From an optimization exercise on the open Yosys and OpenROAD flow, aimed at small area, a short achievable clock period and few clock cycles; shortcuts taken in it are not production practice.
At most, simulation tests tie the RTL to the original design; equivalence was not proved.
Not every run is shown, and edits may drop behaviour that the tests do not exercise.
For runs 2 to 4, 12 and 13, only the layout was checked, not whether the RTL still works.
Power figures rest on the tool's default switching activity, not on a simulated workload.

Figure 1. Signal wires on met1 (run 1).
Scale: 1.5 px per um. Supply wires on this layer in gray.
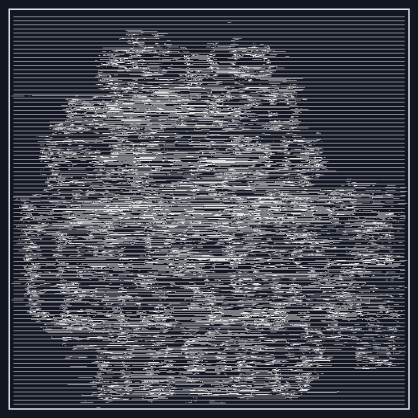
Figure 2. Metal 2 (run 1).
Scale: 1.5 px per um. Cells faint in the background.
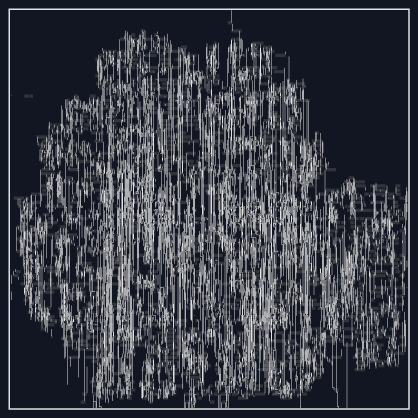
Figure 3. Metal 3 (run 1).
Scale: 1.5 px per um.
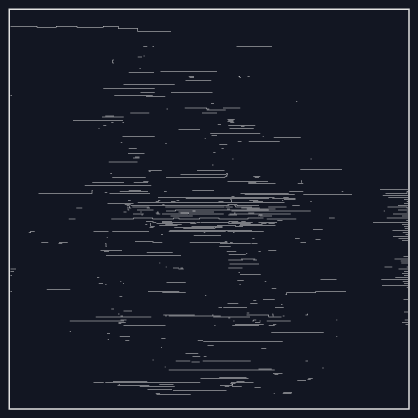
Figure 4. Metal 4 (run 1).
Scale: 2 px per um. Supply wires on this layer in gray. Cells faint in the background.
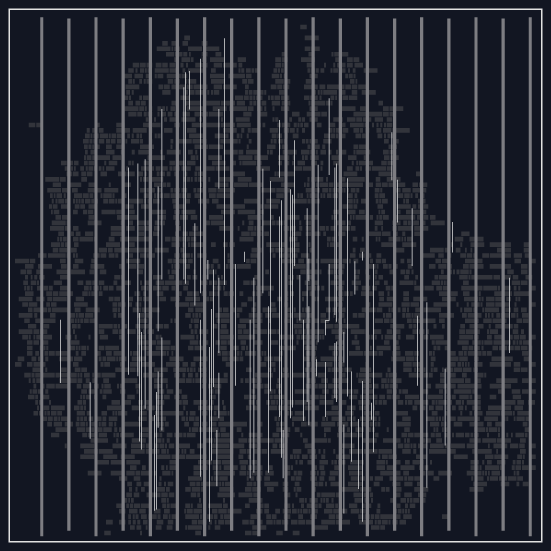
--- config.mk ---
export PLATFORM = sky130hd
export DESIGN_NAME = top_module
export DESIGN_NICKNAME = top_module
export VERILOG_FILES = /design/flow/design.v
export SDC_FILE = /design/flow/constraint.sdc
export NUM_CORES = 4
export LEC_CHECK = 0
export CAP_MARGIN = 20
export CORE_MARGIN = 2
export CORE_UTILIZATION = 35
export PLACE_DENSITY = 0.55
export SLEW_MARGIN = 20
--- constraint.sdc ---
create_clock -name core_clock -period 7.0 [get_ports {clock}]
set_input_delay 1.4000 -clock core_clock [delete_from_list [all_inputs] [get_ports {clock}]]
set_output_delay 1.4000 -clock core_clock [all_outputs]
set_load 0.01 [all_outputs]
--- design.v ---
module processing_element (clock , r , s1 ,s2
   ,s1s2_mux , new_dist, accumulate, r_pipe);
  input clock;
  input [7:0] r;      
  input [7:0] s1;     
  input [7:0] s2;     
  input  s1s2_mux;    
  input  new_dist;    
  output [7:0] accumulate;     
  output [7:0] r_pipe;         
  reg [7:0]  r_pipe, accumulate, accumulate_in, difference;
  reg carry, borrow;
  always @(posedge clock) r_pipe <= r;
  always @(posedge clock) accumulate <=  accumulate_in;
  always @(*)
    begin
      if (s1s2_mux)
        {borrow, difference} = {1'b0, r} - {1'b0, s1};    
      else
        {borrow, difference} = {1'b0, r} - {1'b0, s2};    
      if (borrow) difference = 0 - difference;
        {carry, accumulate_in} = difference + accumulate;
        if (carry == 1) accumulate_in = 8'hFF;     
        if (new_dist == 1) accumulate_in = difference;
    end
endmodule
module controller (clock, reset, start, s1s2_mux, new_dist, comp_start,
   pe_ready, vector_x, vector_y, address_r, address_s1, address_s2, done);
input clock;
input reset;  
input start;  
output [15:0] s1s2_mux;
output [15:0] new_dist;
output comp_start;
output [15:0] pe_ready;
output [3:0] vector_x, vector_y;
output [7:0] address_r;
output [9:0] address_s1, address_s2;
output done;
reg [15:0] s1s2_mux;
reg [15:0] new_dist;
reg comp_start;
reg [15:0] pe_ready;
reg [3:0] vector_x, vector_y;
reg [7:0] address_r;
reg [9:0] address_s1, address_s2;
reg [12:0] count;
reg completed;
reg [11:0] temp;
integer i;
always @(posedge clock)
   if (reset) count <= 16 * 257;
   else if (completed == 0) count <= count + 1'b1;
   else if (start == 0 ) count <= 13'b0;
always @(*)
   begin
      for (i = 0; i < 16; i = i + 1)
         begin
            new_dist[i] = (count[7:0] == i );
            pe_ready[i] = (new_dist[i] && !(count < 256));
            s1s2_mux[i] = (count[3:0] >= i);
            comp_start = (!(count < 256));
         end
      temp = count[11:0] - 16;
      address_r = count[7:0];
      address_s1 = (count[11:8] + count[7:4]) * 31 + count[3:0];
      address_s2 = (temp[11:8] + temp[7:4]) * 31 + temp[3:0] + 16;
      vector_x = count[3:0] - 8;
      vector_y = count[11:8] - 9;
      completed = (count[12:0] == (16 * 257));
   end
assign done = completed;
endmodule
module comparator (clock, comp_start, pe_out, pe_ready, vector_x,
  vector_y, best_dist, motion_x, motion_y);
input clock;
input comp_start;
input [127:0] pe_out;             
input [15:0] pe_ready;            
input [3:0] vector_x, vector_y;   
output [7:0] best_dist;           
output [3:0] motion_x, motion_y;
reg [7:0] best_dist;
reg [7:0] new_dist;
reg [3:0] motion_x, motion_y;
reg new_best;
always@(posedge clock)
  if(comp_start == 0) best_dist <= 8'hFF;    
  else if (new_best == 1) 
    begin
      best_dist <= new_dist;
      motion_x <= vector_x;
      motion_y <= vector_y;
    end 
always @(*)
  begin
    case(pe_ready)
      16'b0000000000000001 :new_dist = pe_out[7:0];       
      16'b0000000000000010 :new_dist = pe_out[15:8];      
      16'b0000000000000100 :new_dist = pe_out[23:16];
      16'b0000000000001000 :new_dist = pe_out[31:24];
      16'b0000000000010000 :new_dist = pe_out[39:32];
      16'b0000000000100000 :new_dist = pe_out[47:40];
      16'b0000000001000000 :new_dist = pe_out[55:48];
      16'b0000000010000000 :new_dist = pe_out[63:56];
      16'b0000000100000000 :new_dist = pe_out[71:64];
      16'b0000001000000000 :new_dist = pe_out[79:72];
      16'b0000010000000000 :new_dist = pe_out[87:80];
      16'b0000100000000000 :new_dist = pe_out[95:88];
      16'b0001000000000000 :new_dist = pe_out[103:96];
      16'b0010000000000000 :new_dist = pe_out[111:104];
      16'b0100000000000000 :new_dist = pe_out[119:112];
      16'b1000000000000000 :new_dist = pe_out[127:120];
      default              :new_dist = 8'hFF;           
    endcase
    if ((|pe_ready == 0) || (comp_start == 0)) new_best = 0;
    else if (new_dist < best_dist)   
      new_best = 1;
    else 
      new_best = 0;
  end
endmodule
module top_module (clock, reset, start, r, s1, s2, address_r, address_s1, address_s2,
   best_dist, motion_x, motion_y, done);
input clock, reset, start;
input [7:0] r;
input [7:0] s1, s2;
output [7:0] best_dist, address_r;
output [3:0] motion_x, motion_y;
output [9:0] address_s1, address_s2;
output done;
wire comp_start;
wire [127:0] pe_out;
wire [15:0] s1s2_mux, new_dist, pe_ready;
wire [9:0] address_s1, address_s2;
wire [7:0] best_dist, address_r;
wire [3:0] vector_x, vector_y;
wire [7:0] r, r_pipe0, r_pipe1, r_pipe2, r_pipe3, r_pipe4, r_pipe5, r_pipe6, r_pipe7, r_pipe8, r_pipe9, r_pipe10, r_pipe11, r_pipe12;
wire [7:0] r_pipe13, r_pipe14, r_pipe15;   
comparator comparador(.clock(clock), .comp_start(comp_start), .pe_out(pe_out),
   .pe_ready(pe_ready), .vector_x(vector_x), .vector_y(vector_y),
   .best_dist(best_dist), .motion_x(motion_x), .motion_y(motion_y));
controller controlador(.clock(clock), .reset(reset), .start(start), .s1s2_mux(s1s2_mux),
   .new_dist(new_dist), .comp_start(comp_start), .pe_ready(pe_ready),
   .vector_x(vector_x), .vector_y(vector_y), .address_r(address_r),
   .address_s1(address_s1), .address_s2(address_s2), .done(done));   
processing_element pe0(.clock(clock), .r(r), .s1(s1), .s2(s2), .s1s2_mux(s1s2_mux[0]), .new_dist(new_dist[0]), .accumulate(pe_out [7 : 0]) , .r_pipe(r_pipe0));
processing_element pe1(.clock(clock), .r(r_pipe0), .s1(s1), .s2(s2), .s1s2_mux(s1s2_mux[1]), .new_dist(new_dist[1]), .accumulate(pe_out [15 : 8]) , .r_pipe(r_pipe1));  
processing_element pe2(.clock(clock), .r(r_pipe1), .s1(s1), .s2(s2), .s1s2_mux(s1s2_mux[2]), .new_dist(new_dist[2]), .accumulate(pe_out [23 : 16]) , .r_pipe(r_pipe2));  
processing_element pe3(.clock(clock), .r(r_pipe2), .s1(s1), .s2(s2), .s1s2_mux(s1s2_mux[3]), .new_dist(new_dist[3]), .accumulate(pe_out [31 : 24]) , .r_pipe(r_pipe3));    
processing_element pe4(.clock(clock), .r(r_pipe3), .s1(s1), .s2(s2), .s1s2_mux(s1s2_mux[4]), .new_dist(new_dist[4]), .accumulate(pe_out [39 : 32]) , .r_pipe(r_pipe4));  
processing_element pe5(.clock(clock), .r(r_pipe4), .s1(s1), .s2(s2), .s1s2_mux(s1s2_mux[5]), .new_dist(new_dist[5]), .accumulate(pe_out [47 : 40]) , .r_pipe(r_pipe5));  
processing_element pe6(.clock(clock), .r(r_pipe5), .s1(s1), .s2(s2), .s1s2_mux(s1s2_mux[6]), .new_dist(new_dist[6]), .accumulate(pe_out [55 : 48]) , .r_pipe(r_pipe6));       
processing_element pe7(.clock(clock), .r(r_pipe6), .s1(s1), .s2(s2), .s1s2_mux(s1s2_mux[7]), .new_dist(new_dist[7]), .accumulate(pe_out [63 : 56]) , .r_pipe(r_pipe7));  
processing_element pe8(.clock(clock), .r(r_pipe7), .s1(s1), .s2(s2), .s1s2_mux(s1s2_mux[8]), .new_dist(new_dist[8]), .accumulate(pe_out [71 : 64]) , .r_pipe(r_pipe8));  
processing_element pe9(.clock(clock), .r(r_pipe8), .s1(s1), .s2(s2), .s1s2_mux(s1s2_mux[9]), .new_dist(new_dist[9]), .accumulate(pe_out [79 : 72]) , .r_pipe(r_pipe9));    
processing_element pe10(.clock(clock), .r(r_pipe9), .s1(s1), .s2(s2), .s1s2_mux(s1s2_mux[10]), .new_dist(new_dist[10]), .accumulate(pe_out [87 : 80]) , .r_pipe(r_pipe10));  
processing_element pe11(.clock(clock), .r(r_pipe10), .s1(s1), .s2(s2), .s1s2_mux(s1s2_mux[11]), .new_dist(new_dist[11]), .accumulate(pe_out [95 : 88]) , .r_pipe(r_pipe11));  
processing_element pe12(.clock(clock), .r(r_pipe11), .s1(s1), .s2(s2), .s1s2_mux(s1s2_mux[12]), .new_dist(new_dist[12]), .accumulate(pe_out [103 : 96]) , .r_pipe(r_pipe12));        
processing_element pe13(.clock(clock), .r(r_pipe12), .s1(s1), .s2(s2), .s1s2_mux(s1s2_mux[13]), .new_dist(new_dist[13]), .accumulate(pe_out [111 : 104]) , .r_pipe(r_pipe13));  
processing_element pe14(.clock(clock), .r(r_pipe13), .s1(s1), .s2(s2), .s1s2_mux(s1s2_mux[14]), .new_dist(new_dist[14]), .accumulate(pe_out [119 : 112]) , .r_pipe(r_pipe14));  
processing_element pe15(.clock(clock), .r(r_pipe14), .s1(s1), .s2(s2), .s1s2_mux(s1s2_mux[15]), .new_dist(new_dist[15]), .accumulate(pe_out [127 : 120]) , .r_pipe(r_pipe15));  
endmodule
--- run.sh ---
#!/bin/bash
# synth_recipe.tcl (not shown) runs the flow's synth.tcl, then flattens the netlist and writes it again
# the make line also repeats each setting of config.mk as NAME=value (left out here)
make -C /OpenROAD-flow-scripts/flow DESIGN_CONFIG=/design/flow/config.mk WORK_HOME=/design/flow/orfs CLKGATE_MAP_FILE= SYNTH_SCRIPT=/design/flow/synth_recipe.tcl finish
==> flow_summary.toml, run 1 <==
[run_status]
outcome = "timing/DRC/antenna clean"

[sta]
post-route-period-util = 0.965
fmax_mhz = 148
fin_ws_ns = 0.245
relSlewSlack = 0.235

[power]
powerDensity_nw_per_um2 = 471
switchingPower_w = 0.00568
p_seq_w = 0.00244

[global_route]
grt_usage = 0.230
grt_pass1_vias = 20796
grt_max_degree = 24

[final_layout]
fillers = 6625
n_antenna_cell = 1
seq_area_um2 = 5630
post-route-util = 0.406
area.growth.synth_to_final_pct = 14.4
buf_share = 0.0501
multi_input_area_share = 0.634

[floorplanning]
row_count = 95
fp.dieW_um = 266

[synthesis]
synth.most_common_cell = "ha_1"
synth_mux_area_frac = 0.0285
ys_ff_latch = 277
synthesis.nets = 3162
synth-main-ff-cell = "dfxtp_1"
synthAdderAreaFrac = 0.236
synth_compound_area_frac = 0.231
synth_edf_count = 8
async_reset_ff_frac = 0
synth_seq_area_share = 0.235

[critical_path]
cp_slowest_stage_delay_ns = 0.53
required_ns = 5.60
cp_slowest_cell = "fa_1"
crit_start = "controlador.count[4]$_SDFFE_PP1P_"
crit_path_end_kind = "primary output"
cp.depth = 22
crit_path_start_kind = "register"
r2r-end = "comparador.motion_x[1]$_DFFE_PP_"

[detailed_routing]
drt.antenna.violating_nets = 0

[worst_hold_path]
min-delay-start = "pe6.r_pipe[0]$_DFF_P_"
hold_class = "reg -> reg"

[placed_design]
dp.final_hpwl_um = 64500

[cts]
cts.sinks = 277
cts_hold_buf = 0
h-tree-depth = 2
Testbench counts for the RTL of run 1, summed over its fixed seeds: cycles 131,616.
Back to the opening pictures, Figure 1:
The layer carries 35.8 mm of wire. 3125 nets have wire on it.

Back to the opening pictures, Figure 2:
The longest straight run is 99.4 um. The layer carries 37.0 mm of wire. 2833 nets have wire on it.

Back to the opening pictures, Figure 3:
The longest straight run is 97.5 um. The wires run mostly horizontal. The layer carries 4280 um of wire. The layer holds 5.3% of the routed length.
vias: 21040
met3 usage: 0.0300

Back to the opening pictures, Figure 4:
The longest straight run is 129 um. The layer carries 4220 um of wire. The wires run mostly vertical. The layer holds 5.2% of the routed length. 55 nets have wire on it.
final WL: 81300 um

Figure 5. Placed standard cells (run 1).
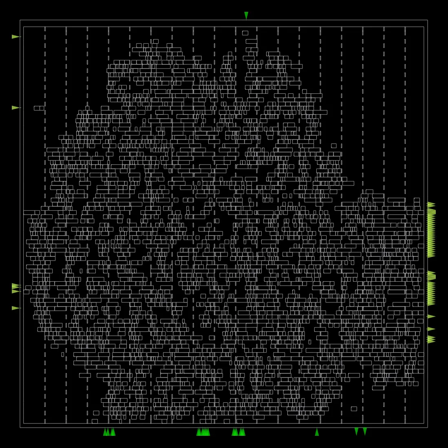

==> run 2, diff against run 1 <==
==> design.v (replaced) <==
module processing_element (clock, r, s1, s2, s1s2_mux, new_dist, accumulate, ovf, r_pipe);
  input clock;
  input [7:0] r;          
  input [7:0] s1, s2;     
  input s1s2_mux;         
  input new_dist;         
  output reg [7:0] accumulate;
  output reg ovf;
  output reg [7:0] r_pipe;
  reg [8:0] d;
  always @(posedge clock) begin
    r_pipe <= r;
    d <= {1'b0, r_pipe} - {1'b0, s1s2_mux ? s1 : s2};
  end
  wire b = d[8];
  wire [7:0] x = d[7:0] ^ {8{b}};             
  wire [7:0] a = new_dist ? 8'd0 : accumulate;
  wire [8:0] sum = {1'b0, a} + {1'b0, x} + {8'd0, b};
  always @(posedge clock) begin
    accumulate <= sum[7:0];
    ovf <= (ovf & ~new_dist) | sum[8];
  end
endmodule
module controller (clock, reset, start, n, address_s1, address_s2, done);
  input clock, reset, start;
  output reg [12:0] n;
  output reg [9:0] address_s1, address_s2;
  output reg done;
  wire c15 = (n[3:0] == 4'd15);
  wire w1 = c15 & (n[7:4] == 4'd15);    
  wire w2 = c15 & (n[7:4] == 4'd0);     
  wire [9:0] k1 = {w1, 3'b000, w1, w1 | c15, w1, w1, w1, w1 | ~c15};
  wire [9:0] k2 = {w2, 3'b000, w2, w2 | c15, w2, w2, w2, w2 | ~c15};
  always @(posedge clock) begin
    if (reset) done <= 1'b1;
    else if (done) done <= start;
    else done <= (n == 13'd4114);
    if (done) begin
      n <= 13'd0;
      address_s1 <= 10'd0;
      address_s2 <= 10'd450;    
    end else begin
      n <= n + 1'b1;
      address_s1 <= address_s1 + k1;
      address_s2 <= address_s2 + k2;
    end
  end
endmodule
module comparator (clock, done, start, n, pick, pe_out, pe_ovf, best_dist, motion_x, motion_y);
  input clock, done, start;
  input [12:0] n;
  input [15:0] pick;         
  input [127:0] pe_out;
  input [15:0] pe_ovf;
  output reg [7:0] best_dist;
  output reg [3:0] motion_x, motion_y;
  reg [7:0] cv;
  reg cval;
  reg [7:0] v;
  reg o;
  integer k;
  always @(*) begin
    v = 8'd0;
    o = 1'b0;
    for (k = 0; k < 16; k = k + 1) begin
      v = v | (pe_out[k*8 +: 8] & {8{pick[k]}});
      o = o | (pe_ovf[k] & pick[k]);
    end
  end
  wire ready = (|pick) & (n[12:8] != 5'd0);
  always @(posedge clock) begin
    cv <= v;
    cval <= ready & ~o;
    if (done) begin
      if (!start) best_dist <= 8'hFF;
    end else if (cval && (cv < best_dist)) begin
      best_dist <= cv;
      motion_x <= n[3:0] + 4'd5;     
      motion_y <= n[11:8] + 4'd7;    
    end
  end
endmodule
module top_module (clock, reset, start, r, s1, s2, address_r, address_s1, address_s2,
   best_dist, motion_x, motion_y, done);
input clock, reset, start;
input [7:0] r;
input [7:0] s1, s2;
output [7:0] best_dist, address_r;
output [3:0] motion_x, motion_y;
output [9:0] address_s1, address_s2;
output done;
wire [12:0] n;
wire [127:0] pe_out;
wire [15:0] pe_ovf;
wire [135:0] rp;
reg [7:0] s1q, s2q;
reg [15:0] therm;      
wire [15:0] pick;
always @(posedge clock) begin
  s1q <= s1;
  s2q <= s2;
end
always @(*)
  case (n[3:0])
    4'd0:  therm = 16'hFFFF;
    4'd1:  therm = 16'h0001;
    4'd2:  therm = 16'h0003;
    4'd3:  therm = 16'h0007;
    4'd4:  therm = 16'h000F;
    4'd5:  therm = 16'h001F;
    4'd6:  therm = 16'h003F;
    4'd7:  therm = 16'h007F;
    4'd8:  therm = 16'h00FF;
    4'd9:  therm = 16'h01FF;
    4'd10: therm = 16'h03FF;
    4'd11: therm = 16'h07FF;
    4'd12: therm = 16'h0FFF;
    4'd13: therm = 16'h1FFF;
    4'd14: therm = 16'h3FFF;
    default: therm = 16'h7FFF;
  endcase
assign address_r = n[7:0];
assign rp[7:0] = r;
controller ctl (.clock(clock), .reset(reset), .start(start), .n(n),
  .address_s1(address_s1), .address_s2(address_s2), .done(done));
comparator cmp (.clock(clock), .done(done), .start(start), .n(n), .pick(pick),
  .pe_out(pe_out), .pe_ovf(pe_ovf), .best_dist(best_dist), .motion_x(motion_x),
  .motion_y(motion_y));
genvar g;
generate
  for (g = 0; g < 16; g = g + 1) begin : pe
    assign pick[g] = (n[7:0] == g + 2);
    processing_element u (.clock(clock), .r(rp[g*8 +: 8]), .s1(s1q), .s2(s2q),
      .s1s2_mux(therm[g]), .new_dist(pick[g]),
      .accumulate(pe_out[g*8 +: 8]), .ovf(pe_ovf[g]), .r_pipe(rp[g*8+8 +: 8]));
  end
endgenerate
endmodule
Figure 6. Placed standard cells (run 2).
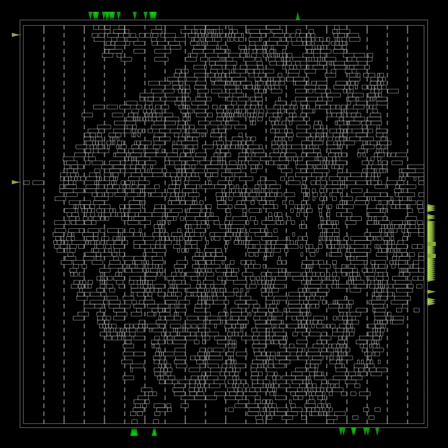
Filler Cells Inserted: 7163
core area: 74400 um2
post-route insts no fill: 3743
Util after Layout: 0.402

Figure 7. Metal 3 (run 2).
Scale: 1.5 px per um.
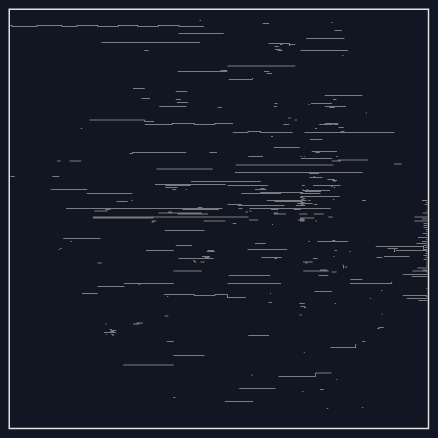
The layer holds 4.1% of the routed length. The longest straight run is 104 um. The wires run mostly horizontal.

Figure 8. Metal 2 (run 2).
Scale: 1.5 px per um. Cells faint in the background.
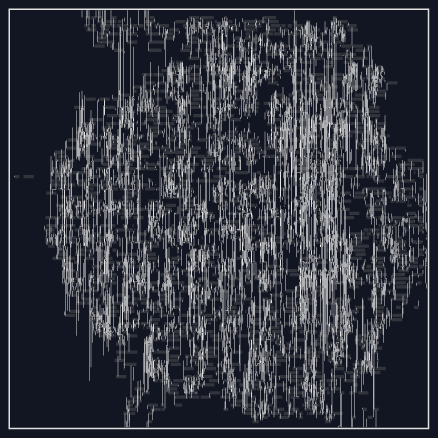
The layer carries 33.3 mm of wire. 2609 nets have wire on it. The layer holds 45% of the routed length. The wires run mostly vertical. The longest straight run is 106 um.

==> run 2 against run 1 <==
Net effect: largest cell class unchanged; non-clock buffer count is 68 lower; sequential cell count grew 229; clock skew rose by 0.016 ns.
==> flow_summary.toml, run 2 <==
[sta]
fin_ws_ns = 2.68
post-route-period-util = 0.618
fmax_mhz = 231
relSlewSlack = 0.252

[final_layout]
buf_share = 0.0287
area.growth.synth_to_final_pct = 13.6
seq_area_um2 = 10300
n_antenna_cell = 1

[cts]
cts.sinks = 506
cts_hold_buf = 0
h-tree-depth = 2

[critical_path]
cp.depth = 12
crit_start = "ctl.n[0]$_SDFF_PP0_"
r2r-end = "pe[3].u.ovf$_DFF_P_"
path_max_fanout = 24
cp_slowest_cell = "ha_1"
critPathArrivalTime_ns = 4.83
required_ns = 7.51
crit_path_end_kind = "register"
crit_path_start_kind = "register"

[global_route]
met3_usage = 0.0257
grt_max_degree = 41
grt_pass1_vias = 19285

[floorplanning]
fp.dieW_um = 278
row_count = 100
dieArea_um2 = 77500

[detailed_routing]
wirelength_um = 74700
wl_met2_um = 33300
drt.antenna.violating_nets = 0

[placed_design]
io_buffers = 71
dp.final_hpwl_um = 57900

[synthesis]
async_reset_ff_frac = 0
synth_compound_area_frac = 0.141
synth_seq_area_share = 0.390
synth_mux_area_frac = 0.0544
synth.most_common_cell = "dfxtp_1"
synthesis.nets = 3002
synthAdderAreaFrac = 0.154

[worst_hold_path]
min-delay-start = "pe[13].u.r_pipe[3]$_DFF_P_"
hold_class = "reg -> reg"

[power]
powerDensity_nw_per_um2 = 444
switchingPower_w = 0.00499

[run_status]
outcome = "timing/DRC/antenna clean"
Figure 9. Metal 4 (run 2).
Scale: 2 px per um. Supply wires on this layer in gray. Cells faint in the background.
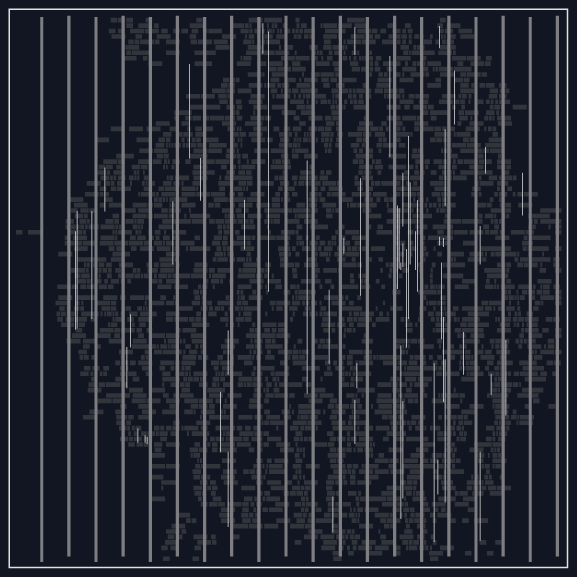

==> run 3, diff against run 2 <==
--- a/design.v
+++ b/design.v
@@ -7,18 +7,32 @@
   output reg [7:0] accumulate;
   output reg ovf;
   output reg [7:0] r_pipe;
-  reg [8:0] d;
+  reg [7:0] d;
+  reg b;
+  wire [7:0] sn = s1s2_mux ? ~s1 : ~s2;
+  wire [8:0] c1;
+  wire [7:0] d1;
+  assign c1[0] = 1'b1;
+  wire [7:0] x = d ^ {8{b}};
+  wire [7:0] a = accumulate & {8{~new_dist}};
+  wire [8:0] c2;
+  wire [7:0] s;
+  assign c2[0] = b;
+  genvar k;
+  generate
+    for (k = 0; k < 8; k = k + 1) begin : fa
+      assign d1[k] = r_pipe[k] ^ sn[k] ^ c1[k];
+      assign c1[k+1] = (r_pipe[k] & sn[k]) | (r_pipe[k] & c1[k]) | (sn[k] & c1[k]);
+      assign s[k] = a[k] ^ x[k] ^ c2[k];
+      assign c2[k+1] = (a[k] & x[k]) | (a[k] & c2[k]) | (x[k] & c2[k]);
+    end
+  endgenerate
   always @(posedge clock) begin
     r_pipe <= r;
-    d <= {1'b0, r_pipe} - {1'b0, s1s2_mux ? s1 : s2};
-  end
-  wire b = d[8];
-  wire [7:0] x = d[7:0] ^ {8{b}};             
-  wire [7:0] a = new_dist ? 8'd0 : accumulate;
-  wire [8:0] sum = {1'b0, a} + {1'b0, x} + {8'd0, b};
-  always @(posedge clock) begin
-    accumulate <= sum[7:0];
-    ovf <= (ovf & ~new_dist) | sum[8];
+    d <= d1;
+    b <= ~c1[8];
+    accumulate <= s;
+    ovf <= (ovf & ~new_dist) | c2[8];
   end
 endmodule
 module controller (clock, reset, start, n, address_s1, address_s2, done);
Figure 10. Metal 4 (run 3).
Scale: 2 px per um. Supply wires on this layer in gray. Cells faint in the background.
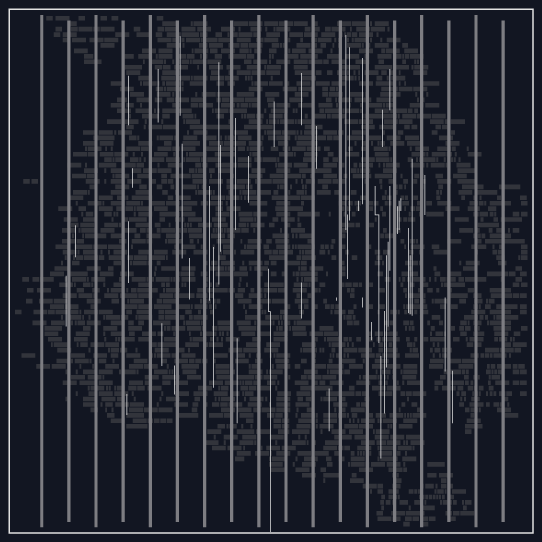
The wires run mostly vertical. The layer holds 3.0% of the routed length. 29 nets have wire on it. The longest straight run is 111 um.
vias: 13841
final WL: 61900 um

Figure 11. Placed standard cells (run 3).
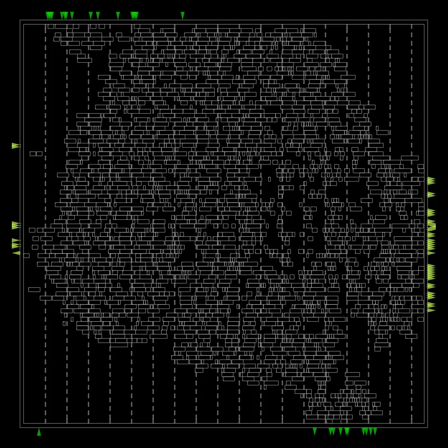
Util after Layout: 0.405
post-route insts no fill: 3040

Figure 12. Metal 3 (run 3).
Scale: 1.5 px per um.
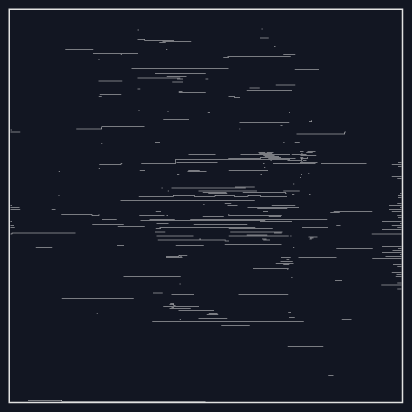
The wires run mostly horizontal. The layer holds 5.2% of the routed length. The layer carries 3220 um of wire. The longest straight run is 101 um.
met3 usage: 0.0300

==> run 3 against run 2 <==
Net effect: power shrank 20%; worst setup slack lost 0.92 ns; worst hold slack gained 0.019 ns; register-to-register slack lost 0.92 ns; design area shrank 11%; synthesized area shrank 12%; largest cell class unchanged.
==> flow_summary.toml, run 3 <==
[critical_path]
critPathTopFamily = "adder cells"
critPathArrivalTime_ns = 5.74
cp.depth = 14
path_max_fanout = 11
required_ns = 7.49
crit_path_end_kind = "register"
crit_start = "ctl.n[0]$_SDFF_PP0_"
r2r-end = "pe[0].u.accumulate[7]$_DFF_P_"
crit_path_start_kind = "register"

[placed_design]
post-place-ws_ns = 1.73
dp.final_hpwl_um = 47900
io_buffers = 71

[synthesis]
synth.most_common_cell = "dfxtp_1"
synth_seq_area_share = 0.445
synthesis.nets = 2381
synthTopCellsByCount = "490 x dfxtp_1, 400 x inv_1, 226 x fa_1, 148 x nand2_1, 124 x mux2_2"
synth_mux_area_frac = 0.0625
synth_compound_area_frac = 0.0543
async_reset_ff_frac = 0
synthAdderAreaFrac = 0.220

[detailed_routing]
wl_met2_um = 28300
drc = 0
met1_length_um = 28500

[final_layout]
seq_share = 0.388
design.seq.count = 506
fillers = 6290
area.growth.synth_to_final_pct = 14.7
n_antenna_cell = 0
seq_area_um2 = 10300
buf_share = 0.0307

[sta]
relSlewSlack = 0.187
fmax_mhz = 191
fin_ws_ns = 1.75

[power]
switchingPower_w = 0.00362

[floorplanning]
row_count = 94
fp.dieW_um = 261
dieArea_um2 = 68200
core_um2 = 65600

[global_route]
grt_antenna_before_repair = 1
grt_pass1_wl_um = 92700
grt_max_degree = 51
grt_pass1_vias = 14629

[cts]
clk_pin_slew_ns = 0.06
cts.sinks = 506
h-tree-depth = 2
cts_hold_buf = 0

[worst_hold_path]
min-delay-start = "pe[7].u.r_pipe[2]$_DFF_P_"
hold_class = "reg -> reg"

[run_status]
outcome = "timing/DRC/antenna clean"
Figure 13. Metal 2 (run 3).
Scale: 1.5 px per um. Cells faint in the background.
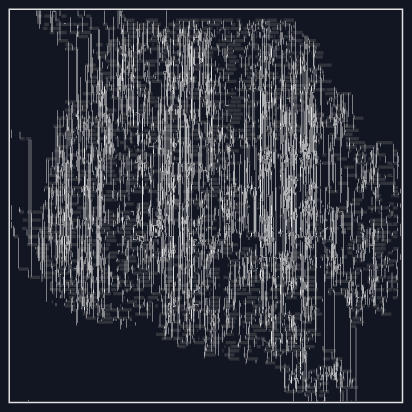

==> run 4, diff against run 3 <==
--- a/design.v
+++ b/design.v
@@ -7,32 +7,19 @@
   output reg [7:0] accumulate;
   output reg ovf;
   output reg [7:0] r_pipe;
-  reg [7:0] d;
+  reg [7:0] x;
   reg b;
-  wire [7:0] sn = s1s2_mux ? ~s1 : ~s2;
-  wire [8:0] c1;
-  wire [7:0] d1;
-  assign c1[0] = 1'b1;
-  wire [7:0] x = d ^ {8{b}};
-  wire [7:0] a = accumulate & {8{~new_dist}};
-  wire [8:0] c2;
-  wire [7:0] s;
-  assign c2[0] = b;
-  genvar k;
-  generate
-    for (k = 0; k < 8; k = k + 1) begin : fa
-      assign d1[k] = r_pipe[k] ^ sn[k] ^ c1[k];
-      assign c1[k+1] = (r_pipe[k] & sn[k]) | (r_pipe[k] & c1[k]) | (sn[k] & c1[k]);
-      assign s[k] = a[k] ^ x[k] ^ c2[k];
-      assign c2[k+1] = (a[k] & x[k]) | (a[k] & c2[k]) | (x[k] & c2[k]);
-    end
-  endgenerate
+  wire [8:0] d = {1'b0, r_pipe} - {1'b0, s1s2_mux ? s1 : s2};
   always @(posedge clock) begin
     r_pipe <= r;
-    d <= d1;
-    b <= ~c1[8];
-    accumulate <= s;
-    ovf <= (ovf & ~new_dist) | c2[8];
+    x <= d[7:0] ^ {8{d[8]}};
+    b <= d[8];
+  end
+  wire [7:0] a = new_dist ? 8'd0 : accumulate;
+  wire [8:0] sum = {1'b0, a} + {1'b0, x} + {8'd0, b};
+  always @(posedge clock) begin
+    accumulate <= sum[7:0];
+    ovf <= (ovf & ~new_dist) | sum[8];
   end
 endmodule
 module controller (clock, reset, start, n, address_s1, address_s2, done);
@@ -109,30 +96,15 @@
 wire [135:0] rp;
 reg [7:0] s1q, s2q;
 reg [15:0] therm;      
-wire [15:0] pick;
+reg [15:0] pick;       
 always @(posedge clock) begin
   s1q <= s1;
   s2q <= s2;
+  pick <= {pick[14:0], (n[7:0] == 8'd1)};
+  if (done) therm <= 16'hFFFF;
+  else if (therm[15]) therm <= 16'h0001;
+  else therm <= {therm[14:0], 1'b1};
 end
-always @(*)
-  case (n[3:0])
-    4'd0:  therm = 16'hFFFF;
-    4'd1:  therm = 16'h0001;
-    4'd2:  therm = 16'h0003;
-    4'd3:  therm = 16'h0007;
-    4'd4:  therm = 16'h000F;
-    4'd5:  therm = 16'h001F;
-    4'd6:  therm = 16'h003F;
-    4'd7:  therm = 16'h007F;
-    4'd8:  therm = 16'h00FF;
-    4'd9:  therm = 16'h01FF;
-    4'd10: therm = 16'h03FF;
-    4'd11: therm = 16'h07FF;
-    4'd12: therm = 16'h0FFF;
-    4'd13: therm = 16'h1FFF;
-    4'd14: therm = 16'h3FFF;
-    default: therm = 16'h7FFF;
-  endcase
 assign address_r = n[7:0];
 assign rp[7:0] = r;
 controller ctl (.clock(clock), .reset(reset), .start(start), .n(n),
@@ -143,7 +115,6 @@
 genvar g;
 generate
   for (g = 0; g < 16; g = g + 1) begin : pe
-    assign pick[g] = (n[7:0] == g + 2);
     processing_element u (.clock(clock), .r(rp[g*8 +: 8]), .s1(s1q), .s2(s2q),
       .s1s2_mux(therm[g]), .new_dist(pick[g]),
       .accumulate(pe_out[g*8 +: 8]), .ovf(pe_ovf[g]), .r_pipe(rp[g*8+8 +: 8]));
Figure 14. Metal 2 (run 4).
Scale: 1 px per um. Cells faint in the background.
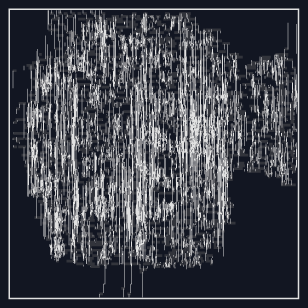
2611 nets have wire on it. The layer carries 34.3 mm of wire. The wires run mostly vertical. The longest straight run is 118 um. The layer holds 43% of the routed length.
final WL: 79000 um
met2 Track Usage GR: 0.292

Figure 15. Metal 4 (run 4).
Scale: 2 px per um. Supply wires on this layer in gray. Cells faint in the background.
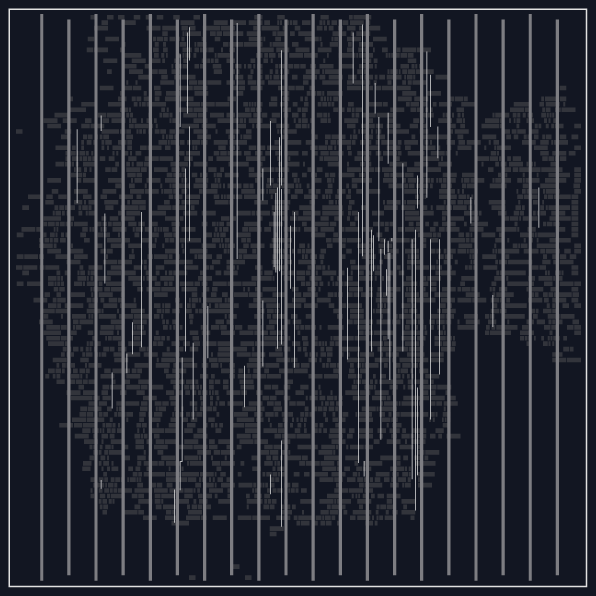
The wires run mostly vertical. The layer carries 2780 um of wire. The layer holds 3.5% of the routed length. The longest straight run is 140 um.
vias: 20365

Figure 16. Signal wires on met1 (run 4).
Scale: 1 px per um. Supply wires on this layer in gray.
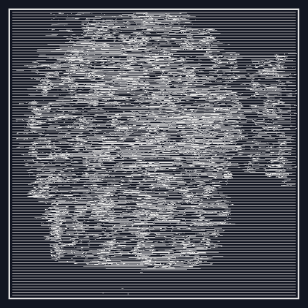
3110 nets have wire on it. The longest straight run is 84.6 um.
met1 Usage GRT: 0.267

==> run 4 against run 3 <==
Net effect: via count is 47% higher; largest cell class unchanged; sequential power is about 10% higher; largest power group is now combinational logic; combinational power is 68% higher; synthesized area is 22% higher; still clean on timing, DRC and antenna; sequential cell count is 16 higher; cell count is 32% higher.
==> flow_summary.toml, run 4 <==
[run_status]
outcome = "timing/DRC/antenna clean"

[cts]
clk_pin_slew_ns = 0.06
cts.sinks = 522
cts_hold_buf = 0

[detailed_routing]
wl_met2_um = 34300
met1_length_um = 37800

[synthesis]
synth_seq_area_share = 0.376
synthTopCellsByCount = "506 x dfxtp_1, 265 x ha_1, 218 x inv_1, 185 x nor2_1, 182 x nor2b_1"
synthesis.nets = 3223
async_reset_ff_frac = 0
synth_compound_area_frac = 0.144
synth.most_common_cell = "dfxtp_1"

[global_route]
grt_pass1_wl_um = 119000
grt_pass1_vias = 19308
grt_antenna_before_repair = 2

[power]
switchingPower_w = 0.00490

[floorplanning]
dieArea_um2 = 82900
fp.dieW_um = 288
row_count = 104

[sta]
relSlewSlack = 0.247

[placed_design]
io_buffers = 71
post-place-ws_ns = 3.92
dp.final_hpwl_um = 59800

[final_layout]
n_antenna_cell = 0
post-route-util = 0.396
buf_share = 0.0257
fillers = 7967

[critical_path]
r2r-end = "pe[14].u.x[0]$_DFF_P_"
required_ns = 5.60
crit_start = "ctl.done$_SDFF_PP1_"
crit_path_end_kind = "primary output"
critPathTopFamily = "buffers and inverters"
cp.depth = 2

[worst_hold_path]
min-delay-start = "pe[11].u.r_pipe[0]$_DFF_P_"
Figure 17. Metal 3 (run 4).
Scale: 1 px per um.
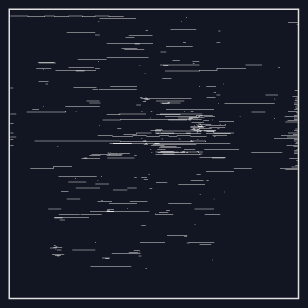

==> run 5, diff against run 4 <==
--- a/design.v
+++ b/design.v
@@ -22,29 +22,76 @@
     ovf <= (ovf & ~new_dist) | sum[8];
   end
 endmodule
-module controller (clock, reset, start, n, address_s1, address_s2, done);
+module controller (clock, reset, start, n, address_s1, address_s2, done, idle);
   input clock, reset, start;
   output reg [12:0] n;
   output reg [9:0] address_s1, address_s2;
-  output reg done;
-  wire c15 = (n[3:0] == 4'd15);
-  wire w1 = c15 & (n[7:4] == 4'd15);    
-  wire w2 = c15 & (n[7:4] == 4'd0);     
-  wire [9:0] k1 = {w1, 3'b000, w1, w1 | c15, w1, w1, w1, w1 | ~c15};
-  wire [9:0] k2 = {w2, 3'b000, w2, w2 | c15, w2, w2, w2, w2 | ~c15};
+  output reg done;       
+  output reg idle;              
+  function [9:0] rowstart(input [3:0] k);
+    case (k)
+      4'd0: rowstart = 10'd31;
+      4'd1: rowstart = 10'd62;
+      4'd2: rowstart = 10'd93;
+      4'd3: rowstart = 10'd124;
+      4'd4: rowstart = 10'd155;
+      4'd5: rowstart = 10'd186;
+      4'd6: rowstart = 10'd217;
+      4'd7: rowstart = 10'd248;
+      4'd8: rowstart = 10'd279;
+      4'd9: rowstart = 10'd310;
+      4'd10: rowstart = 10'd341;
+      4'd11: rowstart = 10'd372;
+      4'd12: rowstart = 10'd403;
+      4'd13: rowstart = 10'd434;
+      4'd14: rowstart = 10'd465;
+      4'd15: rowstart = 10'd496;
+    endcase
+  endfunction
+  function [9:0] rowstart2(input [3:0] k);
+    case (k)
+      4'd0: rowstart2 = 10'd16;
+      4'd1: rowstart2 = 10'd47;
+      4'd2: rowstart2 = 10'd78;
+      4'd3: rowstart2 = 10'd109;
+      4'd4: rowstart2 = 10'd140;
+      4'd5: rowstart2 = 10'd171;
+      4'd6: rowstart2 = 10'd202;
+      4'd7: rowstart2 = 10'd233;
+      4'd8: rowstart2 = 10'd264;
+      4'd9: rowstart2 = 10'd295;
+      4'd10: rowstart2 = 10'd326;
+      4'd11: rowstart2 = 10'd357;
+      4'd12: rowstart2 = 10'd388;
+      4'd13: rowstart2 = 10'd419;
+      4'd14: rowstart2 = 10'd450;
+      4'd15: rowstart2 = 10'd481;
+    endcase
+  endfunction
+  wire last = n[12] & n[4] & n[1];     
+  wire c15 = &n[3:0];
+  wire w1 = c15 & (&n[7:4]);           
+  wire w2 = c15 & (n[7:4] == 4'd0);    
+  wire [9:0] step1 = {address_s1[9:4] + (c15 | (&address_s1[3:0])),
+                      (c15 ? address_s1[3:0] : address_s1[3:0] + 4'd1)};
+  wire [9:0] step2 = {address_s2[9:4] + (c15 | (&address_s2[3:0])),
+                      (c15 ? address_s2[3:0] : address_s2[3:0] + 4'd1)};
   always @(posedge clock) begin
-    if (reset) done <= 1'b1;
-    else if (done) done <= start;
-    else done <= (n == 13'd4114);
-    if (done) begin
+    if (reset) begin
+      done <= 1'b1;
+      idle <= 1'b1;
+    end else begin
+      done <= idle ? start : last;
+      idle <= done ? start : last;
+    end
+    if (idle) begin
       n <= 13'd0;
       address_s1 <= 10'd0;
-      address_s2 <= 10'd450;    
     end else begin
       n <= n + 1'b1;
-      address_s1 <= address_s1 + k1;
-      address_s2 <= address_s2 + k2;
+      address_s1 <= w1 ? rowstart(n[11:8]) : step1;
     end
+    address_s2 <= w2 ? rowstart2(n[11:8]) : step2;
   end
 endmodule
 module comparator (clock, done, start, n, pick, pe_out, pe_ovf, best_dist, motion_x, motion_y);
@@ -91,6 +138,7 @@
 output [9:0] address_s1, address_s2;
 output done;
 wire [12:0] n;
+wire idle;
 wire [127:0] pe_out;
 wire [15:0] pe_ovf;
 wire [135:0] rp;
@@ -101,15 +149,15 @@
   s1q <= s1;
   s2q <= s2;
   pick <= {pick[14:0], (n[7:0] == 8'd1)};
-  if (done) therm <= 16'hFFFF;
+  if (idle) therm <= 16'hFFFF;
   else if (therm[15]) therm <= 16'h0001;
   else therm <= {therm[14:0], 1'b1};
 end
 assign address_r = n[7:0];
 assign rp[7:0] = r;
 controller ctl (.clock(clock), .reset(reset), .start(start), .n(n),
-  .address_s1(address_s1), .address_s2(address_s2), .done(done));
-comparator cmp (.clock(clock), .done(done), .start(start), .n(n), .pick(pick),
+  .address_s1(address_s1), .address_s2(address_s2), .done(done), .idle(idle));
+comparator cmp (.clock(clock), .done(idle), .start(start), .n(n), .pick(pick),
   .pe_out(pe_out), .pe_ovf(pe_ovf), .best_dist(best_dist), .motion_x(motion_x),
   .motion_y(motion_y));
 genvar g;
Figure 18. Metal 3 (run 5).
Scale: 1.5 px per um.
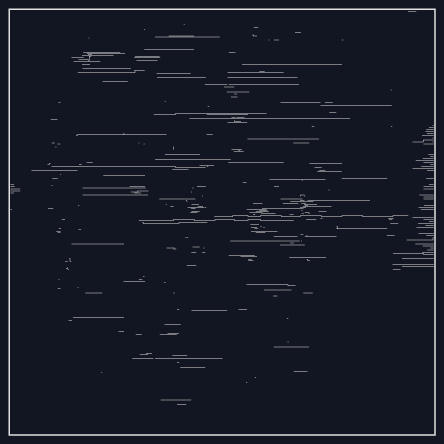
The layer carries 3330 um of wire. The layer holds 4.5% of the routed length.

Figure 19. Metal 4 (run 5).
Scale: 2 px per um. Supply wires on this layer in gray. Cells faint in the background.
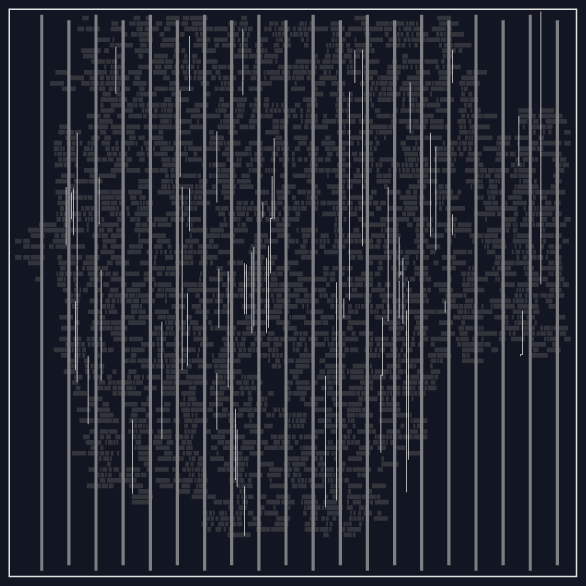
30 nets have wire on it. The layer carries 2380 um of wire. The longest straight run is 136 um. The wires run mostly vertical. The layer holds 3.2% of the routed length.
final WL: 74600 um
vias: 19525

Figure 20. Signal wires on met1 (run 5).
Scale: 1.5 px per um. Supply wires on this layer in gray.
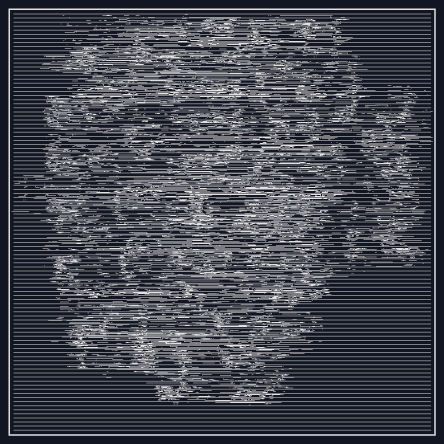
3049 nets have wire on it. The layer holds 47% of the routed length. The layer carries 35.4 mm of wire.
met1 Usage GRT: 0.252

==> run 5 against run 4 <==
Net effect: still clean on timing, DRC and antenna; die area down 3.5%; critical path depth increased by 7; sequential share of layout area up 1.8 points; sequential power about the same; clock-buffer cell count increased by 7; via count shrank 4.1%; critical endpoint is now pe[10].u.x[1]$_DFF_P_; largest cell class unchanged; largest power group is now registers.
==> flow_summary.toml, run 5 <==
[placed_design]
dp.final_hpwl_um = 56700
dpl_cell_area_um2 = 29000
post-place-ws_ns = 3.77
io_buffers = 71

[power]
switchingPower_w = 0.00464
p_leak_nw = 13.5
ir_worst_vdd_mv = 0.214
comb_power_share = 0.375

[synthesis]
yosys.area_share.simple = 0.126
synth_compound_area_frac = 0.140
synth.most_common_cell = "dfxtp_1"
synth_area_um2 = 27200
synth_seq_area_share = 0.401
synthTopCellsByCount = "515 x dfxtp_1, 259 x ha_1, 209 x nor2b_1, 198 x inv_1, 189 x nor2_1"
async_reset_ff_frac = 0
synthesis.nets = 3115

[critical_path]
crit_path_start_kind = "register"
crit_start = "s1q[0]$_DFF_P_"
cp.depth = 9
r2r_cells = 9
critPathTopFamily = "compound AO/OA/AOI/OAI gates"
r2r-end = "pe[10].u.x[1]$_DFF_P_"
required_ns = 7.46
crit_path_end_kind = "register"

[final_layout]
post-route-util = 0.402
fillers = 7506
seq_share = 0.352
inverters = 198
buf_share = 0.0278
n_antenna_cell = 1

[worst_hold_path]
hold_class = "reg -> reg"

[floorplanning]
dieArea_um2 = 80000
row_count = 102
fp.dieW_um = 283

[global_route]
grt_pass1_wl_um = 112000
grt_pass1_vias = 19023
globalRouteMet2Util = 0.302
grt_antenna_before_repair = 0

[cts]
clk_pin_slew_ns = 0.06
cts.sinks = 535
cts_hold_buf = 0

[run_status]
outcome = "timing/DRC/antenna clean"

[detailed_routing]
met1_length_um = 35400
drt_iter0_markers = 1183
wl_met2_um = 33500

[sta]
relSlewSlack = 0.364
Testbench counts for the RTL of run 5, summed over its fixed seeds: cycles 131,712.
Figure 21. Metal 2 (run 5).
Scale: 1.5 px per um. Cells faint in the background.
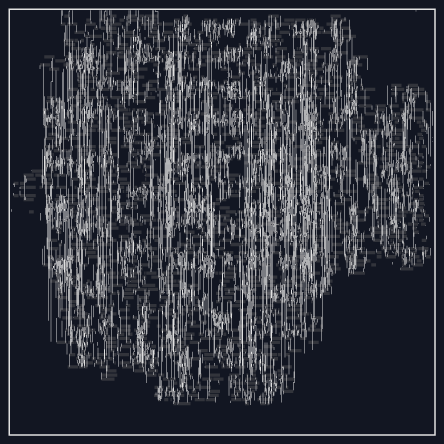

==> run 6, diff against run 5 <==
--- a/config.mk
+++ b/config.mk
@@ -9,4 +9,5 @@
 export CORE_MARGIN = 2
 export CORE_UTILIZATION = 35
 export PLACE_DENSITY = 0.55
+export SETUP_SLACK_MARGIN = 4.4
 export SLEW_MARGIN = 20
Figure 22. Metal 2 (run 6).
Scale: 1.5 px per um. Cells faint in the background.
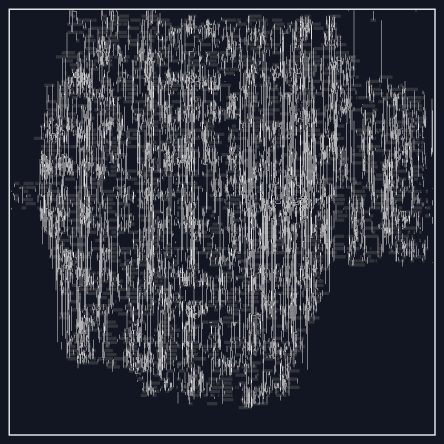
The layer carries 33.9 mm of wire. The layer holds 44% of the routed length. The longest straight run is 125 um. The wires run mostly vertical.

Figure 23. Metal 3 (run 6).
Scale: 1.5 px per um.
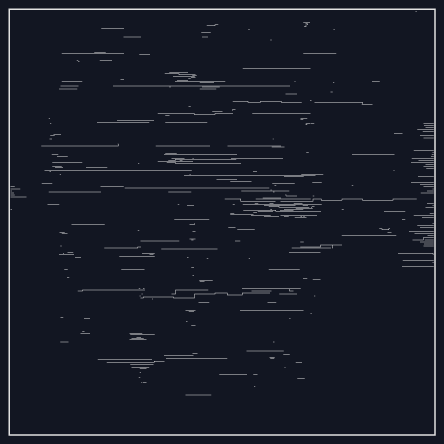
The longest straight run is 118 um. The layer holds 4.7% of the routed length. 198 nets have wire on it. The wires run mostly horizontal. The layer carries 3620 um of wire.

Figure 24. Metal 4 (run 6).
Scale: 2 px per um. Supply wires on this layer in gray. Cells faint in the background.
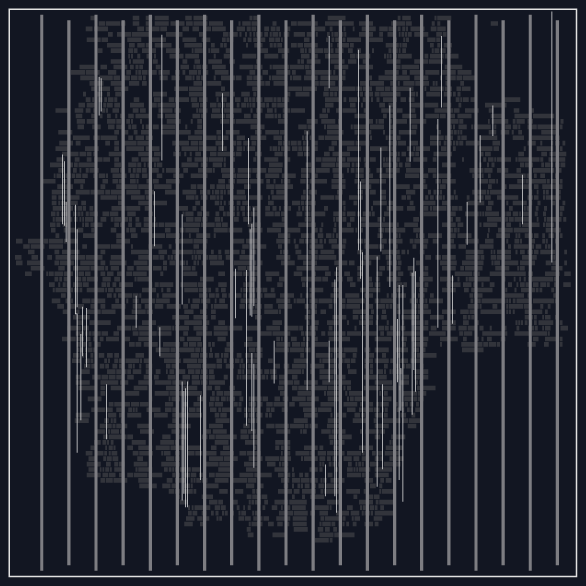
The longest straight run is 129 um. The layer carries 3100 um of wire. 34 nets have wire on it.
final WL: 76800 um
vias: 20021

==> run 6 against run 5 <==
Net effect: cell count increased by 2.0%; still clean; register-to-register slack improved by 0.66 ns; largest cell class unchanged; global-route usage increased by 0.33 points; largest power group is now combinational logic; combinational power increased by 5.2%; sequential share of layout area decreased by 0.58 points.
==> flow_summary.toml, run 6 <==
[sta]
relSlewSlack = 0.417

[final_layout]
fillers = 7486
n_antenna_cell = 0
inverters = 198
post-route-util = 0.415

[placed_design]
io_buffers = 71
dp.final_hpwl_um = 58100

[critical_path]
r2r-end = "pe[6].u.x[7]$_DFF_P_"
crit_path_start_kind = "register"
required_ns = 5.60

[cts]
cts_hold_buf = 0
cts.sinks = 535

[floorplanning]
dieArea_um2 = 80000
fp.dieW_um = 283
row_count = 102

[global_route]
grt_pass1_vias = 19370
grt_pass1_wl_um = 114000
globalRouteMet2Util = 0.296

[power]
comb_power_share = 0.386
switchingPower_w = 0.00479

[synthesis]
async_reset_ff_frac = 0
yosys.area_share.simple = 0.126
synth_seq_area_share = 0.401
synthTopCellsByCount = "515 x dfxtp_1, 259 x ha_1, 209 x nor2b_1, 198 x inv_1, 189 x nor2_1"
synth.most_common_cell = "dfxtp_1"

[run_status]
outcome = "timing/DRC/antenna clean"
Figure 25. Signal wires on met1 (run 6).
Scale: 1.5 px per um. Supply wires on this layer in gray.
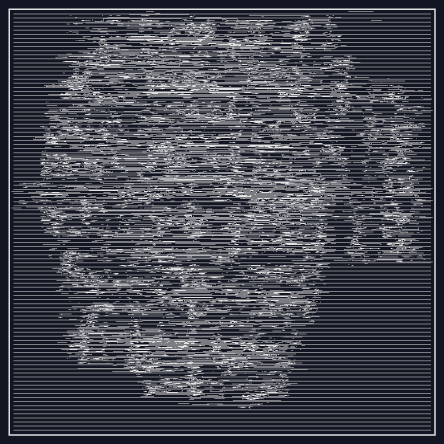

==> run 7, diff against run 6 <==
--- a/config.mk
+++ b/config.mk
@@ -7,7 +7,7 @@
 export LEC_CHECK = 0
 export CAP_MARGIN = 20
 export CORE_MARGIN = 2
-export CORE_UTILIZATION = 35
-export PLACE_DENSITY = 0.55
-export SETUP_SLACK_MARGIN = 4.4
+export CORE_UTILIZATION = 55
+export PLACE_DENSITY = 0.7
+export SETUP_SLACK_MARGIN = 4.6
 export SLEW_MARGIN = 20
Figure 26. Signal wires on met1 (run 7).
Scale: 1.5 px per um. Supply wires on this layer in gray.
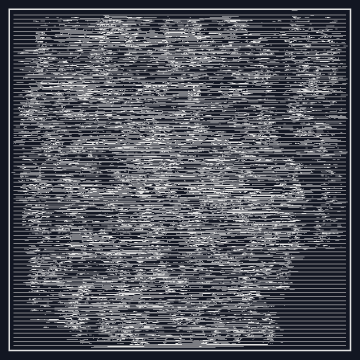
The wires run mostly horizontal. The layer carries 33.7 mm of wire. 3211 nets have wire on it.
met1 Usage GRT: 0.389
vias: 20732
final WL: 75800 um

Figure 27. Placed standard cells (run 7).
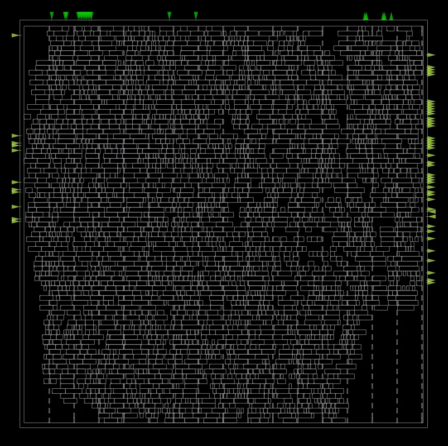
Seq/total area: 0.333
Tap Cells: 664
post-route insts no fill: 3713

Figure 28. Metal 4 (run 7).
Scale: 3 px per um. Supply wires on this layer in gray. Cells faint in the background.
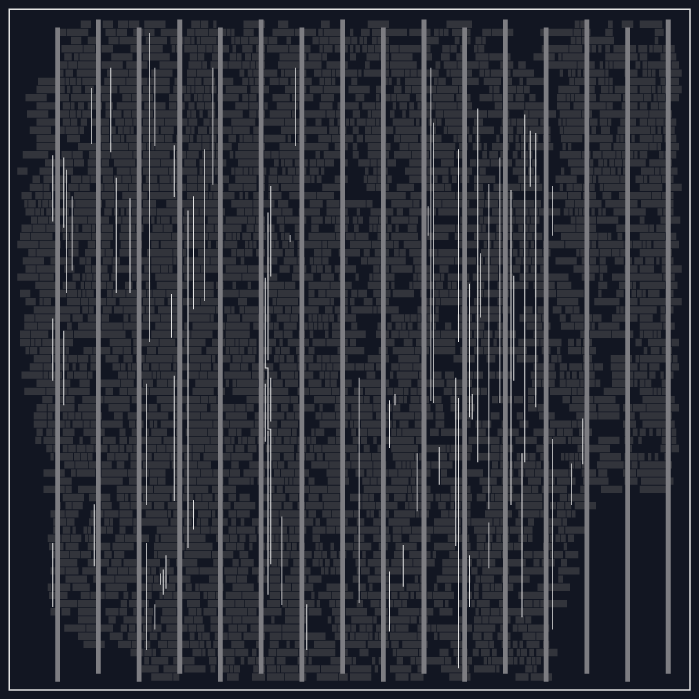
The layer carries 2720 um of wire. The longest straight run is 118 um. The layer holds 3.6% of the routed length. 44 nets have wire on it. The wires run mostly vertical.

==> run 7 against run 6 <==
Net effect: maximum frequency rose by 2.6%; die area fell by 36%; clock skew rose by 0.0051 ns; via count rose by 3.6%; core utilization rose by 27 points; synthesized area did not move; sequential power barely moved.
==> flow_summary.toml, run 7 <==
[floorplanning]
fp.dieW_um = 226
dieArea_um2 = 51300
core_um2 = 48800
row_count = 81

[placed_design]
placedCellCount = 3440
dp.final_hpwl_um = 54400
io_buffers = 71

[critical_path]
cp.depth = 1
cp_cell_sequence = "buf_2"
cp_slowest_cell = "edfxtp_1"
endpoint = "address_s2[2]"
r2r-end = "pe[6].u.x[2]$_DFF_P_"
path_max_fanout = 2
crit_path_start_kind = "register"
required_ns = 5.60

[detailed_routing]
wl_met2_um = 35000
drt_iter0_markers = 1353
met1_length_um = 33700
drt.antenna.violating_nets = 0
wl_per_cell_um = 20.4

[cts]
cts_hold_buf = 0
cts_tree = "done"
numCtsBuffers = 55
cts.sinks = 535

[global_route]
grt_pass1_wl_um = 112000
grt_pass1_vias = 20166
grt_usage = 0.288
globalRouteMet2Util = 0.473

[synthesis]
yosys-top-cells-area = "dfxtp_1 38%, ha_1 12%, xnor2_1 5.9%"
synth_seq_area_share = 0.401
synth_largest_area_cell = "dfxtp_1"
synthesis.nets = 3115
async_reset_ff_frac = 0
yosys.area_share.simple = 0.126
synth_top_family_by_area = "adder cells"
synthTopCellsByCount = "515 x dfxtp_1, 259 x ha_1, 209 x nor2b_1, 198 x inv_1, 189 x nor2_1"
synth.most_common_cell = "dfxtp_1"

[sta]
fmax_mhz = 388
relSlewSlack = 0.271
post-route-period-util = 0.368

[final_layout]
inverters = 198
fillers = 3700
nNetsFinal = 3337
post-route-util = 0.681
multi_input_area_share = 0.492
n_antenna_cell = 0

[worst_hold_path]
hold_class = "reg -> reg"

[job]
cap_violations = 0

[run_status]
outcome = "timing/DRC/antenna clean"

[power]
switchingPower_w = 0.00490
comb_power_w = 0.00551
largestPowerGroup = "combinational logic"
comb_power_share = 0.411
Figure 29. Metal 2 (run 7).
Scale: 1.5 px per um. Cells faint in the background.
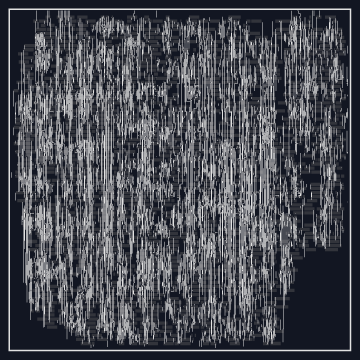

==> run 8: a larger rewrite; changed files in full <==
==> design.v <==
module processing_element (clock, r, s1, s2, s1s2_mux, new_dist, lo, hi, c, ovf, r_pipe);
  input clock;
  input [7:0] r;          
  input [7:0] s1, s2;     
  input s1s2_mux;         
  input new_dist;         
  output reg [3:0] lo, hi;
  output reg c, ovf;
  output reg [7:0] r_pipe;
  reg [7:0] x;
  reg b;
  wire [8:0] d = {1'b0, r_pipe} - {1'b0, s1s2_mux ? s1 : s2};
  always @(posedge clock) begin
    r_pipe <= r;
    x <= d[7:0] ^ {8{d[8]}};
    b <= d[8];
  end
  wire [3:0] al = lo & {4{~new_dist}};
  wire [3:0] ah = hi & {4{~new_dist}};
  wire [4:0] cl, ch;
  wire [3:0] sl, sh;
  assign cl[0] = b;
  assign ch[0] = c & ~new_dist;
  genvar k;
  generate
    for (k = 0; k < 4; k = k + 1) begin : fa
      assign sl[k] = al[k] ^ x[k] ^ cl[k];
      assign cl[k+1] = (al[k] & x[k]) | (al[k] & cl[k]) | (x[k] & cl[k]);
      assign sh[k] = ah[k] ^ x[k+4] ^ ch[k];
      assign ch[k+1] = (ah[k] & x[k+4]) | (ah[k] & ch[k]) | (x[k+4] & ch[k]);
    end
  endgenerate
  always @(posedge clock) begin
    lo <= sl;
    hi <= sh;
    c <= cl[4];
    ovf <= (ovf & ~new_dist) | ch[4];
  end
endmodule
module controller (clock, reset, start, n, address_s1, address_s2, done, idle);
  input clock, reset, start;
  output reg [12:0] n;
  output reg [9:0] address_s1, address_s2;
  output reg done;       
  output reg idle;              
  function [9:0] rowstart(input [3:0] k);
    case (k)
      4'd0: rowstart = 10'd31;
      4'd1: rowstart = 10'd62;
      4'd2: rowstart = 10'd93;
      4'd3: rowstart = 10'd124;
      4'd4: rowstart = 10'd155;
      4'd5: rowstart = 10'd186;
      4'd6: rowstart = 10'd217;
      4'd7: rowstart = 10'd248;
      4'd8: rowstart = 10'd279;
      4'd9: rowstart = 10'd310;
      4'd10: rowstart = 10'd341;
      4'd11: rowstart = 10'd372;
      4'd12: rowstart = 10'd403;
      4'd13: rowstart = 10'd434;
      4'd14: rowstart = 10'd465;
      4'd15: rowstart = 10'd496;
    endcase
  endfunction
  function [9:0] rowstart2(input [3:0] k);
    case (k)
      4'd0: rowstart2 = 10'd16;
      4'd1: rowstart2 = 10'd47;
      4'd2: rowstart2 = 10'd78;
      4'd3: rowstart2 = 10'd109;
      4'd4: rowstart2 = 10'd140;
      4'd5: rowstart2 = 10'd171;
      4'd6: rowstart2 = 10'd202;
      4'd7: rowstart2 = 10'd233;
      4'd8: rowstart2 = 10'd264;
      4'd9: rowstart2 = 10'd295;
      4'd10: rowstart2 = 10'd326;
      4'd11: rowstart2 = 10'd357;
      4'd12: rowstart2 = 10'd388;
      4'd13: rowstart2 = 10'd419;
      4'd14: rowstart2 = 10'd450;
      4'd15: rowstart2 = 10'd481;
    endcase
  endfunction
  wire last = n[12] & n[4] & n[1];     
  wire c15 = &n[3:0];
  wire w1 = c15 & (&n[7:4]);           
  wire w2 = c15 & (n[7:4] == 4'd0);    
  wire [9:0] step1 = {address_s1[9:4] + (c15 | (&address_s1[3:0])),
                      (c15 ? address_s1[3:0] : address_s1[3:0] + 4'd1)};
  wire [9:0] step2 = {address_s2[9:4] + (c15 | (&address_s2[3:0])),
                      (c15 ? address_s2[3:0] : address_s2[3:0] + 4'd1)};
  always @(posedge clock) begin
    if (reset) begin
      done <= 1'b1;
      idle <= 1'b1;
    end else begin
      done <= idle ? start : last;
      idle <= done ? start : last;
    end
    if (idle) begin
      n <= 13'd0;
      address_s1 <= 10'd0;
    end else begin
      n <= n + 1'b1;
      address_s1 <= w1 ? rowstart(n[11:8]) : step1;
    end
    address_s2 <= w2 ? rowstart2(n[11:8]) : step2;
  end
endmodule
module comparator (clock, done, start, n, pick, pe_lo, pe_hi, pe_c, pe_ovf,
  best_dist, motion_x, motion_y);
  input clock, done, start;
  input [12:0] n;
  input [15:0] pick;         
  input [63:0] pe_lo, pe_hi;
  input [15:0] pe_c, pe_ovf;
  output reg [7:0] best_dist;
  output reg [3:0] motion_x, motion_y;
  reg [3:0] cl, ch;
  reg cc, co, cval;
  reg [3:0] vl, vh;
  reg vc, vo;
  integer k;
  always @(*) begin
    vl = 4'd0;
    vh = 4'd0;
    vc = 1'b0;
    vo = 1'b0;
    for (k = 0; k < 16; k = k + 1) begin
      vl = vl | (pe_lo[k*4 +: 4] & {4{pick[k]}});
      vh = vh | (pe_hi[k*4 +: 4] & {4{pick[k]}});
      vc = vc | (pe_c[k] & pick[k]);
      vo = vo | (pe_ovf[k] & pick[k]);
    end
  end
  wire ready = (|pick) & (n[12:8] != 5'd0);
  wire [4:0] h = {1'b0, ch} + {4'd0, cc};
  wire [7:0] sad = {h[3:0], cl};
  always @(posedge clock) begin
    cl <= vl;
    ch <= vh;
    cc <= vc;
    cval <= ready & ~vo;
    if (done) begin
      if (!start) best_dist <= 8'hFF;
    end else if (cval && !h[4] && (sad < best_dist)) begin
      best_dist <= sad;
      motion_x <= n[3:0] + 4'd5;     
      motion_y <= n[11:8] + 4'd7;    
    end
  end
endmodule
module top_module (clock, reset, start, r, s1, s2, address_r, address_s1, address_s2,
   best_dist, motion_x, motion_y, done);
input clock, reset, start;
input [7:0] r;
input [7:0] s1, s2;
output [7:0] best_dist, address_r;
output [3:0] motion_x, motion_y;
output [9:0] address_s1, address_s2;
output done;
wire [12:0] n;
wire idle;
wire [63:0] pe_lo, pe_hi;
wire [15:0] pe_c, pe_ovf;
wire [135:0] rp;
reg [7:0] s1q, s2q;
reg [15:0] therm;      
reg [15:0] pick;       
always @(posedge clock) begin
  s1q <= s1;
  s2q <= s2;
  pick <= {pick[14:0], (n[7:0] == 8'd1)};
  if (idle) therm <= 16'hFFFF;
  else if (therm[15]) therm <= 16'h0001;
  else therm <= {therm[14:0], 1'b1};
end
assign address_r = n[7:0];
assign rp[7:0] = r;
controller ctl (.clock(clock), .reset(reset), .start(start), .n(n),
  .address_s1(address_s1), .address_s2(address_s2), .done(done), .idle(idle));
comparator cmp (.clock(clock), .done(idle), .start(start), .n(n), .pick(pick),
  .pe_lo(pe_lo), .pe_hi(pe_hi), .pe_c(pe_c), .pe_ovf(pe_ovf), .best_dist(best_dist), .motion_x(motion_x),
  .motion_y(motion_y));
genvar g;
generate
  for (g = 0; g < 16; g = g + 1) begin : pe
    processing_element u (.clock(clock), .r(rp[g*8 +: 8]), .s1(s1q), .s2(s2q),
      .s1s2_mux(therm[g]), .new_dist(pick[g]),
      .lo(pe_lo[g*4 +: 4]), .hi(pe_hi[g*4 +: 4]), .c(pe_c[g]), .ovf(pe_ovf[g]), .r_pipe(rp[g*8+8 +: 8]));
  end
endgenerate
endmodule
==> config.mk <==
export PLATFORM = sky130hd
export DESIGN_NAME = top_module
export DESIGN_NICKNAME = top_module
export VERILOG_FILES = /design/flow/design.v
export SDC_FILE = /design/flow/constraint.sdc
export NUM_CORES = 4
export LEC_CHECK = 0
export CAP_MARGIN = 20
export CORE_MARGIN = 2
export CORE_UTILIZATION = 35
export CTS_BUF_LIST = sky130_fd_sc_hd__clkbuf_8
export PLACE_DENSITY = 0.55
export SETUP_SLACK_MARGIN = 4.4
export SLEW_MARGIN = 20
Figure 30. Metal 2 (run 8).
Scale: 1.5 px per um. Cells faint in the background.
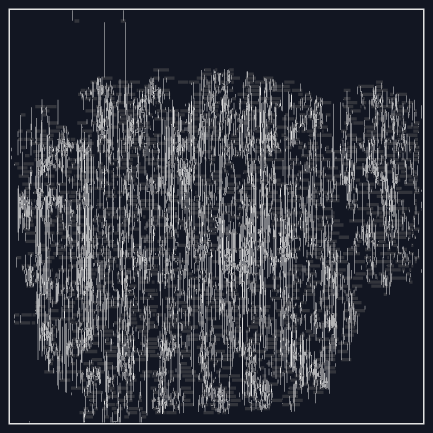
The longest straight run is 110 um. The layer holds 45% of the routed length.

Figure 31. Signal wires on met1 (run 8).
Scale: 1.5 px per um. Supply wires on this layer in gray.
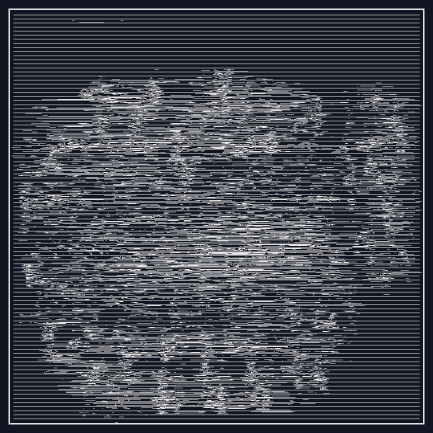
The wires run mostly horizontal. The layer carries 32.7 mm of wire.
vias: 17939
final WL: 71400 um
met1 Usage GRT: 0.255

Figure 32. Metal 3 (run 8).
Scale: 1.5 px per um.
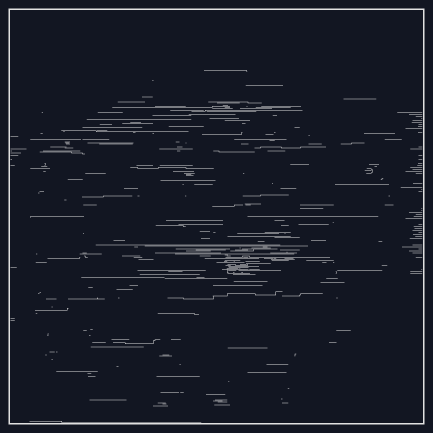
The layer carries 4410 um of wire. The wires run mostly horizontal.
met3 usage: 0.0378

==> run 8 against run 7 <==
Net effect: routed wire length down 5.8%; non-clock buffer count down 96; core utilization down 27 points; still clean; largest power group is now registers; combinational power down 39%; critical endpoint unchanged; synthesized cell count down 13%; sequential cell count up 17; maximum frequency down 2.9%; critical path depth unchanged; critical path type unchanged; worst hold slack worse by 0.0019 ns.
==> flow_summary.toml, run 8 <==
[run_status]
outcome = "timing/DRC/antenna clean"

[synthesis]
yosys.area_share.simple = 0.102
async_reset_ff_frac = 0
synthesis.nets = 2733
synth.most_common_cell = "dfxtp_1"
synth_xor_area_frac = 0.0588
synth_area_per_cell_um2 = 10.7
synth_top_family_by_area = "adder cells"
yosys-top-cells-area = "dfxtp_1 41%, fa_1 11%, ha_1 7.2%"
synth_largest_area_cell = "dfxtp_1"
synthTopCellsByCount = "532 x dfxtp_1, 234 x inv_1, 149 x ha_1, 144 x fa_1, 144 x nor2b_1"

[critical_path]
cp_slowest_cell = "edfxtp_1"
endpoint = "address_s2[2]"
cp.depth = 1
path_max_fanout = 2
r2r-end = "pe[2].u.x[6]$_DFF_P_"
required_ns = 5.60
r2r_cells = 10
crit_type = "reg -> out"
crit_path_start_kind = "register"

[final_layout]
post-route-util = 0.416
seq_share = 0.377
multi_input_area_share = 0.444
n_antenna_cell = 3
nNetsFinal = 2899
instances_no_fill = 3615
fillers = 6935
final_cell_mix = "472 x dfxtp_1, 257 x inv_1, 149 x ha_1, 144 x fa_1, 140 x nor2b_1"

[placed_design]
placedCellCount = 3370
dp.final_hpwl_um = 51000
io_buffers = 71

[power]
largestPowerGroup = "registers"
switchingPower_w = 0.00396
comb_power_w = 0.00334
comb_power_share = 0.293

[cts]
cts_tree = "done"
h-tree-depth = 3
numCtsBuffers = 93
cts.sinks = 552
cts_hold_buf = 0

[worst_hold_path]
hold_class = "reg -> reg"

[sta]
post-route-period-util = 0.379
relSlewSlack = 0.378
fmax_mhz = 377

[detailed_routing]
wl_met2_um = 32400
wl_per_cell_um = 19.7
top_layer_used = "met4"
met1_length_um = 32700
drt.antenna.violating_nets = 0
drt_iter0_markers = 1289

[floorplanning]
dieArea_um2 = 75800
row_count = 99
taps = 959
core_um2 = 73000

[job]
cap_violations = 0

[global_route]
grt_usage = 0.186
Testbench counts for the RTL of run 8, summed over its fixed seeds: cycles 131,712.
Figure 33. Placed standard cells (run 8).
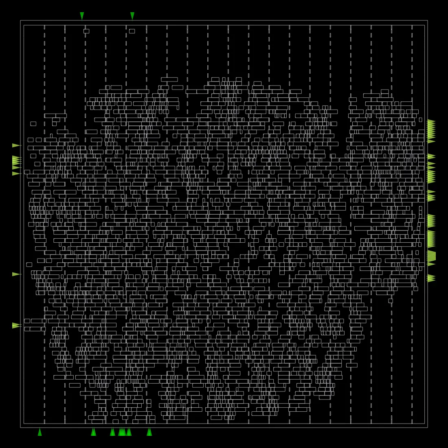

==> run 9, diff against run 8 <==
--- a/config.mk
+++ b/config.mk
@@ -8,7 +8,6 @@
 export CAP_MARGIN = 20
 export CORE_MARGIN = 2
 export CORE_UTILIZATION = 35
-export CTS_BUF_LIST = sky130_fd_sc_hd__clkbuf_8
 export PLACE_DENSITY = 0.55
-export SETUP_SLACK_MARGIN = 4.4
+export SETUP_SLACK_MARGIN = 4.7
 export SLEW_MARGIN = 20
Figure 34. Placed standard cells (run 9).
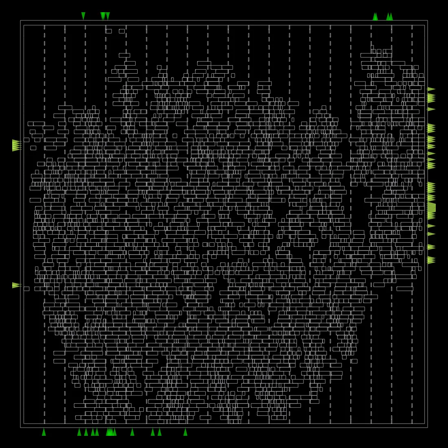
Util after Layout: 0.453
FP Rows: 99
Tap Cells: 959

Figure 35. Signal wires on met1 (run 9).
Scale: 1.5 px per um. Supply wires on this layer in gray.
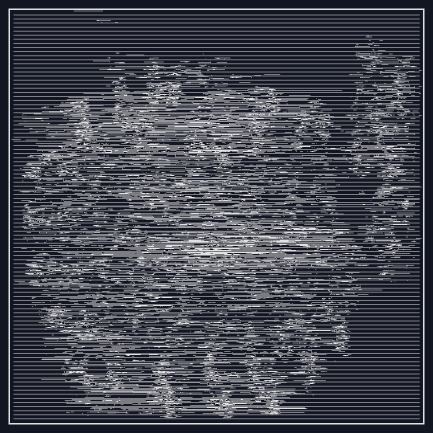
The wires run mostly horizontal. The longest straight run is 120 um. The layer carries 33.9 mm of wire.
final WL: 75600 um
met1 Usage GRT: 0.267

==> run 9 against run 8 <==
Net effect: still clean on timing, DRC and antenna; power up 4.6%; worst setup slack better by 0.078 ns; cell count up 1.6%; sequential power about the same; clock-buffer cell count down 21; first-iteration DRC count down 2.7%; maximum frequency up 3.0%; synthesized area unchanged; worst hold slack better by 0.0011 ns; routed wire length up 6.0%; critical path depth unchanged; largest cell class unchanged.
==> flow_summary.toml, run 9 <==
[run_status]
outcome = "timing/DRC/antenna clean"

[critical_path]
crit_path_start_kind = "register"
cp_slowest_cell = "edfxtp_1"
r2r_cells = 11
crit_type = "reg -> out"
path_max_fanout = 2
r2r-end = "pe[2].u.x[1]$_DFF_P_"
cp.depth = 1
endpoint = "address_s2[3]"

[placed_design]
dp.final_hpwl_um = 50800
placedCellCount = 3368
io_buffers = 71

[final_layout]
nNetsFinal = 2989
instances_no_fill = 3674
fillers = 6632
multi_input_area_share = 0.456
final_cell_mix = "463 x dfxtp_1, 226 x inv_1, 171 x buf_4, 129 x nor2b_1"
n_antenna_cell = 2

[synthesis]
yosys-top-cells-area = "dfxtp_1 41%, fa_1 11%, ha_1 7.2%"
synth_largest_area_cell = "dfxtp_1"
synthTopCellsByCount = "532 x dfxtp_1, 234 x inv_1, 149 x ha_1, 144 x fa_1, 144 x nor2b_1"
synth.most_common_cell = "dfxtp_1"
async_reset_ff_frac = 0

[power]
comb_power_w = 0.00390
comb_power_share = 0.328
largestPowerGroup = "registers"
switchingPower_w = 0.00410

[sta]
relSlewSlack = 0.290
post-route-period-util = 0.368

[detailed_routing]
met1_length_um = 33900
vias = 18462
wl_met2_um = 34400

[cts]
cts.sinks = 552
h-tree-depth = 2

[global_route]
met3_usage = 0.0313
grt_usage = 0.196

[floorplanning]
dieArea_um2 = 75800

[worst_hold_path]
hold_class = "reg -> reg"
Figure 36. Metal 3 (run 9).
Scale: 1.5 px per um.
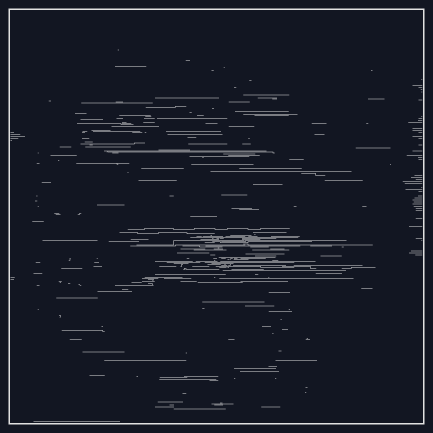
The longest straight run is 110 um. The wires run mostly horizontal. 190 nets have wire on it. The layer holds 6.1% of the routed length. The layer carries 4620 um of wire.

Figure 37. Metal 2 (run 9).
Scale: 1.5 px per um. Cells faint in the background.
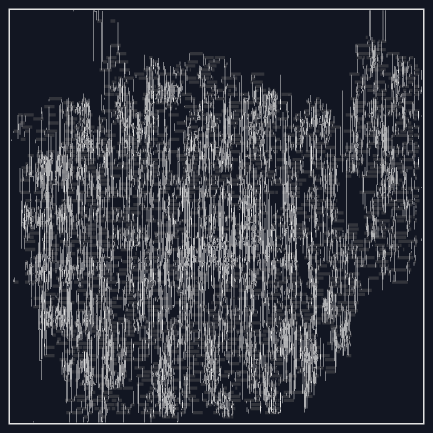

==> run 10, diff against run 9 <==
--- a/config.mk
+++ b/config.mk
@@ -9,5 +9,5 @@
 export CORE_MARGIN = 2
 export CORE_UTILIZATION = 35
 export PLACE_DENSITY = 0.55
-export SETUP_SLACK_MARGIN = 4.7
+export SETUP_SLACK_MARGIN = 4.4
 export SLEW_MARGIN = 20
Figure 38. Metal 2 (run 10).
Scale: 1.5 px per um. Cells faint in the background.
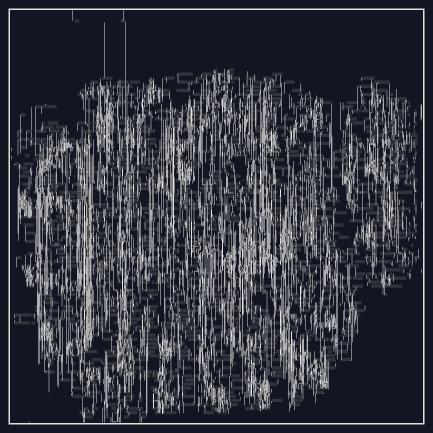
The longest straight run is 106 um. The layer carries 31.5 mm of wire. The wires run mostly vertical.

Figure 39. Signal wires on met1 (run 10).
Scale: 1.5 px per um. Supply wires on this layer in gray.
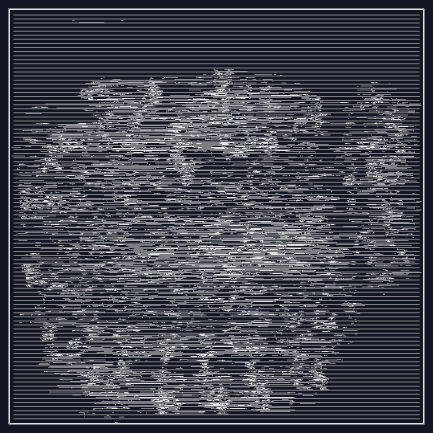
The longest straight run is 114 um. 2688 nets have wire on it. The layer carries 31.7 mm of wire. The layer holds 45% of the routed length. The wires run mostly horizontal.

==> run 10 against run 9 <==
Net effect: sequential power hardly changed; synthesized cell count stayed put; routed wire length is 6.7% lower; design area is 8.4% lower; non-clock buffer count is 130 lower; die area stayed put; still clean; critical endpoint is now address_s2[2]; highest routed layer is now met5; cell count is 3.4% lower; clock power is 11% higher; sequential cell count stayed put.
==> flow_summary.toml, run 10 <==
[global_route]
grt_pass1_wl_um = 105000
met3_usage = 0.0408
grtUsageMet1 = 0.245

[critical_path]
cp.depth = 1
crit_path_start_kind = "register"
r2r_cells = 10
r2r-end = "pe[2].u.x[6]$_DFF_P_"
cp_slowest_cell = "edfxtp_1"
required_ns = 5.60
path_max_fanout = 2
crit_type = "reg -> out"
endpoint = "address_s2[2]"

[final_layout]
layout_commonest_cell = "dfxtp_1"
fillers = 6933
inverters = 236
post-route-util = 0.415
area_dominant_class = "multi-input combinational cells"
n_antenna_cell = 2
instances_no_fill = 3549
multi_input_area_share = 0.444
nNetsFinal = 2858
final_cell_mix = "473 x dfxtp_1, 234 x inv_1, 149 x ha_1, 143 x fa_1, 140 x nor2b_1"

[sta]
relSlewSlack = 0.339
min_period_ns = 2.60

[run_status]
outcome = "timing/DRC/antenna clean"

[cts]
cts_buffer_depth = 3
h-tree-depth = 2
cts_tree = "done"
cts.sinks = 552

[floorplanning]
initial_utilization = 0.353
row_count = 99
fp.dieW_um = 275
dieArea_um2 = 75800
taps = 959

[power]
switchingPower_w = 0.00393
comb_power_share = 0.283
largestPowerGroup = "registers"
comb_power_w = 0.00330

[synthesis]
async_reset_ff_frac = 0
synth_xor_area_frac = 0.0588
synth.most_common_cell = "dfxtp_1"
synthTopCellsByCount = "532 x dfxtp_1, 234 x inv_1, 149 x ha_1, 144 x fa_1, 144 x nor2b_1"
yosys-top-cells-area = "dfxtp_1 41%, fa_1 11%, ha_1 7.2%"
yosys.area_share.simple = 0.102

[detailed_routing]
wirelength_um = 70600
met1_length_um = 31700
wl_per_cell_um = 19.9
vias = 17591
wl_met2_um = 31500
firstDrtPassIters = 5

[placed_design]
placedCellCount = 3370
dp.final_hpwl_um = 51000
gp_congestion = 0.933
io_buffers = 71

[worst_hold_path]
holdPathStages = 0
hold_class = "reg -> reg"
Figure 40. Metal 4 (run 10).
Scale: 2 px per um. Supply wires on this layer in gray. Cells faint in the background.
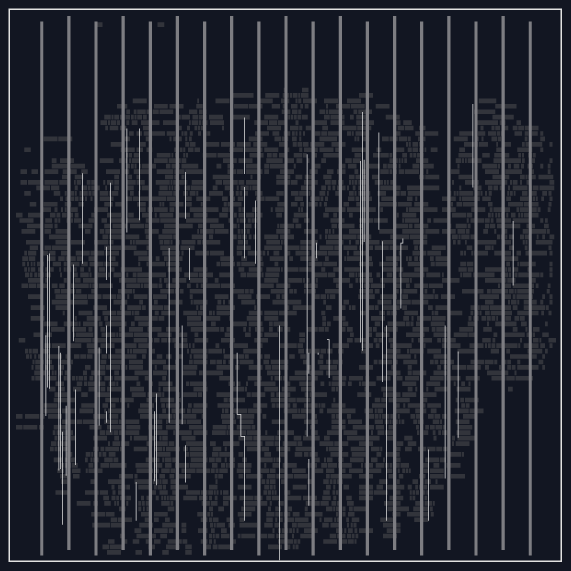
31 nets have wire on it. The layer carries 2310 um of wire. The longest straight run is 141 um. The layer holds 3.3% of the routed length.

Figure 41. Metal 3 (run 10).
Scale: 1.5 px per um.
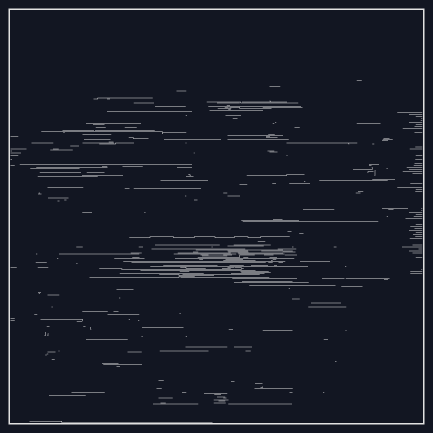

==> run 11, diff against run 10 <==
--- a/config.mk
+++ b/config.mk
@@ -8,6 +8,8 @@
 export CAP_MARGIN = 20
 export CORE_MARGIN = 2
 export CORE_UTILIZATION = 35
+export CTS_BUF_LIST = sky130_fd_sc_hd__clkbuf_16
+export CTS_CLUSTER_SIZE = 24
 export PLACE_DENSITY = 0.55
 export SETUP_SLACK_MARGIN = 4.4
 export SLEW_MARGIN = 20
Figure 42. Metal 3 (run 11).
Scale: 1.5 px per um.
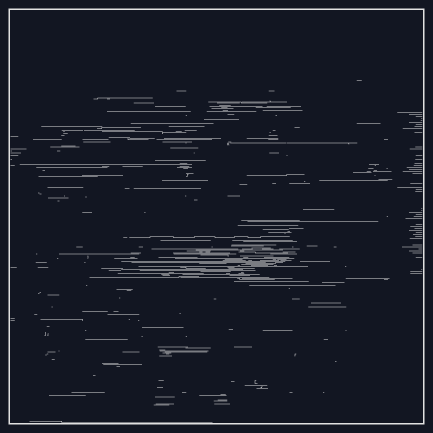
The longest straight run is 115 um. The wires run mostly horizontal.
vias: 17656
met3 usage: 0.0408
final WL: 70600 um

Figure 43. Metal 4 (run 11).
Scale: 2 px per um. Supply wires on this layer in gray. Cells faint in the background.
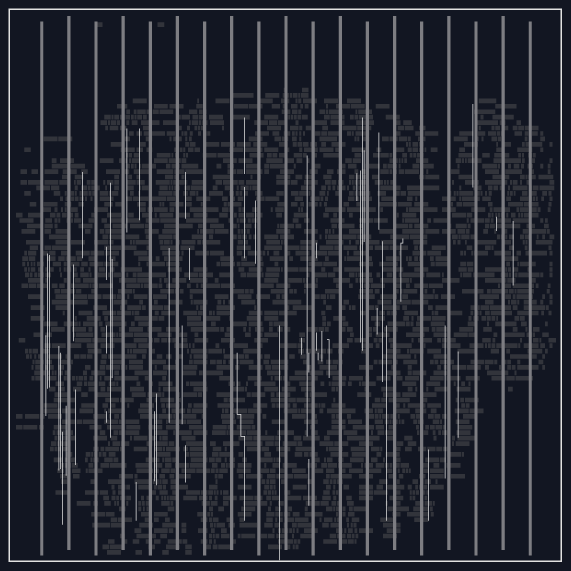
36 nets have wire on it. The layer carries 2390 um of wire. The layer holds 3.4% of the routed length.

Figure 44. Metal 2 (run 11).
Scale: 1.5 px per um. Cells faint in the background.
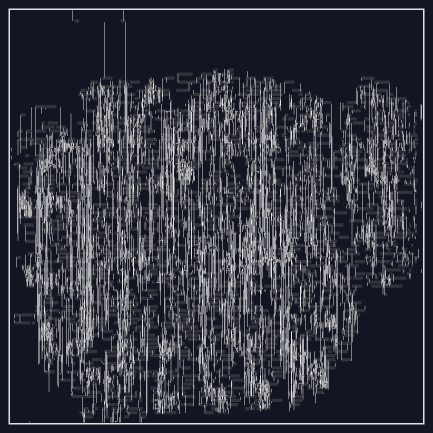
The longest straight run is 110 um. 2480 nets have wire on it.
met2 Track Usage GR: 0.293

==> run 11 against run 10 <==
Net effect: power fell by 0.92%; worst hold slack improved by 0.0014 ns; global-route usage barely moved; first-iteration DRC count shrank 2.5%; cell count about the same; largest power group unchanged; die area did not move; sequential share of layout area increased by 0.11 points; via count increased by 0.37%; critical path type unchanged; clock power down 3%.
==> flow_summary.toml, run 11 <==
[floorplanning]
fp.dieW_um = 275
dieArea_um2 = 75800
row_count = 99

[run_status]
outcome = "timing/DRC/antenna clean"

[global_route]
grt_pass1_wl_um = 105000

[synthesis]
synth.most_common_cell = "dfxtp_1"
async_reset_ff_frac = 0
yosys.area_share.simple = 0.102
yosys-top-cells-area = "dfxtp_1 41%, fa_1 11%, ha_1 7.2%"
synthTopCellsByCount = "532 x dfxtp_1, 234 x inv_1, 149 x ha_1, 144 x fa_1, 144 x nor2b_1"

[critical_path]
crit_path_start_kind = "register"
cp_slowest_cell = "edfxtp_1"
path_max_fanout = 2
r2r_cells = 10
r2r-end = "pe[2].u.x[6]$_DFF_P_"
cp.depth = 1

[cts]
cts_buffer_depth = 3

[final_layout]
n_antenna_cell = 0
inverters = 236
final_cell_mix = "473 x dfxtp_1, 242 x inv_1, 149 x ha_1, 143 x fa_1, 140 x nor2b_1"
post-route-util = 0.414
multi_input_area_share = 0.445
fillers = 6941

[power]
comb_power_share = 0.286
switchingPower_w = 0.00392

[detailed_routing]
wl_met2_um = 31500
met1_length_um = 31600

[placed_design]
dp.final_hpwl_um = 51000
placedCellCount = 3370

[worst_hold_path]
hold_class = "reg -> reg"

[sta]
relSlewSlack = 0.347
Figure 45. Signal wires on met1 (run 11).
Scale: 1.5 px per um. Supply wires on this layer in gray.
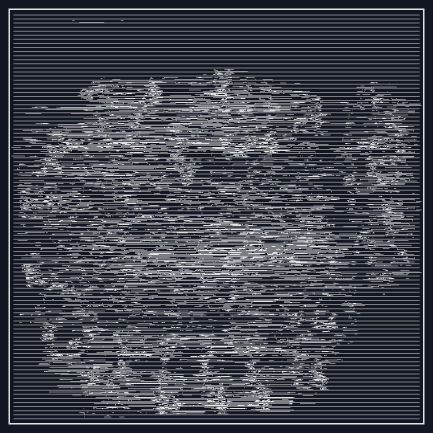

==> run 12, diff against run 11 <==
--- a/design.v
+++ b/design.v
@@ -7,14 +7,15 @@
   output reg [3:0] lo, hi;
   output reg c, ovf;
   output reg [7:0] r_pipe;
-  reg [7:0] x;
+  reg [7:0] dq;
   reg b;
   wire [8:0] d = {1'b0, r_pipe} - {1'b0, s1s2_mux ? s1 : s2};
   always @(posedge clock) begin
     r_pipe <= r;
-    x <= d[7:0] ^ {8{d[8]}};
+    dq <= d[7:0];
     b <= d[8];
   end
+  wire [7:0] x = dq ^ {8{b}};
   wire [3:0] al = lo & {4{~new_dist}};
   wire [3:0] ah = hi & {4{~new_dist}};
   wire [4:0] cl, ch;
@@ -88,9 +89,9 @@
   wire w1 = c15 & (&n[7:4]);           
   wire w2 = c15 & (n[7:4] == 4'd0);    
   wire [9:0] step1 = {address_s1[9:4] + (c15 | (&address_s1[3:0])),
-                      (c15 ? address_s1[3:0] : address_s1[3:0] + 4'd1)};
+                      address_s1[3:0] + {3'd0, ~c15}};
   wire [9:0] step2 = {address_s2[9:4] + (c15 | (&address_s2[3:0])),
-                      (c15 ? address_s2[3:0] : address_s2[3:0] + 4'd1)};
+                      address_s2[3:0] + {3'd0, ~c15}};
   always @(posedge clock) begin
     if (reset) begin
       done <= 1'b1;
--- a/config.mk
+++ b/config.mk
@@ -9,7 +9,8 @@
 export CORE_MARGIN = 2
 export CORE_UTILIZATION = 35
 export CTS_BUF_LIST = sky130_fd_sc_hd__clkbuf_16
+export CTS_CLUSTER_DIAMETER = 100
 export CTS_CLUSTER_SIZE = 24
 export PLACE_DENSITY = 0.55
-export SETUP_SLACK_MARGIN = 4.4
+export SETUP_SLACK_MARGIN = 4.45
 export SLEW_MARGIN = 20
Figure 46. Signal wires on met1 (run 12).
Scale: 1.5 px per um. Supply wires on this layer in gray.
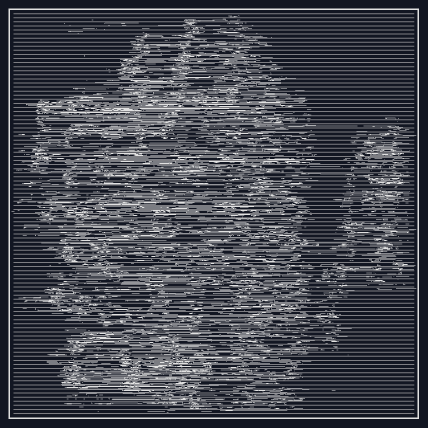
The wires run mostly horizontal. The layer holds 48% of the routed length.
final WL: 68100 um
vias: 16038
met1 Usage GRT: 0.259

Figure 47. Metal 2 (run 12).
Scale: 1.5 px per um. Cells faint in the background.
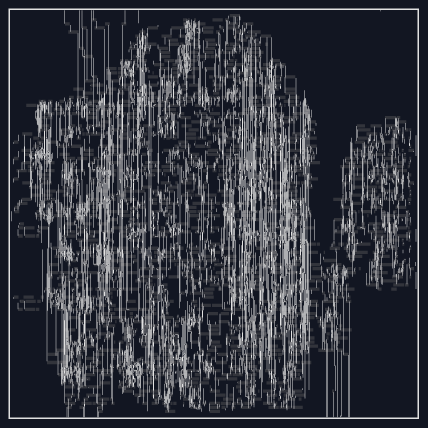
The longest straight run is 113 um. The wires run mostly vertical. The layer carries 31.1 mm of wire. 2250 nets have wire on it.
met2 Track Usage GR: 0.300

==> run 12 against run 11 <==
Net effect: power down 12%; worst hold slack worse by 0.0029 ns; non-clock buffer count is 18 lower; clock skew decreased by 0.0016 ns; synthesized area down 2.6%; sequential cell count is the same.
==> flow_summary.toml, run 12 <==
[final_layout]
post-route-util = 0.391
n_antenna_cell = 1
seq_share = 0.407
fillers = 6855
multi_input_area_share = 0.452
seq_area_um2 = 11400
final_cell_mix = "464 x dfxtp_1, 245 x inv_1, 151 x ha_1, 133 x xnor2_1, 128 x nor2_1"

[global_route]
grt_pass1_wl_um = 104000
met3_usage = 0.0214

[synthesis]
yosys.area_share.simple = 0.101
synth.most_common_cell = "dfxtp_1"
yosys-top-cells-area = "dfxtp_1 43%, fa_1 10%, ha_1 7.5%"
synthTopCellsByCount = "536 x dfxtp_1, 241 x inv_1, 151 x ha_1, 133 x xnor2_1"

[placed_design]
placedCellCount = 3273
dp.final_hpwl_um = 52000

[critical_path]
r2r_cells = 7
cp_slowest_cell = "edfxtp_1"
path_max_fanout = 2
cp.depth = 1

[detailed_routing]
met1_length_um = 32400
wl_met2_um = 31100

[floorplanning]
dieArea_um2 = 73800
row_count = 98
fp.dieW_um = 272

[power]
switchingPower_w = 0.00369
ir_worst_vdd_mv = 0.185
comb_power_share = 0.339

[run_status]
outcome = "timing/DRC/antenna clean"

[worst_hold_path]
hold_class = "reg -> reg"

[sta]
relSlewSlack = 0.415

[cts]
cts_buffer_depth = 3
Figure 48. Metal 4 (run 12).
Scale: 2 px per um. Supply wires on this layer in gray. Cells faint in the background.
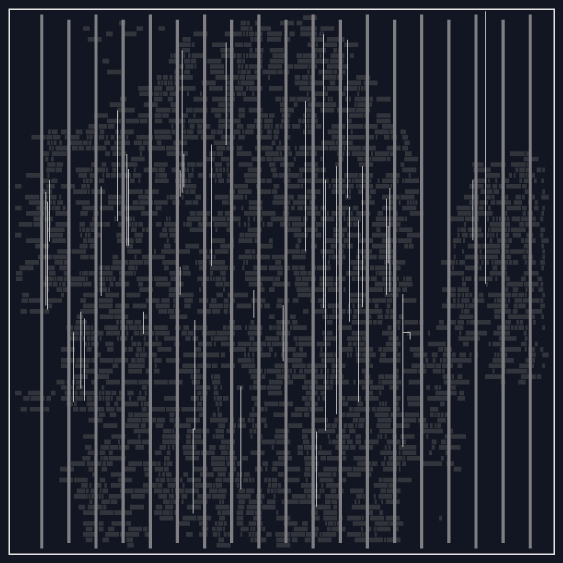
The layer carries 2030 um of wire. The wires run mostly vertical. 23 nets have wire on it. The layer holds 3.0% of the routed length. The longest straight run is 137 um.

Figure 49. Metal 3 (run 12).
Scale: 1.5 px per um.
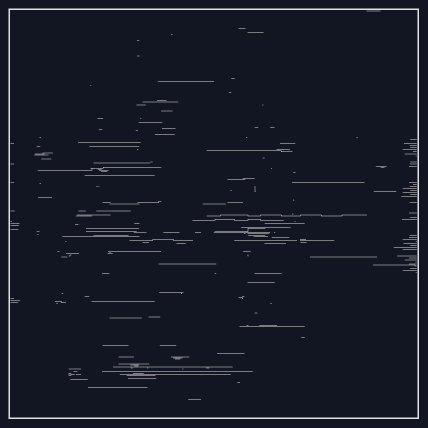

==> run 13, diff against run 12 <==
--- a/design.v
+++ b/design.v
@@ -7,15 +7,14 @@
   output reg [3:0] lo, hi;
   output reg c, ovf;
   output reg [7:0] r_pipe;
-  reg [7:0] dq;
+  reg [7:0] x;
   reg b;
   wire [8:0] d = {1'b0, r_pipe} - {1'b0, s1s2_mux ? s1 : s2};
   always @(posedge clock) begin
     r_pipe <= r;
-    dq <= d[7:0];
+    x <= d[7:0] ^ {8{d[8]}};
     b <= d[8];
   end
-  wire [7:0] x = dq ^ {8{b}};
   wire [3:0] al = lo & {4{~new_dist}};
   wire [3:0] ah = hi & {4{~new_dist}};
   wire [4:0] cl, ch;
@@ -139,18 +138,22 @@
   wire ready = (|pick) & (n[12:8] != 5'd0);
   wire [4:0] h = {1'b0, ch} + {4'd0, cc};
   wire [7:0] sad = {h[3:0], cl};
+  reg [7:0] bd;
+  reg [3:0] mx, my;
+  wire upd = ~done & cval & ~h[4] & (sad < bd);
+  wire [3:0] mxn = n[3:0] + 4'd5;     
+  wire [3:0] myn = n[11:8] + 4'd7;    
   always @(posedge clock) begin
     cl <= vl;
     ch <= vh;
     cc <= vc;
     cval <= ready & ~vo;
-    if (done) begin
-      if (!start) best_dist <= 8'hFF;
-    end else if (cval && !h[4] && (sad < best_dist)) begin
-      best_dist <= sad;
-      motion_x <= n[3:0] + 4'd5;     
-      motion_y <= n[11:8] + 4'd7;    
-    end
+    best_dist <= done ? (start ? bd : 8'hFF) : (upd ? sad : bd);
+    bd <= done ? (start ? best_dist : 8'hFF) : (upd ? sad : best_dist);
+    motion_x <= upd ? mxn : mx;
+    mx <= upd ? mxn : motion_x;
+    motion_y <= upd ? myn : my;
+    my <= upd ? myn : motion_y;
   end
 endmodule
 module top_module (clock, reset, start, r, s1, s2, address_r, address_s1, address_s2,
--- a/config.mk
+++ b/config.mk
@@ -8,9 +8,6 @@
 export CAP_MARGIN = 20
 export CORE_MARGIN = 2
 export CORE_UTILIZATION = 35
-export CTS_BUF_LIST = sky130_fd_sc_hd__clkbuf_16
-export CTS_CLUSTER_DIAMETER = 100
-export CTS_CLUSTER_SIZE = 24
 export PLACE_DENSITY = 0.55
 export SETUP_SLACK_MARGIN = 4.45
 export SLEW_MARGIN = 20
Figure 50. Metal 3 (run 13).
Scale: 1.5 px per um.
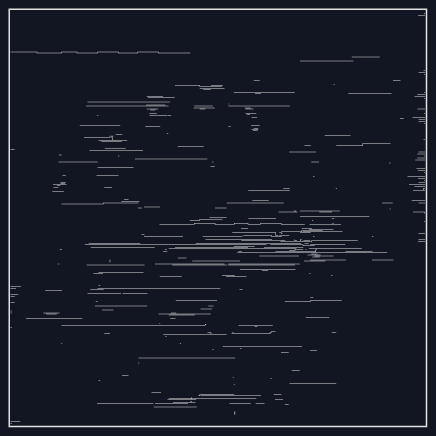
The wires run mostly horizontal. The layer holds 5.6% of the routed length.
final WL: 74300 um
met3 usage: 0.0304
vias: 18148

Figure 51. Metal 2 (run 13).
Scale: 1.5 px per um. Cells faint in the background.
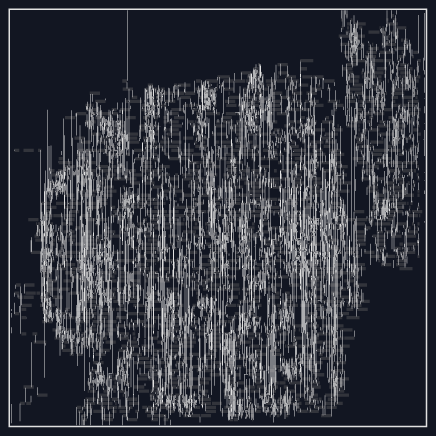
The layer carries 33.4 mm of wire. 2519 nets have wire on it. The longest straight run is 89.8 um.

Figure 52. Placed standard cells (run 13).
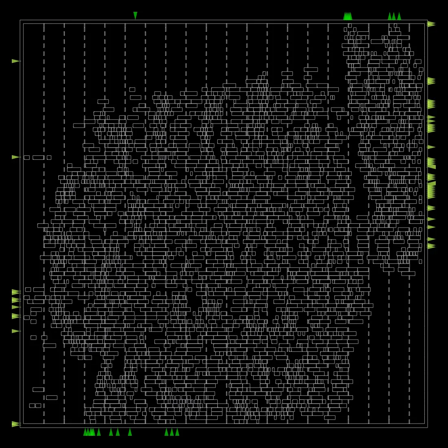
Util after Layout: 0.420
FP Rows: 100
Filler Cells Inserted: 7018
post-route insts no fill: 3647
num sequential: 568

==> run 13 against run 12 <==
Net effect: still clean on timing, DRC and antenna; synthesized cell count is 6.9% higher; maximum frequency is 3.0% higher; die area is 4.1% higher; via count is 13% higher; core utilization is 2.8 points higher; power is 17% higher; cell count is 8.6% higher; sequential power is 5.4% higher; design area is 12% higher; worst hold slack worse by 0.00059 ns; critical endpoint is now pe[12].u.x[7]$_DFF_P_.
==> flow_summary.toml, run 13 <==
[run_status]
outcome = "timing/DRC/antenna clean"

[global_route]
grtUsageMet1 = 0.265
grt_pass1_wl_um = 112000
grt_pass1_vias = 18161
grt_antenna_before_repair = 1
globalRouteMet2Util = 0.306

[critical_path]
endpoint = "pe[12].u.x[7]$_DFF_P_"
cp_slowest_cell = "dfxtp_4"
r2r_cells = 8
cp_cell_sequence = "mux2i_1, ha_1, nor2b_1, o31a_1, o21ai_1, a21oi_1, or4b_1, o2111a_1"
required_ns = 7.52
cp.depth = 8
critPathArrivalTime_ns = 3.07
path_max_fanout = 15
r2r_slack_ns = 4.45

[synthesis]
synth_area_per_cell_um2 = 10.5
ys.warnings.count = 4
synth_seq_area_share = 0.435
synthTopCellsByCount = "568 x dfxtp_1, 241 x inv_1, 151 x ha_1, 145 x nor2_1, 145 x nor2b_1"
yosys.area_share.simple = 0.105
synth.most_common_cell = "dfxtp_1"
yosys-top-cells-area = "dfxtp_1 44%, fa_1 11%, ha_1 7.2%"
synth_edf_count = 0
synth_top_family_by_area = "adder cells"

[final_layout]
n_antenna_cell = 0
final_cell_mix = "497 x dfxtp_1, 241 x inv_1, 147 x ha_1, 145 x nor2_1, 131 x nor2b_1"
multi_input_area_share = 0.446
multiInputGateArea_um2 = 13900
buffers = 163
seq_share = 0.371
seq_area_um2 = 11600

[worst_hold_path]
hold_class = "reg -> reg"
min-delay-start = "pe[14].u.r_pipe[0]$_DFF_P_"

[floorplanning]
die_h_um = 277
fp.dieW_um = 277
dieArea_um2 = 76800

[detailed_routing]
firstDrtPassIters = 5
top_layer_used = "met4"
wl_per_cell_um = 20.4
met1_length_um = 34600
drt_iter0_markers = 1188
wl_met2_um = 33400

[sta]
fin_skew_ns = 0.0282
relSlewSlack = 0.363

[power]
ir_worst_vdd_mv = 0.214
switchingPower_w = 0.00404
comb_power_share = 0.288

[cts]
h-tree-depth = 2
postCtsSetupBuffers = 37
cts_buffer_depth = 3

[placed_design]
placedCellCount = 3469
dp.final_hpwl_um = 53400
dpl_cell_area_um2 = 27900
Figure 53. Metal 4 (run 13).
Scale: 2 px per um. Supply wires on this layer in gray. Cells faint in the background.
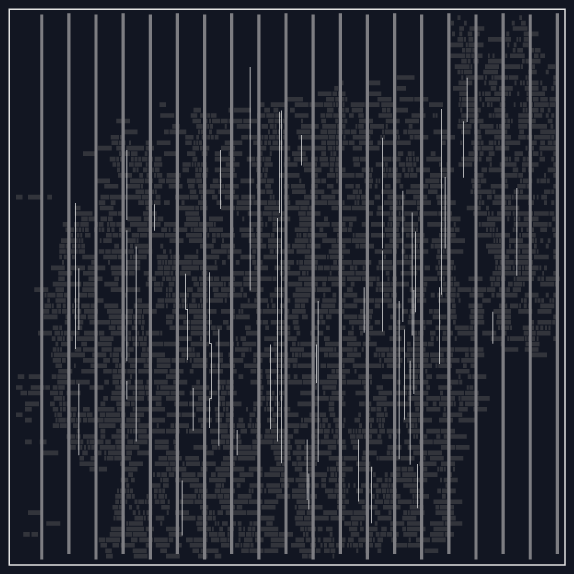

==> run 14, diff against run 13 <==
--- a/design.v
+++ b/design.v
@@ -7,14 +7,15 @@
   output reg [3:0] lo, hi;
   output reg c, ovf;
   output reg [7:0] r_pipe;
-  reg [7:0] x;
+  reg [7:0] dq;
   reg b;
   wire [8:0] d = {1'b0, r_pipe} - {1'b0, s1s2_mux ? s1 : s2};
   always @(posedge clock) begin
     r_pipe <= r;
-    x <= d[7:0] ^ {8{d[8]}};
+    dq <= d[7:0];
     b <= d[8];
   end
+  wire [7:0] x = dq ^ {8{b}};
   wire [3:0] al = lo & {4{~new_dist}};
   wire [3:0] ah = hi & {4{~new_dist}};
   wire [4:0] cl, ch;
Figure 54. Metal 4 (run 14).
Scale: 2 px per um. Supply wires on this layer in gray. Cells faint in the background.
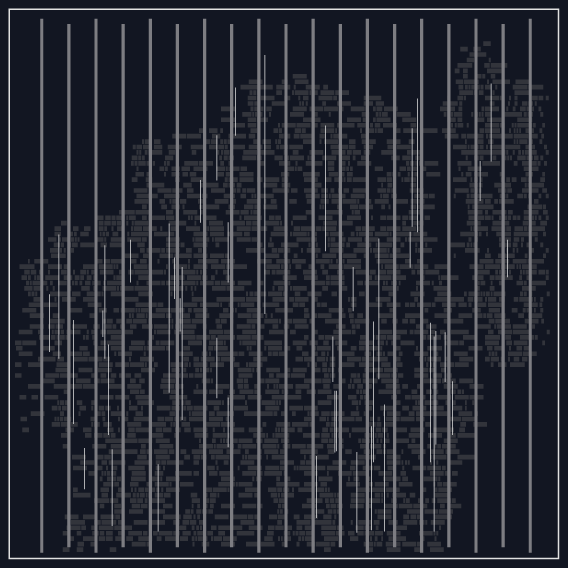
21 nets have wire on it. The layer carries 1820 um of wire. The longest straight run is 129 um. The wires run mostly vertical.
vias: 17018
final WL: 68900 um

Figure 55. Metal 2 (run 14).
Scale: 1.5 px per um. Cells faint in the background.
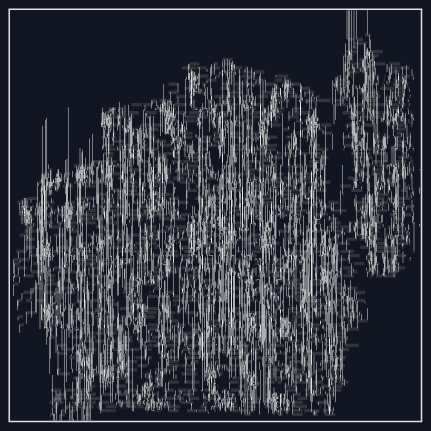
The layer holds 46% of the routed length. The layer carries 31.8 mm of wire. 2395 nets have wire on it. The wires run mostly vertical.

Figure 56. Placed standard cells (run 14).
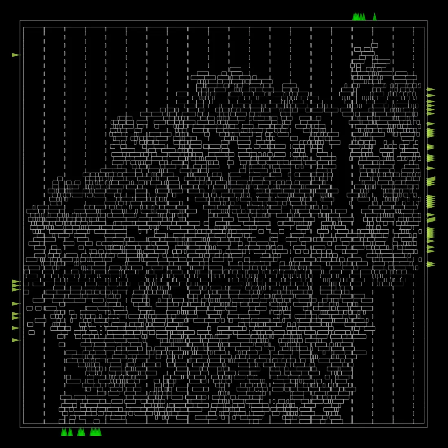
Util after Layout: 0.409
Seq/total area: 0.392

==> run 14 against run 13 <==
Net effect: critical endpoint is now address_s1[2]; clock power decreased by 5%; maximum frequency increased by 1.7%; combinational power decreased by 3%; sequential power decreased by 3%; power decreased by 3.5%; via count decreased by 6.2%; sequential share of layout area increased by 2.1 points; first-iteration DRC count decreased by 3.0%; still clean; critical path type is now reg -> out.
==> flow_summary.toml, run 14 <==
[power]
comb_power_share = 0.290
ir_worst_vdd_mv = 0.172

[run_status]
outcome = "timing/DRC/antenna clean"

[critical_path]
path_max_fanout = 2
critPathArrivalTime_ns = 1.10
r2r_slack_ns = 4.53
cp_cell_sequence = "buf_2"
cp.depth = 1
required_ns = 5.60

[final_layout]
multiInputGateArea_um2 = 12900
seq_area_um2 = 11500
instances_no_fill = 3475
final_cell_mix = "485 x dfxtp_1, 239 x inv_1, 151 x ha_1, 135 x nor2_1, 134 x xnor2_1"
design.seq.count = 568

[synthesis]
synth_area_per_cell_um2 = 10.6
yosys.area_share.simple = 0.101
synth_seq_area_share = 0.446
synthTopCellsByCount = "568 x dfxtp_1, 239 x inv_1, 151 x ha_1, 137 x nor2_1, 134 x xnor2_1"
synth_edf_count = 0
synth.most_common_cell = "dfxtp_1"
ys.warnings.count = 4

[detailed_routing]
wl_per_cell_um = 19.8
drt_iter0_markers = 1152
met1_length_um = 31900
top_layer_used = "met4"

[floorplanning]
dieArea_um2 = 75000
die_h_um = 274
row_count = 98

[global_route]
grt_pass1_wl_um = 105000
grt_antenna_before_repair = 1
grtUsageMet1 = 0.249
globalRouteMet2Util = 0.302
grt_pass1_vias = 17297

[cts]
cts_buffer_depth = 3

[placed_design]
dp.final_hpwl_um = 50800
Testbench counts for the RTL of run 14, summed over its fixed seeds: cycles 131,712.
Figure 57. Signal wires on met1 (run 14).
Scale: 1.5 px per um. Supply wires on this layer in gray.
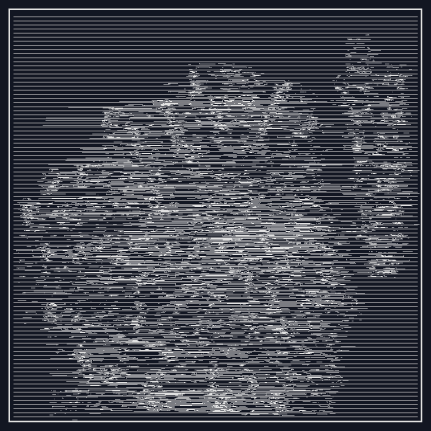

==> run 15, diff against run 14 <==
--- a/config.mk
+++ b/config.mk
@@ -9,5 +9,5 @@
 export CORE_MARGIN = 2
 export CORE_UTILIZATION = 35
 export PLACE_DENSITY = 0.55
-export SETUP_SLACK_MARGIN = 4.45
+export SETUP_SLACK_MARGIN = 4.55
 export SLEW_MARGIN = 20
Figure 58. Signal wires on met1 (run 15).
Scale: 1.5 px per um. Supply wires on this layer in gray.
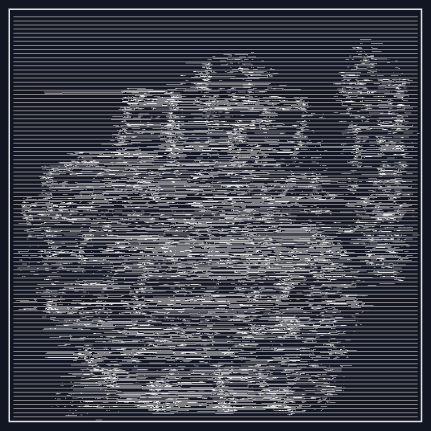
The layer holds 45% of the routed length. The layer carries 31.5 mm of wire.

Figure 59. Placed standard cells (run 15).
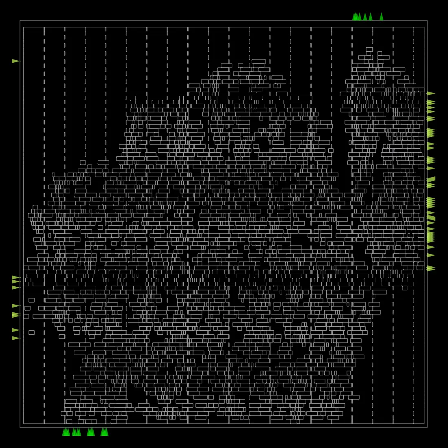
Tap Cells: 950
Seq/total area: 0.383
FP Rows: 98

==> run 15 against run 14 <==
Net effect: cell count up 0.75%; critical endpoint is now motion_y[1]; register-to-register slack better by 0.02 ns; sequential power about the same; critical path type unchanged; still clean on timing, DRC and antenna; non-clock buffer count up 29; synthesized area unchanged; clock skew up 0.011 ns; worst hold slack about the same; synthesized cell count unchanged; power up 2.2%; die area unchanged; combinational power up 2%.
==> flow_summary.toml, run 15 <==
[cts]
clk_pin_slew_ns = 0.06
cts_buffer_depth = 3

[floorplanning]
ios = 72
dieArea_um2 = 75000
die_h_um = 274

[synthesis]
synth.most_common_cell = "dfxtp_1"
yosys.area_share.simple = 0.101
ys.warnings.count = 4
synth_edf_count = 0
synth_mux_area_frac = 0.0550
synth_area_per_cell_um2 = 10.6
ys_types = 56
synth_seq_area_share = 0.446
synthTopCellsByCount = "568 x dfxtp_1, 239 x inv_1, 151 x ha_1, 137 x nor2_1, 134 x xnor2_1"

[power]
comb_power_share = 0.291
ir_worst_vdd_mv = 0.187
comb_power_w = 0.00340

[final_layout]
final_cell_mix = "472 x dfxtp_1, 239 x inv_1, 146 x ha_1, 135 x nor2_1, 134 x xnor2_1"
inverters = 241
instances_no_fill = 3501
post-route-util = 0.420
design.seq.count = 568
seq_area_um2 = 11600

[detailed_routing]
drt_iter0_markers = 1156
wl_per_cell_um = 19.9
top_layer_used = "met4"
met1_length_um = 31500
vias_per_cell = 4.85

[sta]
min_period_ns = 2.49
relSlewSlack = 0.310

[run_status]
outcome = "timing/DRC/antenna clean"

[worst_hold_path]
holdPathStages = 0

[critical_path]
cp_cell_sequence = "buf_6"
critPathArrivalTime_ns = 1.09
r2r_slack_ns = 4.55
cp.depth = 1
required_ns = 5.60
path_max_fanout = 2

[global_route]
grt_pass1_wl_um = 105000
grtUsageMet1 = 0.248
grt_pass1_vias = 17466
grt_max_degree = 44
globalRouteMet2Util = 0.300

[placed_design]
dp.final_hpwl_um = 51100
Figure 60. Metal 3 (run 15).
Scale: 1.5 px per um.
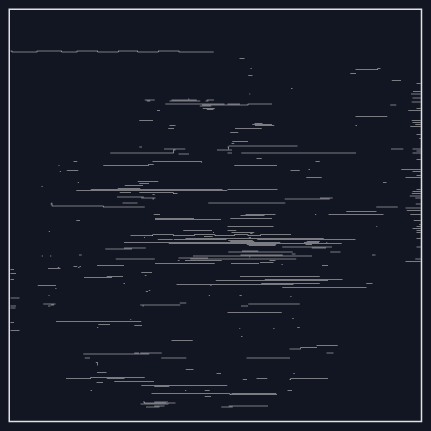
The layer holds 5.9% of the routed length. The longest straight run is 115 um. 171 nets have wire on it. The layer carries 4100 um of wire.
final WL: 69800 um
vias: 16988

Figure 61. Metal 2 (run 15).
Scale: 1.5 px per um. Cells faint in the background.
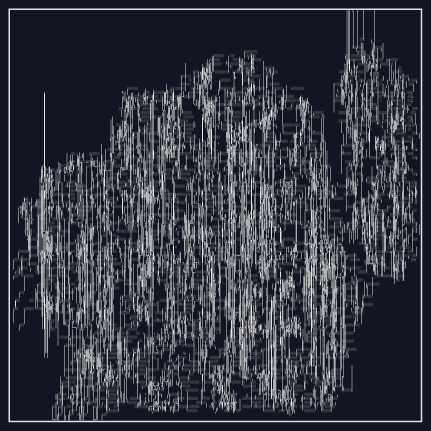

==> run 16, diff against run 15 <==
--- a/config.mk
+++ b/config.mk
@@ -8,6 +8,9 @@
 export CAP_MARGIN = 20
 export CORE_MARGIN = 2
 export CORE_UTILIZATION = 35
+export CTS_BUF_LIST = sky130_fd_sc_hd__clkbuf_16
+export CTS_CLUSTER_DIAMETER = 120
+export CTS_CLUSTER_SIZE = 30
 export PLACE_DENSITY = 0.55
-export SETUP_SLACK_MARGIN = 4.55
+export SETUP_SLACK_MARGIN = 4.45
 export SLEW_MARGIN = 20
Figure 62. Metal 2 (run 16).
Scale: 1.5 px per um. Cells faint in the background.
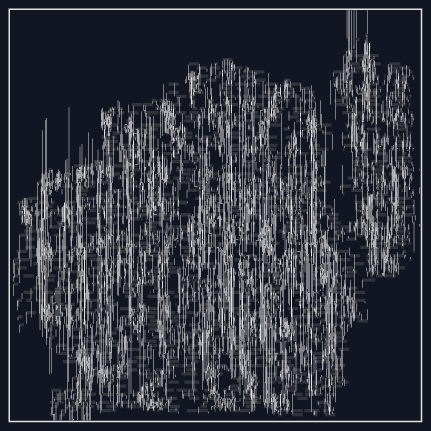
2375 nets have wire on it. The layer holds 46% of the routed length. The wires run mostly vertical. The longest straight run is 97.9 um. The layer carries 31.3 mm of wire.

Figure 63. Metal 3 (run 16).
Scale: 1.5 px per um.
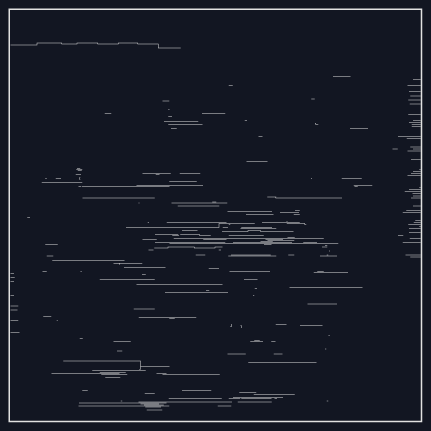
The layer carries 3090 um of wire. The layer holds 4.6% of the routed length. The longest straight run is 112 um. 149 nets have wire on it.
vias: 16662
met3 usage: 0.0233

Figure 64. Placed standard cells (run 16).
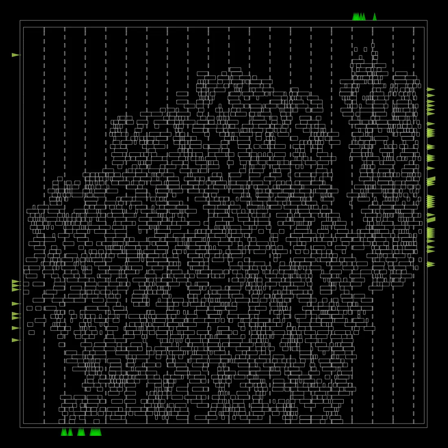
Seq/total area: 0.411
core area: 71900 um2

==> run 16 against run 15 <==
Net effect: die area unchanged; still clean on timing, DRC and antenna; clock-buffer cell count down 64; core utilization down 2.8 points; global-route usage fell by 0.73 points; clock skew shrank 0.0080 ns; maximum frequency fell by 0.32%; combinational power decreased by 2%; critical path type is now reg -> reg; cell count fell by 2.7%; synthesized cell count unchanged; routed wire length is 3.0% lower; largest cell class unchanged; synthesized area unchanged; sequential power is essentially flat.
==> flow_summary.toml, run 16 <==
[critical_path]
crit_path_end_kind = "register"
required_ns = 7.48
cp_slowest_stage_delay_ns = 0.45
path_max_fanout = 13
critPathArrivalTime_ns = 2.98
timing.rr.start = "s1q[0]$_DFF_P_"
cp.depth = 9
r2r_slack_ns = 4.50

[synthesis]
synthTopCellsByCount = "568 x dfxtp_1, 239 x inv_1, 151 x ha_1, 137 x nor2_1, 134 x xnor2_1"
ys.warnings.count = 4
ys_types = 56
synth_compound_area_frac = 0.0930
synth.most_common_cell = "dfxtp_1"
synth_edf_count = 0
yosys.area_share.simple = 0.101
synth_mux_area_frac = 0.0550
synth_seq_area_share = 0.446

[power]
ir_worst_vdd_mv = 0.191
powerDensity_nw_per_um2 = 350
comb_power_share = 0.338
pwr-share-seq = 0.499
comb_power_w = 0.00333

[detailed_routing]
drc = 0
vias_per_cell = 4.89
met1_length_um = 32000
wirelength_um = 67700
top_layer_used = "met4"
wl_per_cell_um = 19.9
drt_iter0_markers = 1201

[final_layout]
area_dominant_class = "multi-input combinational cells"
inverters = 241
post-route-util = 0.391
multi_input_area_share = 0.458
seq_area_um2 = 11500
nNetsFinal = 2762
instances_no_fill = 3408
final_cell_mix = "477 x dfxtp_1, 241 x inv_1, 151 x ha_1, 135 x nor2_1, 134 x xnor2_1"

[cts]
cts_buffer_depth = 3
h-tree-depth = 1
clk_pin_slew_ns = 0.11

[sta]
relSlewSlack = 0.395
whs_ns = 0.362
min_period_ns = 2.50

[global_route]
grt_pass1_vias = 16835
globalRouteMet2Util = 0.300
grtUsageMet1 = 0.249
grt_max_degree = 44

[run_status]
outcome = "timing/DRC/antenna clean"

[floorplanning]
die_h_um = 274
dieArea_um2 = 75000
initial_utilization = 0.355
ios = 72
row_count = 98
taps = 950

[placed_design]
dp.final_hpwl_um = 50800

[worst_hold_path]
holdPathStages = 0
Figure 65. Signal wires on met1 (run 16).
Scale: 1.5 px per um. Supply wires on this layer in gray.
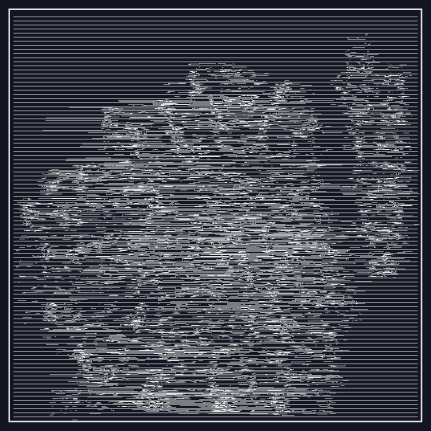

==> run 17, diff against run 16 <==
--- a/config.mk
+++ b/config.mk
@@ -9,7 +9,7 @@
 export CORE_MARGIN = 2
 export CORE_UTILIZATION = 35
 export CTS_BUF_LIST = sky130_fd_sc_hd__clkbuf_16
-export CTS_CLUSTER_DIAMETER = 120
+export CTS_CLUSTER_DIAMETER = 90
 export CTS_CLUSTER_SIZE = 30
 export PLACE_DENSITY = 0.55
 export SETUP_SLACK_MARGIN = 4.45
Figure 66. Signal wires on met1 (run 17).
Scale: 1.5 px per um. Supply wires on this layer in gray.
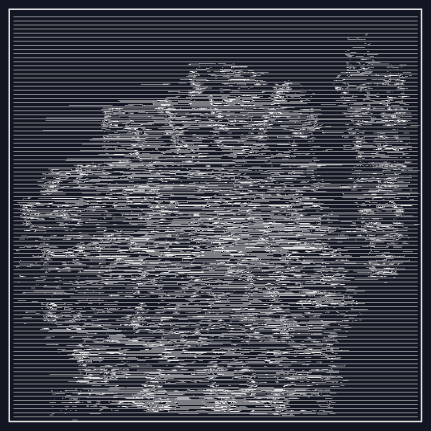
The wires run mostly horizontal. The layer carries 31.6 mm of wire.
final WL: 67900 um
vias: 16802

Figure 67. Placed standard cells (run 17).
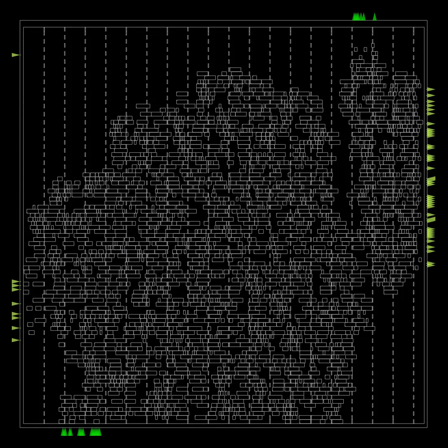
post-route insts no fill: 3429
Seq/total area: 0.405
Filler Cells Inserted: 7001
Util after Layout: 0.397

==> run 17 against run 16 <==
Net effect: sequential power barely moved; synthesized cell count did not move; highest routed layer unchanged; global-route usage barely moved; combinational power barely moved; still clean on timing, DRC and antenna; maximum frequency fell by 0.56%; critical path type unchanged; die area did not move; cell count rose by 0.62%.
==> flow_summary.toml, run 17 <==
[critical_path]
cp_slowest_stage_delay_ns = 0.46
cp.depth = 8
critPathArrivalTime_ns = 3.00
timing.rr.start = "s1q[0]$_DFF_P_"
crit_path_end_kind = "register"

[floorplanning]
row_count = 98
die_h_um = 274
ios = 72
taps = 950
core_um2 = 71900
dieArea_um2 = 75000
initial_utilization = 0.355

[cts]
clk_pin_slew_ns = 0.11
cts_buffer_depth = 3
h-tree-depth = 1

[detailed_routing]
met1_length_um = 31600
top_layer_used = "met4"
drt_iter0_markers = 1067
wl_per_cell_um = 19.8
drc = 0

[synthesis]
synth.most_common_cell = "dfxtp_1"
ys_types = 56
synthTopCellsByCount = "568 x dfxtp_1, 239 x inv_1, 151 x ha_1, 137 x nor2_1, 134 x xnor2_1"
synth_mux_area_frac = 0.0550
synth_compound_area_frac = 0.0930
yosys.area_share.simple = 0.101
synth_edf_count = 0
ys.warnings.count = 4
synth_seq_area_share = 0.446

[sta]
whs_ns = 0.341
relSlewSlack = 0.392

[power]
pwr-share-seq = 0.476
comb_power_share = 0.323
ir_worst_vdd_mv = 0.200
comb_power_w = 0.00333

[final_layout]
inverters = 241
seq_area_um2 = 11500
nNetsFinal = 2765
area_dominant_class = "multi-input combinational cells"
final_cell_mix = "477 x dfxtp_1, 239 x inv_1, 151 x ha_1, 135 x nor2_1, 134 x xnor2_1"

[worst_hold_path]
holdPathStages = 0

[run_status]
outcome = "timing/DRC/antenna clean"

[global_route]
grt_max_degree = 44
globalRouteMet2Util = 0.299
Figure 68. Metal 2 (run 17).
Scale: 1.5 px per um. Cells faint in the background.
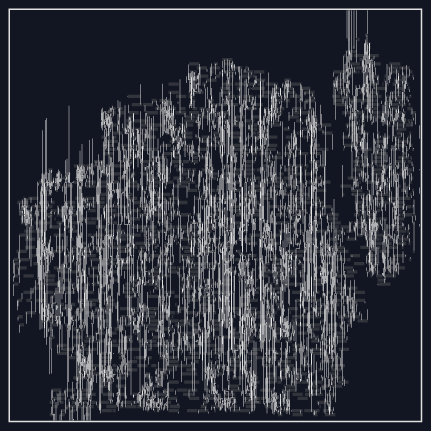
The longest straight run is 121 um. 2376 nets have wire on it.

Figure 69. Metal 3 (run 17).
Scale: 1.5 px per um.
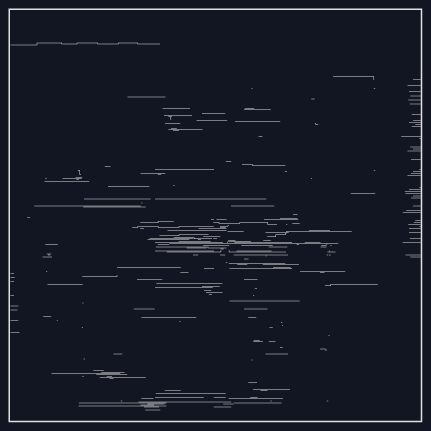

==> run 18, diff against run 17 <==
--- a/config.mk
+++ b/config.mk
@@ -9,8 +9,8 @@
 export CORE_MARGIN = 2
 export CORE_UTILIZATION = 35
 export CTS_BUF_LIST = sky130_fd_sc_hd__clkbuf_16
-export CTS_CLUSTER_DIAMETER = 90
-export CTS_CLUSTER_SIZE = 30
+export CTS_CLUSTER_DIAMETER = 100
+export CTS_CLUSTER_SIZE = 24
 export PLACE_DENSITY = 0.55
 export SETUP_SLACK_MARGIN = 4.45
 export SLEW_MARGIN = 20
Figure 70. Metal 3 (run 18).
Scale: 1.5 px per um.
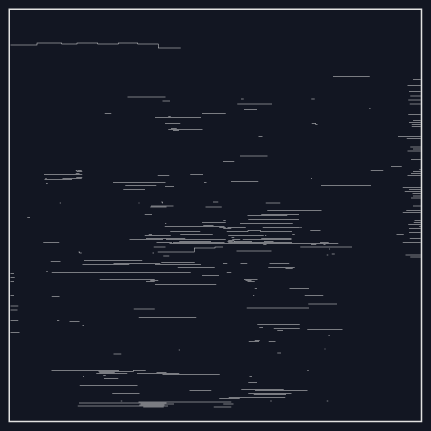
The wires run mostly horizontal. The layer carries 3240 um of wire. The longest straight run is 112 um.
met3 usage: 0.0215
final WL: 67900 um
vias: 16764

Figure 71. Metal 2 (run 18).
Scale: 1.5 px per um. Cells faint in the background.
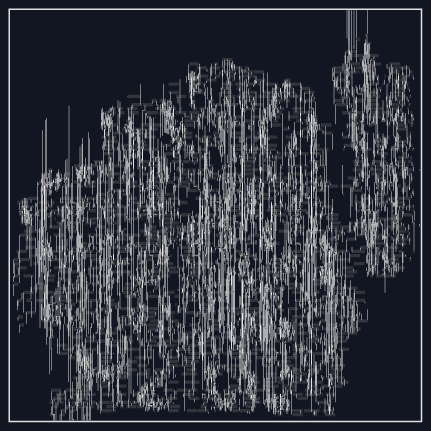
The layer carries 31.5 mm of wire. 2370 nets have wire on it. The longest straight run is 138 um. The wires run mostly vertical. The layer holds 46% of the routed length.

==> run 18 against run 17 <==
Net effect: still clean on timing, DRC and antenna; combinational power about the same; sequential power about the same; core utilization decreased by 0.31 points; clock skew is 0.011 ns lower; cell count is 0.44% lower; design area is 0.79% lower; synthesized cell count is the same.
==> flow_summary.toml, run 18 <==
[global_route]
globalRouteMet2Util = 0.300

[detailed_routing]
drc = 0
drt_iter0_markers = 1188
wl_per_cell_um = 19.9
met1_length_um = 31900

[critical_path]
crit_path_end_kind = "register"
critPathArrivalTime_ns = 2.97
timing.rr.start = "s1q[0]$_DFF_P_"

[final_layout]
nNetsFinal = 2762
post-route-util = 0.394
area_dominant_class = "multi-input combinational cells"
seq_share = 0.408
seq_area_um2 = 11500

[floorplanning]
row_count = 98
ios = 72

[sta]
relSlewSlack = 0.397

[cts]
h-tree-depth = 1
clk_pin_slew_ns = 0.10

[synthesis]
synth_mux_area_frac = 0.0550
synth_edf_count = 0
yosys.area_share.simple = 0.101
synthTopCellsByCount = "568 x dfxtp_1, 239 x inv_1, 151 x ha_1, 137 x nor2_1, 134 x xnor2_1"
ys_types = 56

[run_status]
outcome = "timing/DRC/antenna clean"

[power]
ir_worst_vdd_mv = 0.212

[worst_hold_path]
holdPathStages = 0
Figure 72. Signal wires on met1 (run 18).
Scale: 1.5 px per um. Supply wires on this layer in gray.
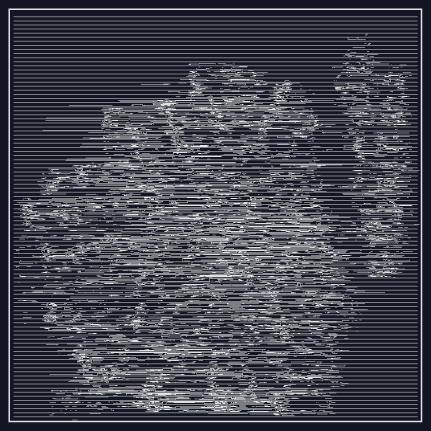
The longest straight run is 86.5 um. The layer carries 31.9 mm of wire. The layer holds 47% of the routed length. 2615 nets have wire on it. The wires run mostly horizontal.
met1 Usage GRT: 0.251

[static timing again, ports no longer ideal]
No port has a modelled driver above. Below, the same layouts with a new extraction and two added sets of constraints. Step 1 (the two cells are an assumption about what drives the block):
set clk [get_ports {clock}]
set_driving_cell -lib_cell sky130_fd_sc_hd__clkbuf_16 $clk
set_driving_cell -lib_cell sky130_fd_sc_hd__buf_2 [delete_from_list [all_inputs] $clk]
Step 2 moves the port delays by t, midway between the first and last clock arrival at a register: inputs arrive t later, outputs are due t later. That takes back most of the time a late clock gives input paths. a / b / c = ideal ports / drivers / drivers and shift; a / b = the first two.
run | shift t [ns] | setup WS [ns] | worst setup path after step 2 | worst register clock-pin slew, ns | cell pins on the clock port's net
run 1 | 0.631 | 0.245 / 0.184 / 0.401 | input to register | 0.06 / 0.06 | 1
run 2 | 0.671 | 2.677 / 2.677 / 2.677 | register to register | 0.07 / 0.07 | 1
run 3 | 0.665 | 1.752 / 1.752 / 1.752 | register to register | 0.06 / 0.06 | 1
run 4 | 0.689 | 3.389 / 3.325 / 3.867 | register to register | 0.06 / 0.06 | 1
run 5 | 0.683 | 3.805 / 3.799 / 3.805 | register to register | 0.07 / 0.07 | 1
run 6 | 0.693 | 4.358 / 4.294 / 4.057 | input to register | 0.06 / 0.06 | 1
run 7 | 0.677 | 4.424 / 4.361 / 4.360 | input to register | 0.07 / 0.07 | 1
run 8 | 0.736 | 4.349 / 4.292 / 4.438 | register to register | 0.07 / 0.07 | 1
run 9 | 0.675 | 4.427 / 4.365 / 4.502 | input to register | 0.06 / 0.06 | 1
run 10 | 0.667 | 4.403 / 4.348 / 4.421 | register to register | 0.07 / 0.07 | 1
run 11 | 0.666 | 4.407 / 4.353 / 4.425 | register to register | 0.07 / 0.07 | 1
run 12 | 0.671 | 4.378 / 4.317 / 4.382 | input to register | 0.10 / 0.10 | 1
run 13 | 0.686 | 4.453 / 4.436 / 4.453 | register to register | 0.07 / 0.07 | 1
run 14 | 0.682 | 4.495 / 4.432 / 4.352 | input to register | 0.06 / 0.06 | 1
run 15 | 0.675 | 4.506 / 4.445 / 4.412 | input to register | 0.07 / 0.07 | 1
run 16 | 0.645 | 4.498 / 4.460 / 4.339 | input to register | 0.12 / 0.12 | 1
run 17 | 0.671 | 4.484 / 4.425 / 4.368 | input to register | 0.11 / 0.11 | 1
run 18 | 0.661 | 4.491 / 4.442 / 4.342 | input to register | 0.10 / 0.10 | 1
After both steps setup and hold are still met in every run listed. The setup slack of run 6, which loses most, moves by -0.064 ns with the drivers and by -0.301 ns with both steps.
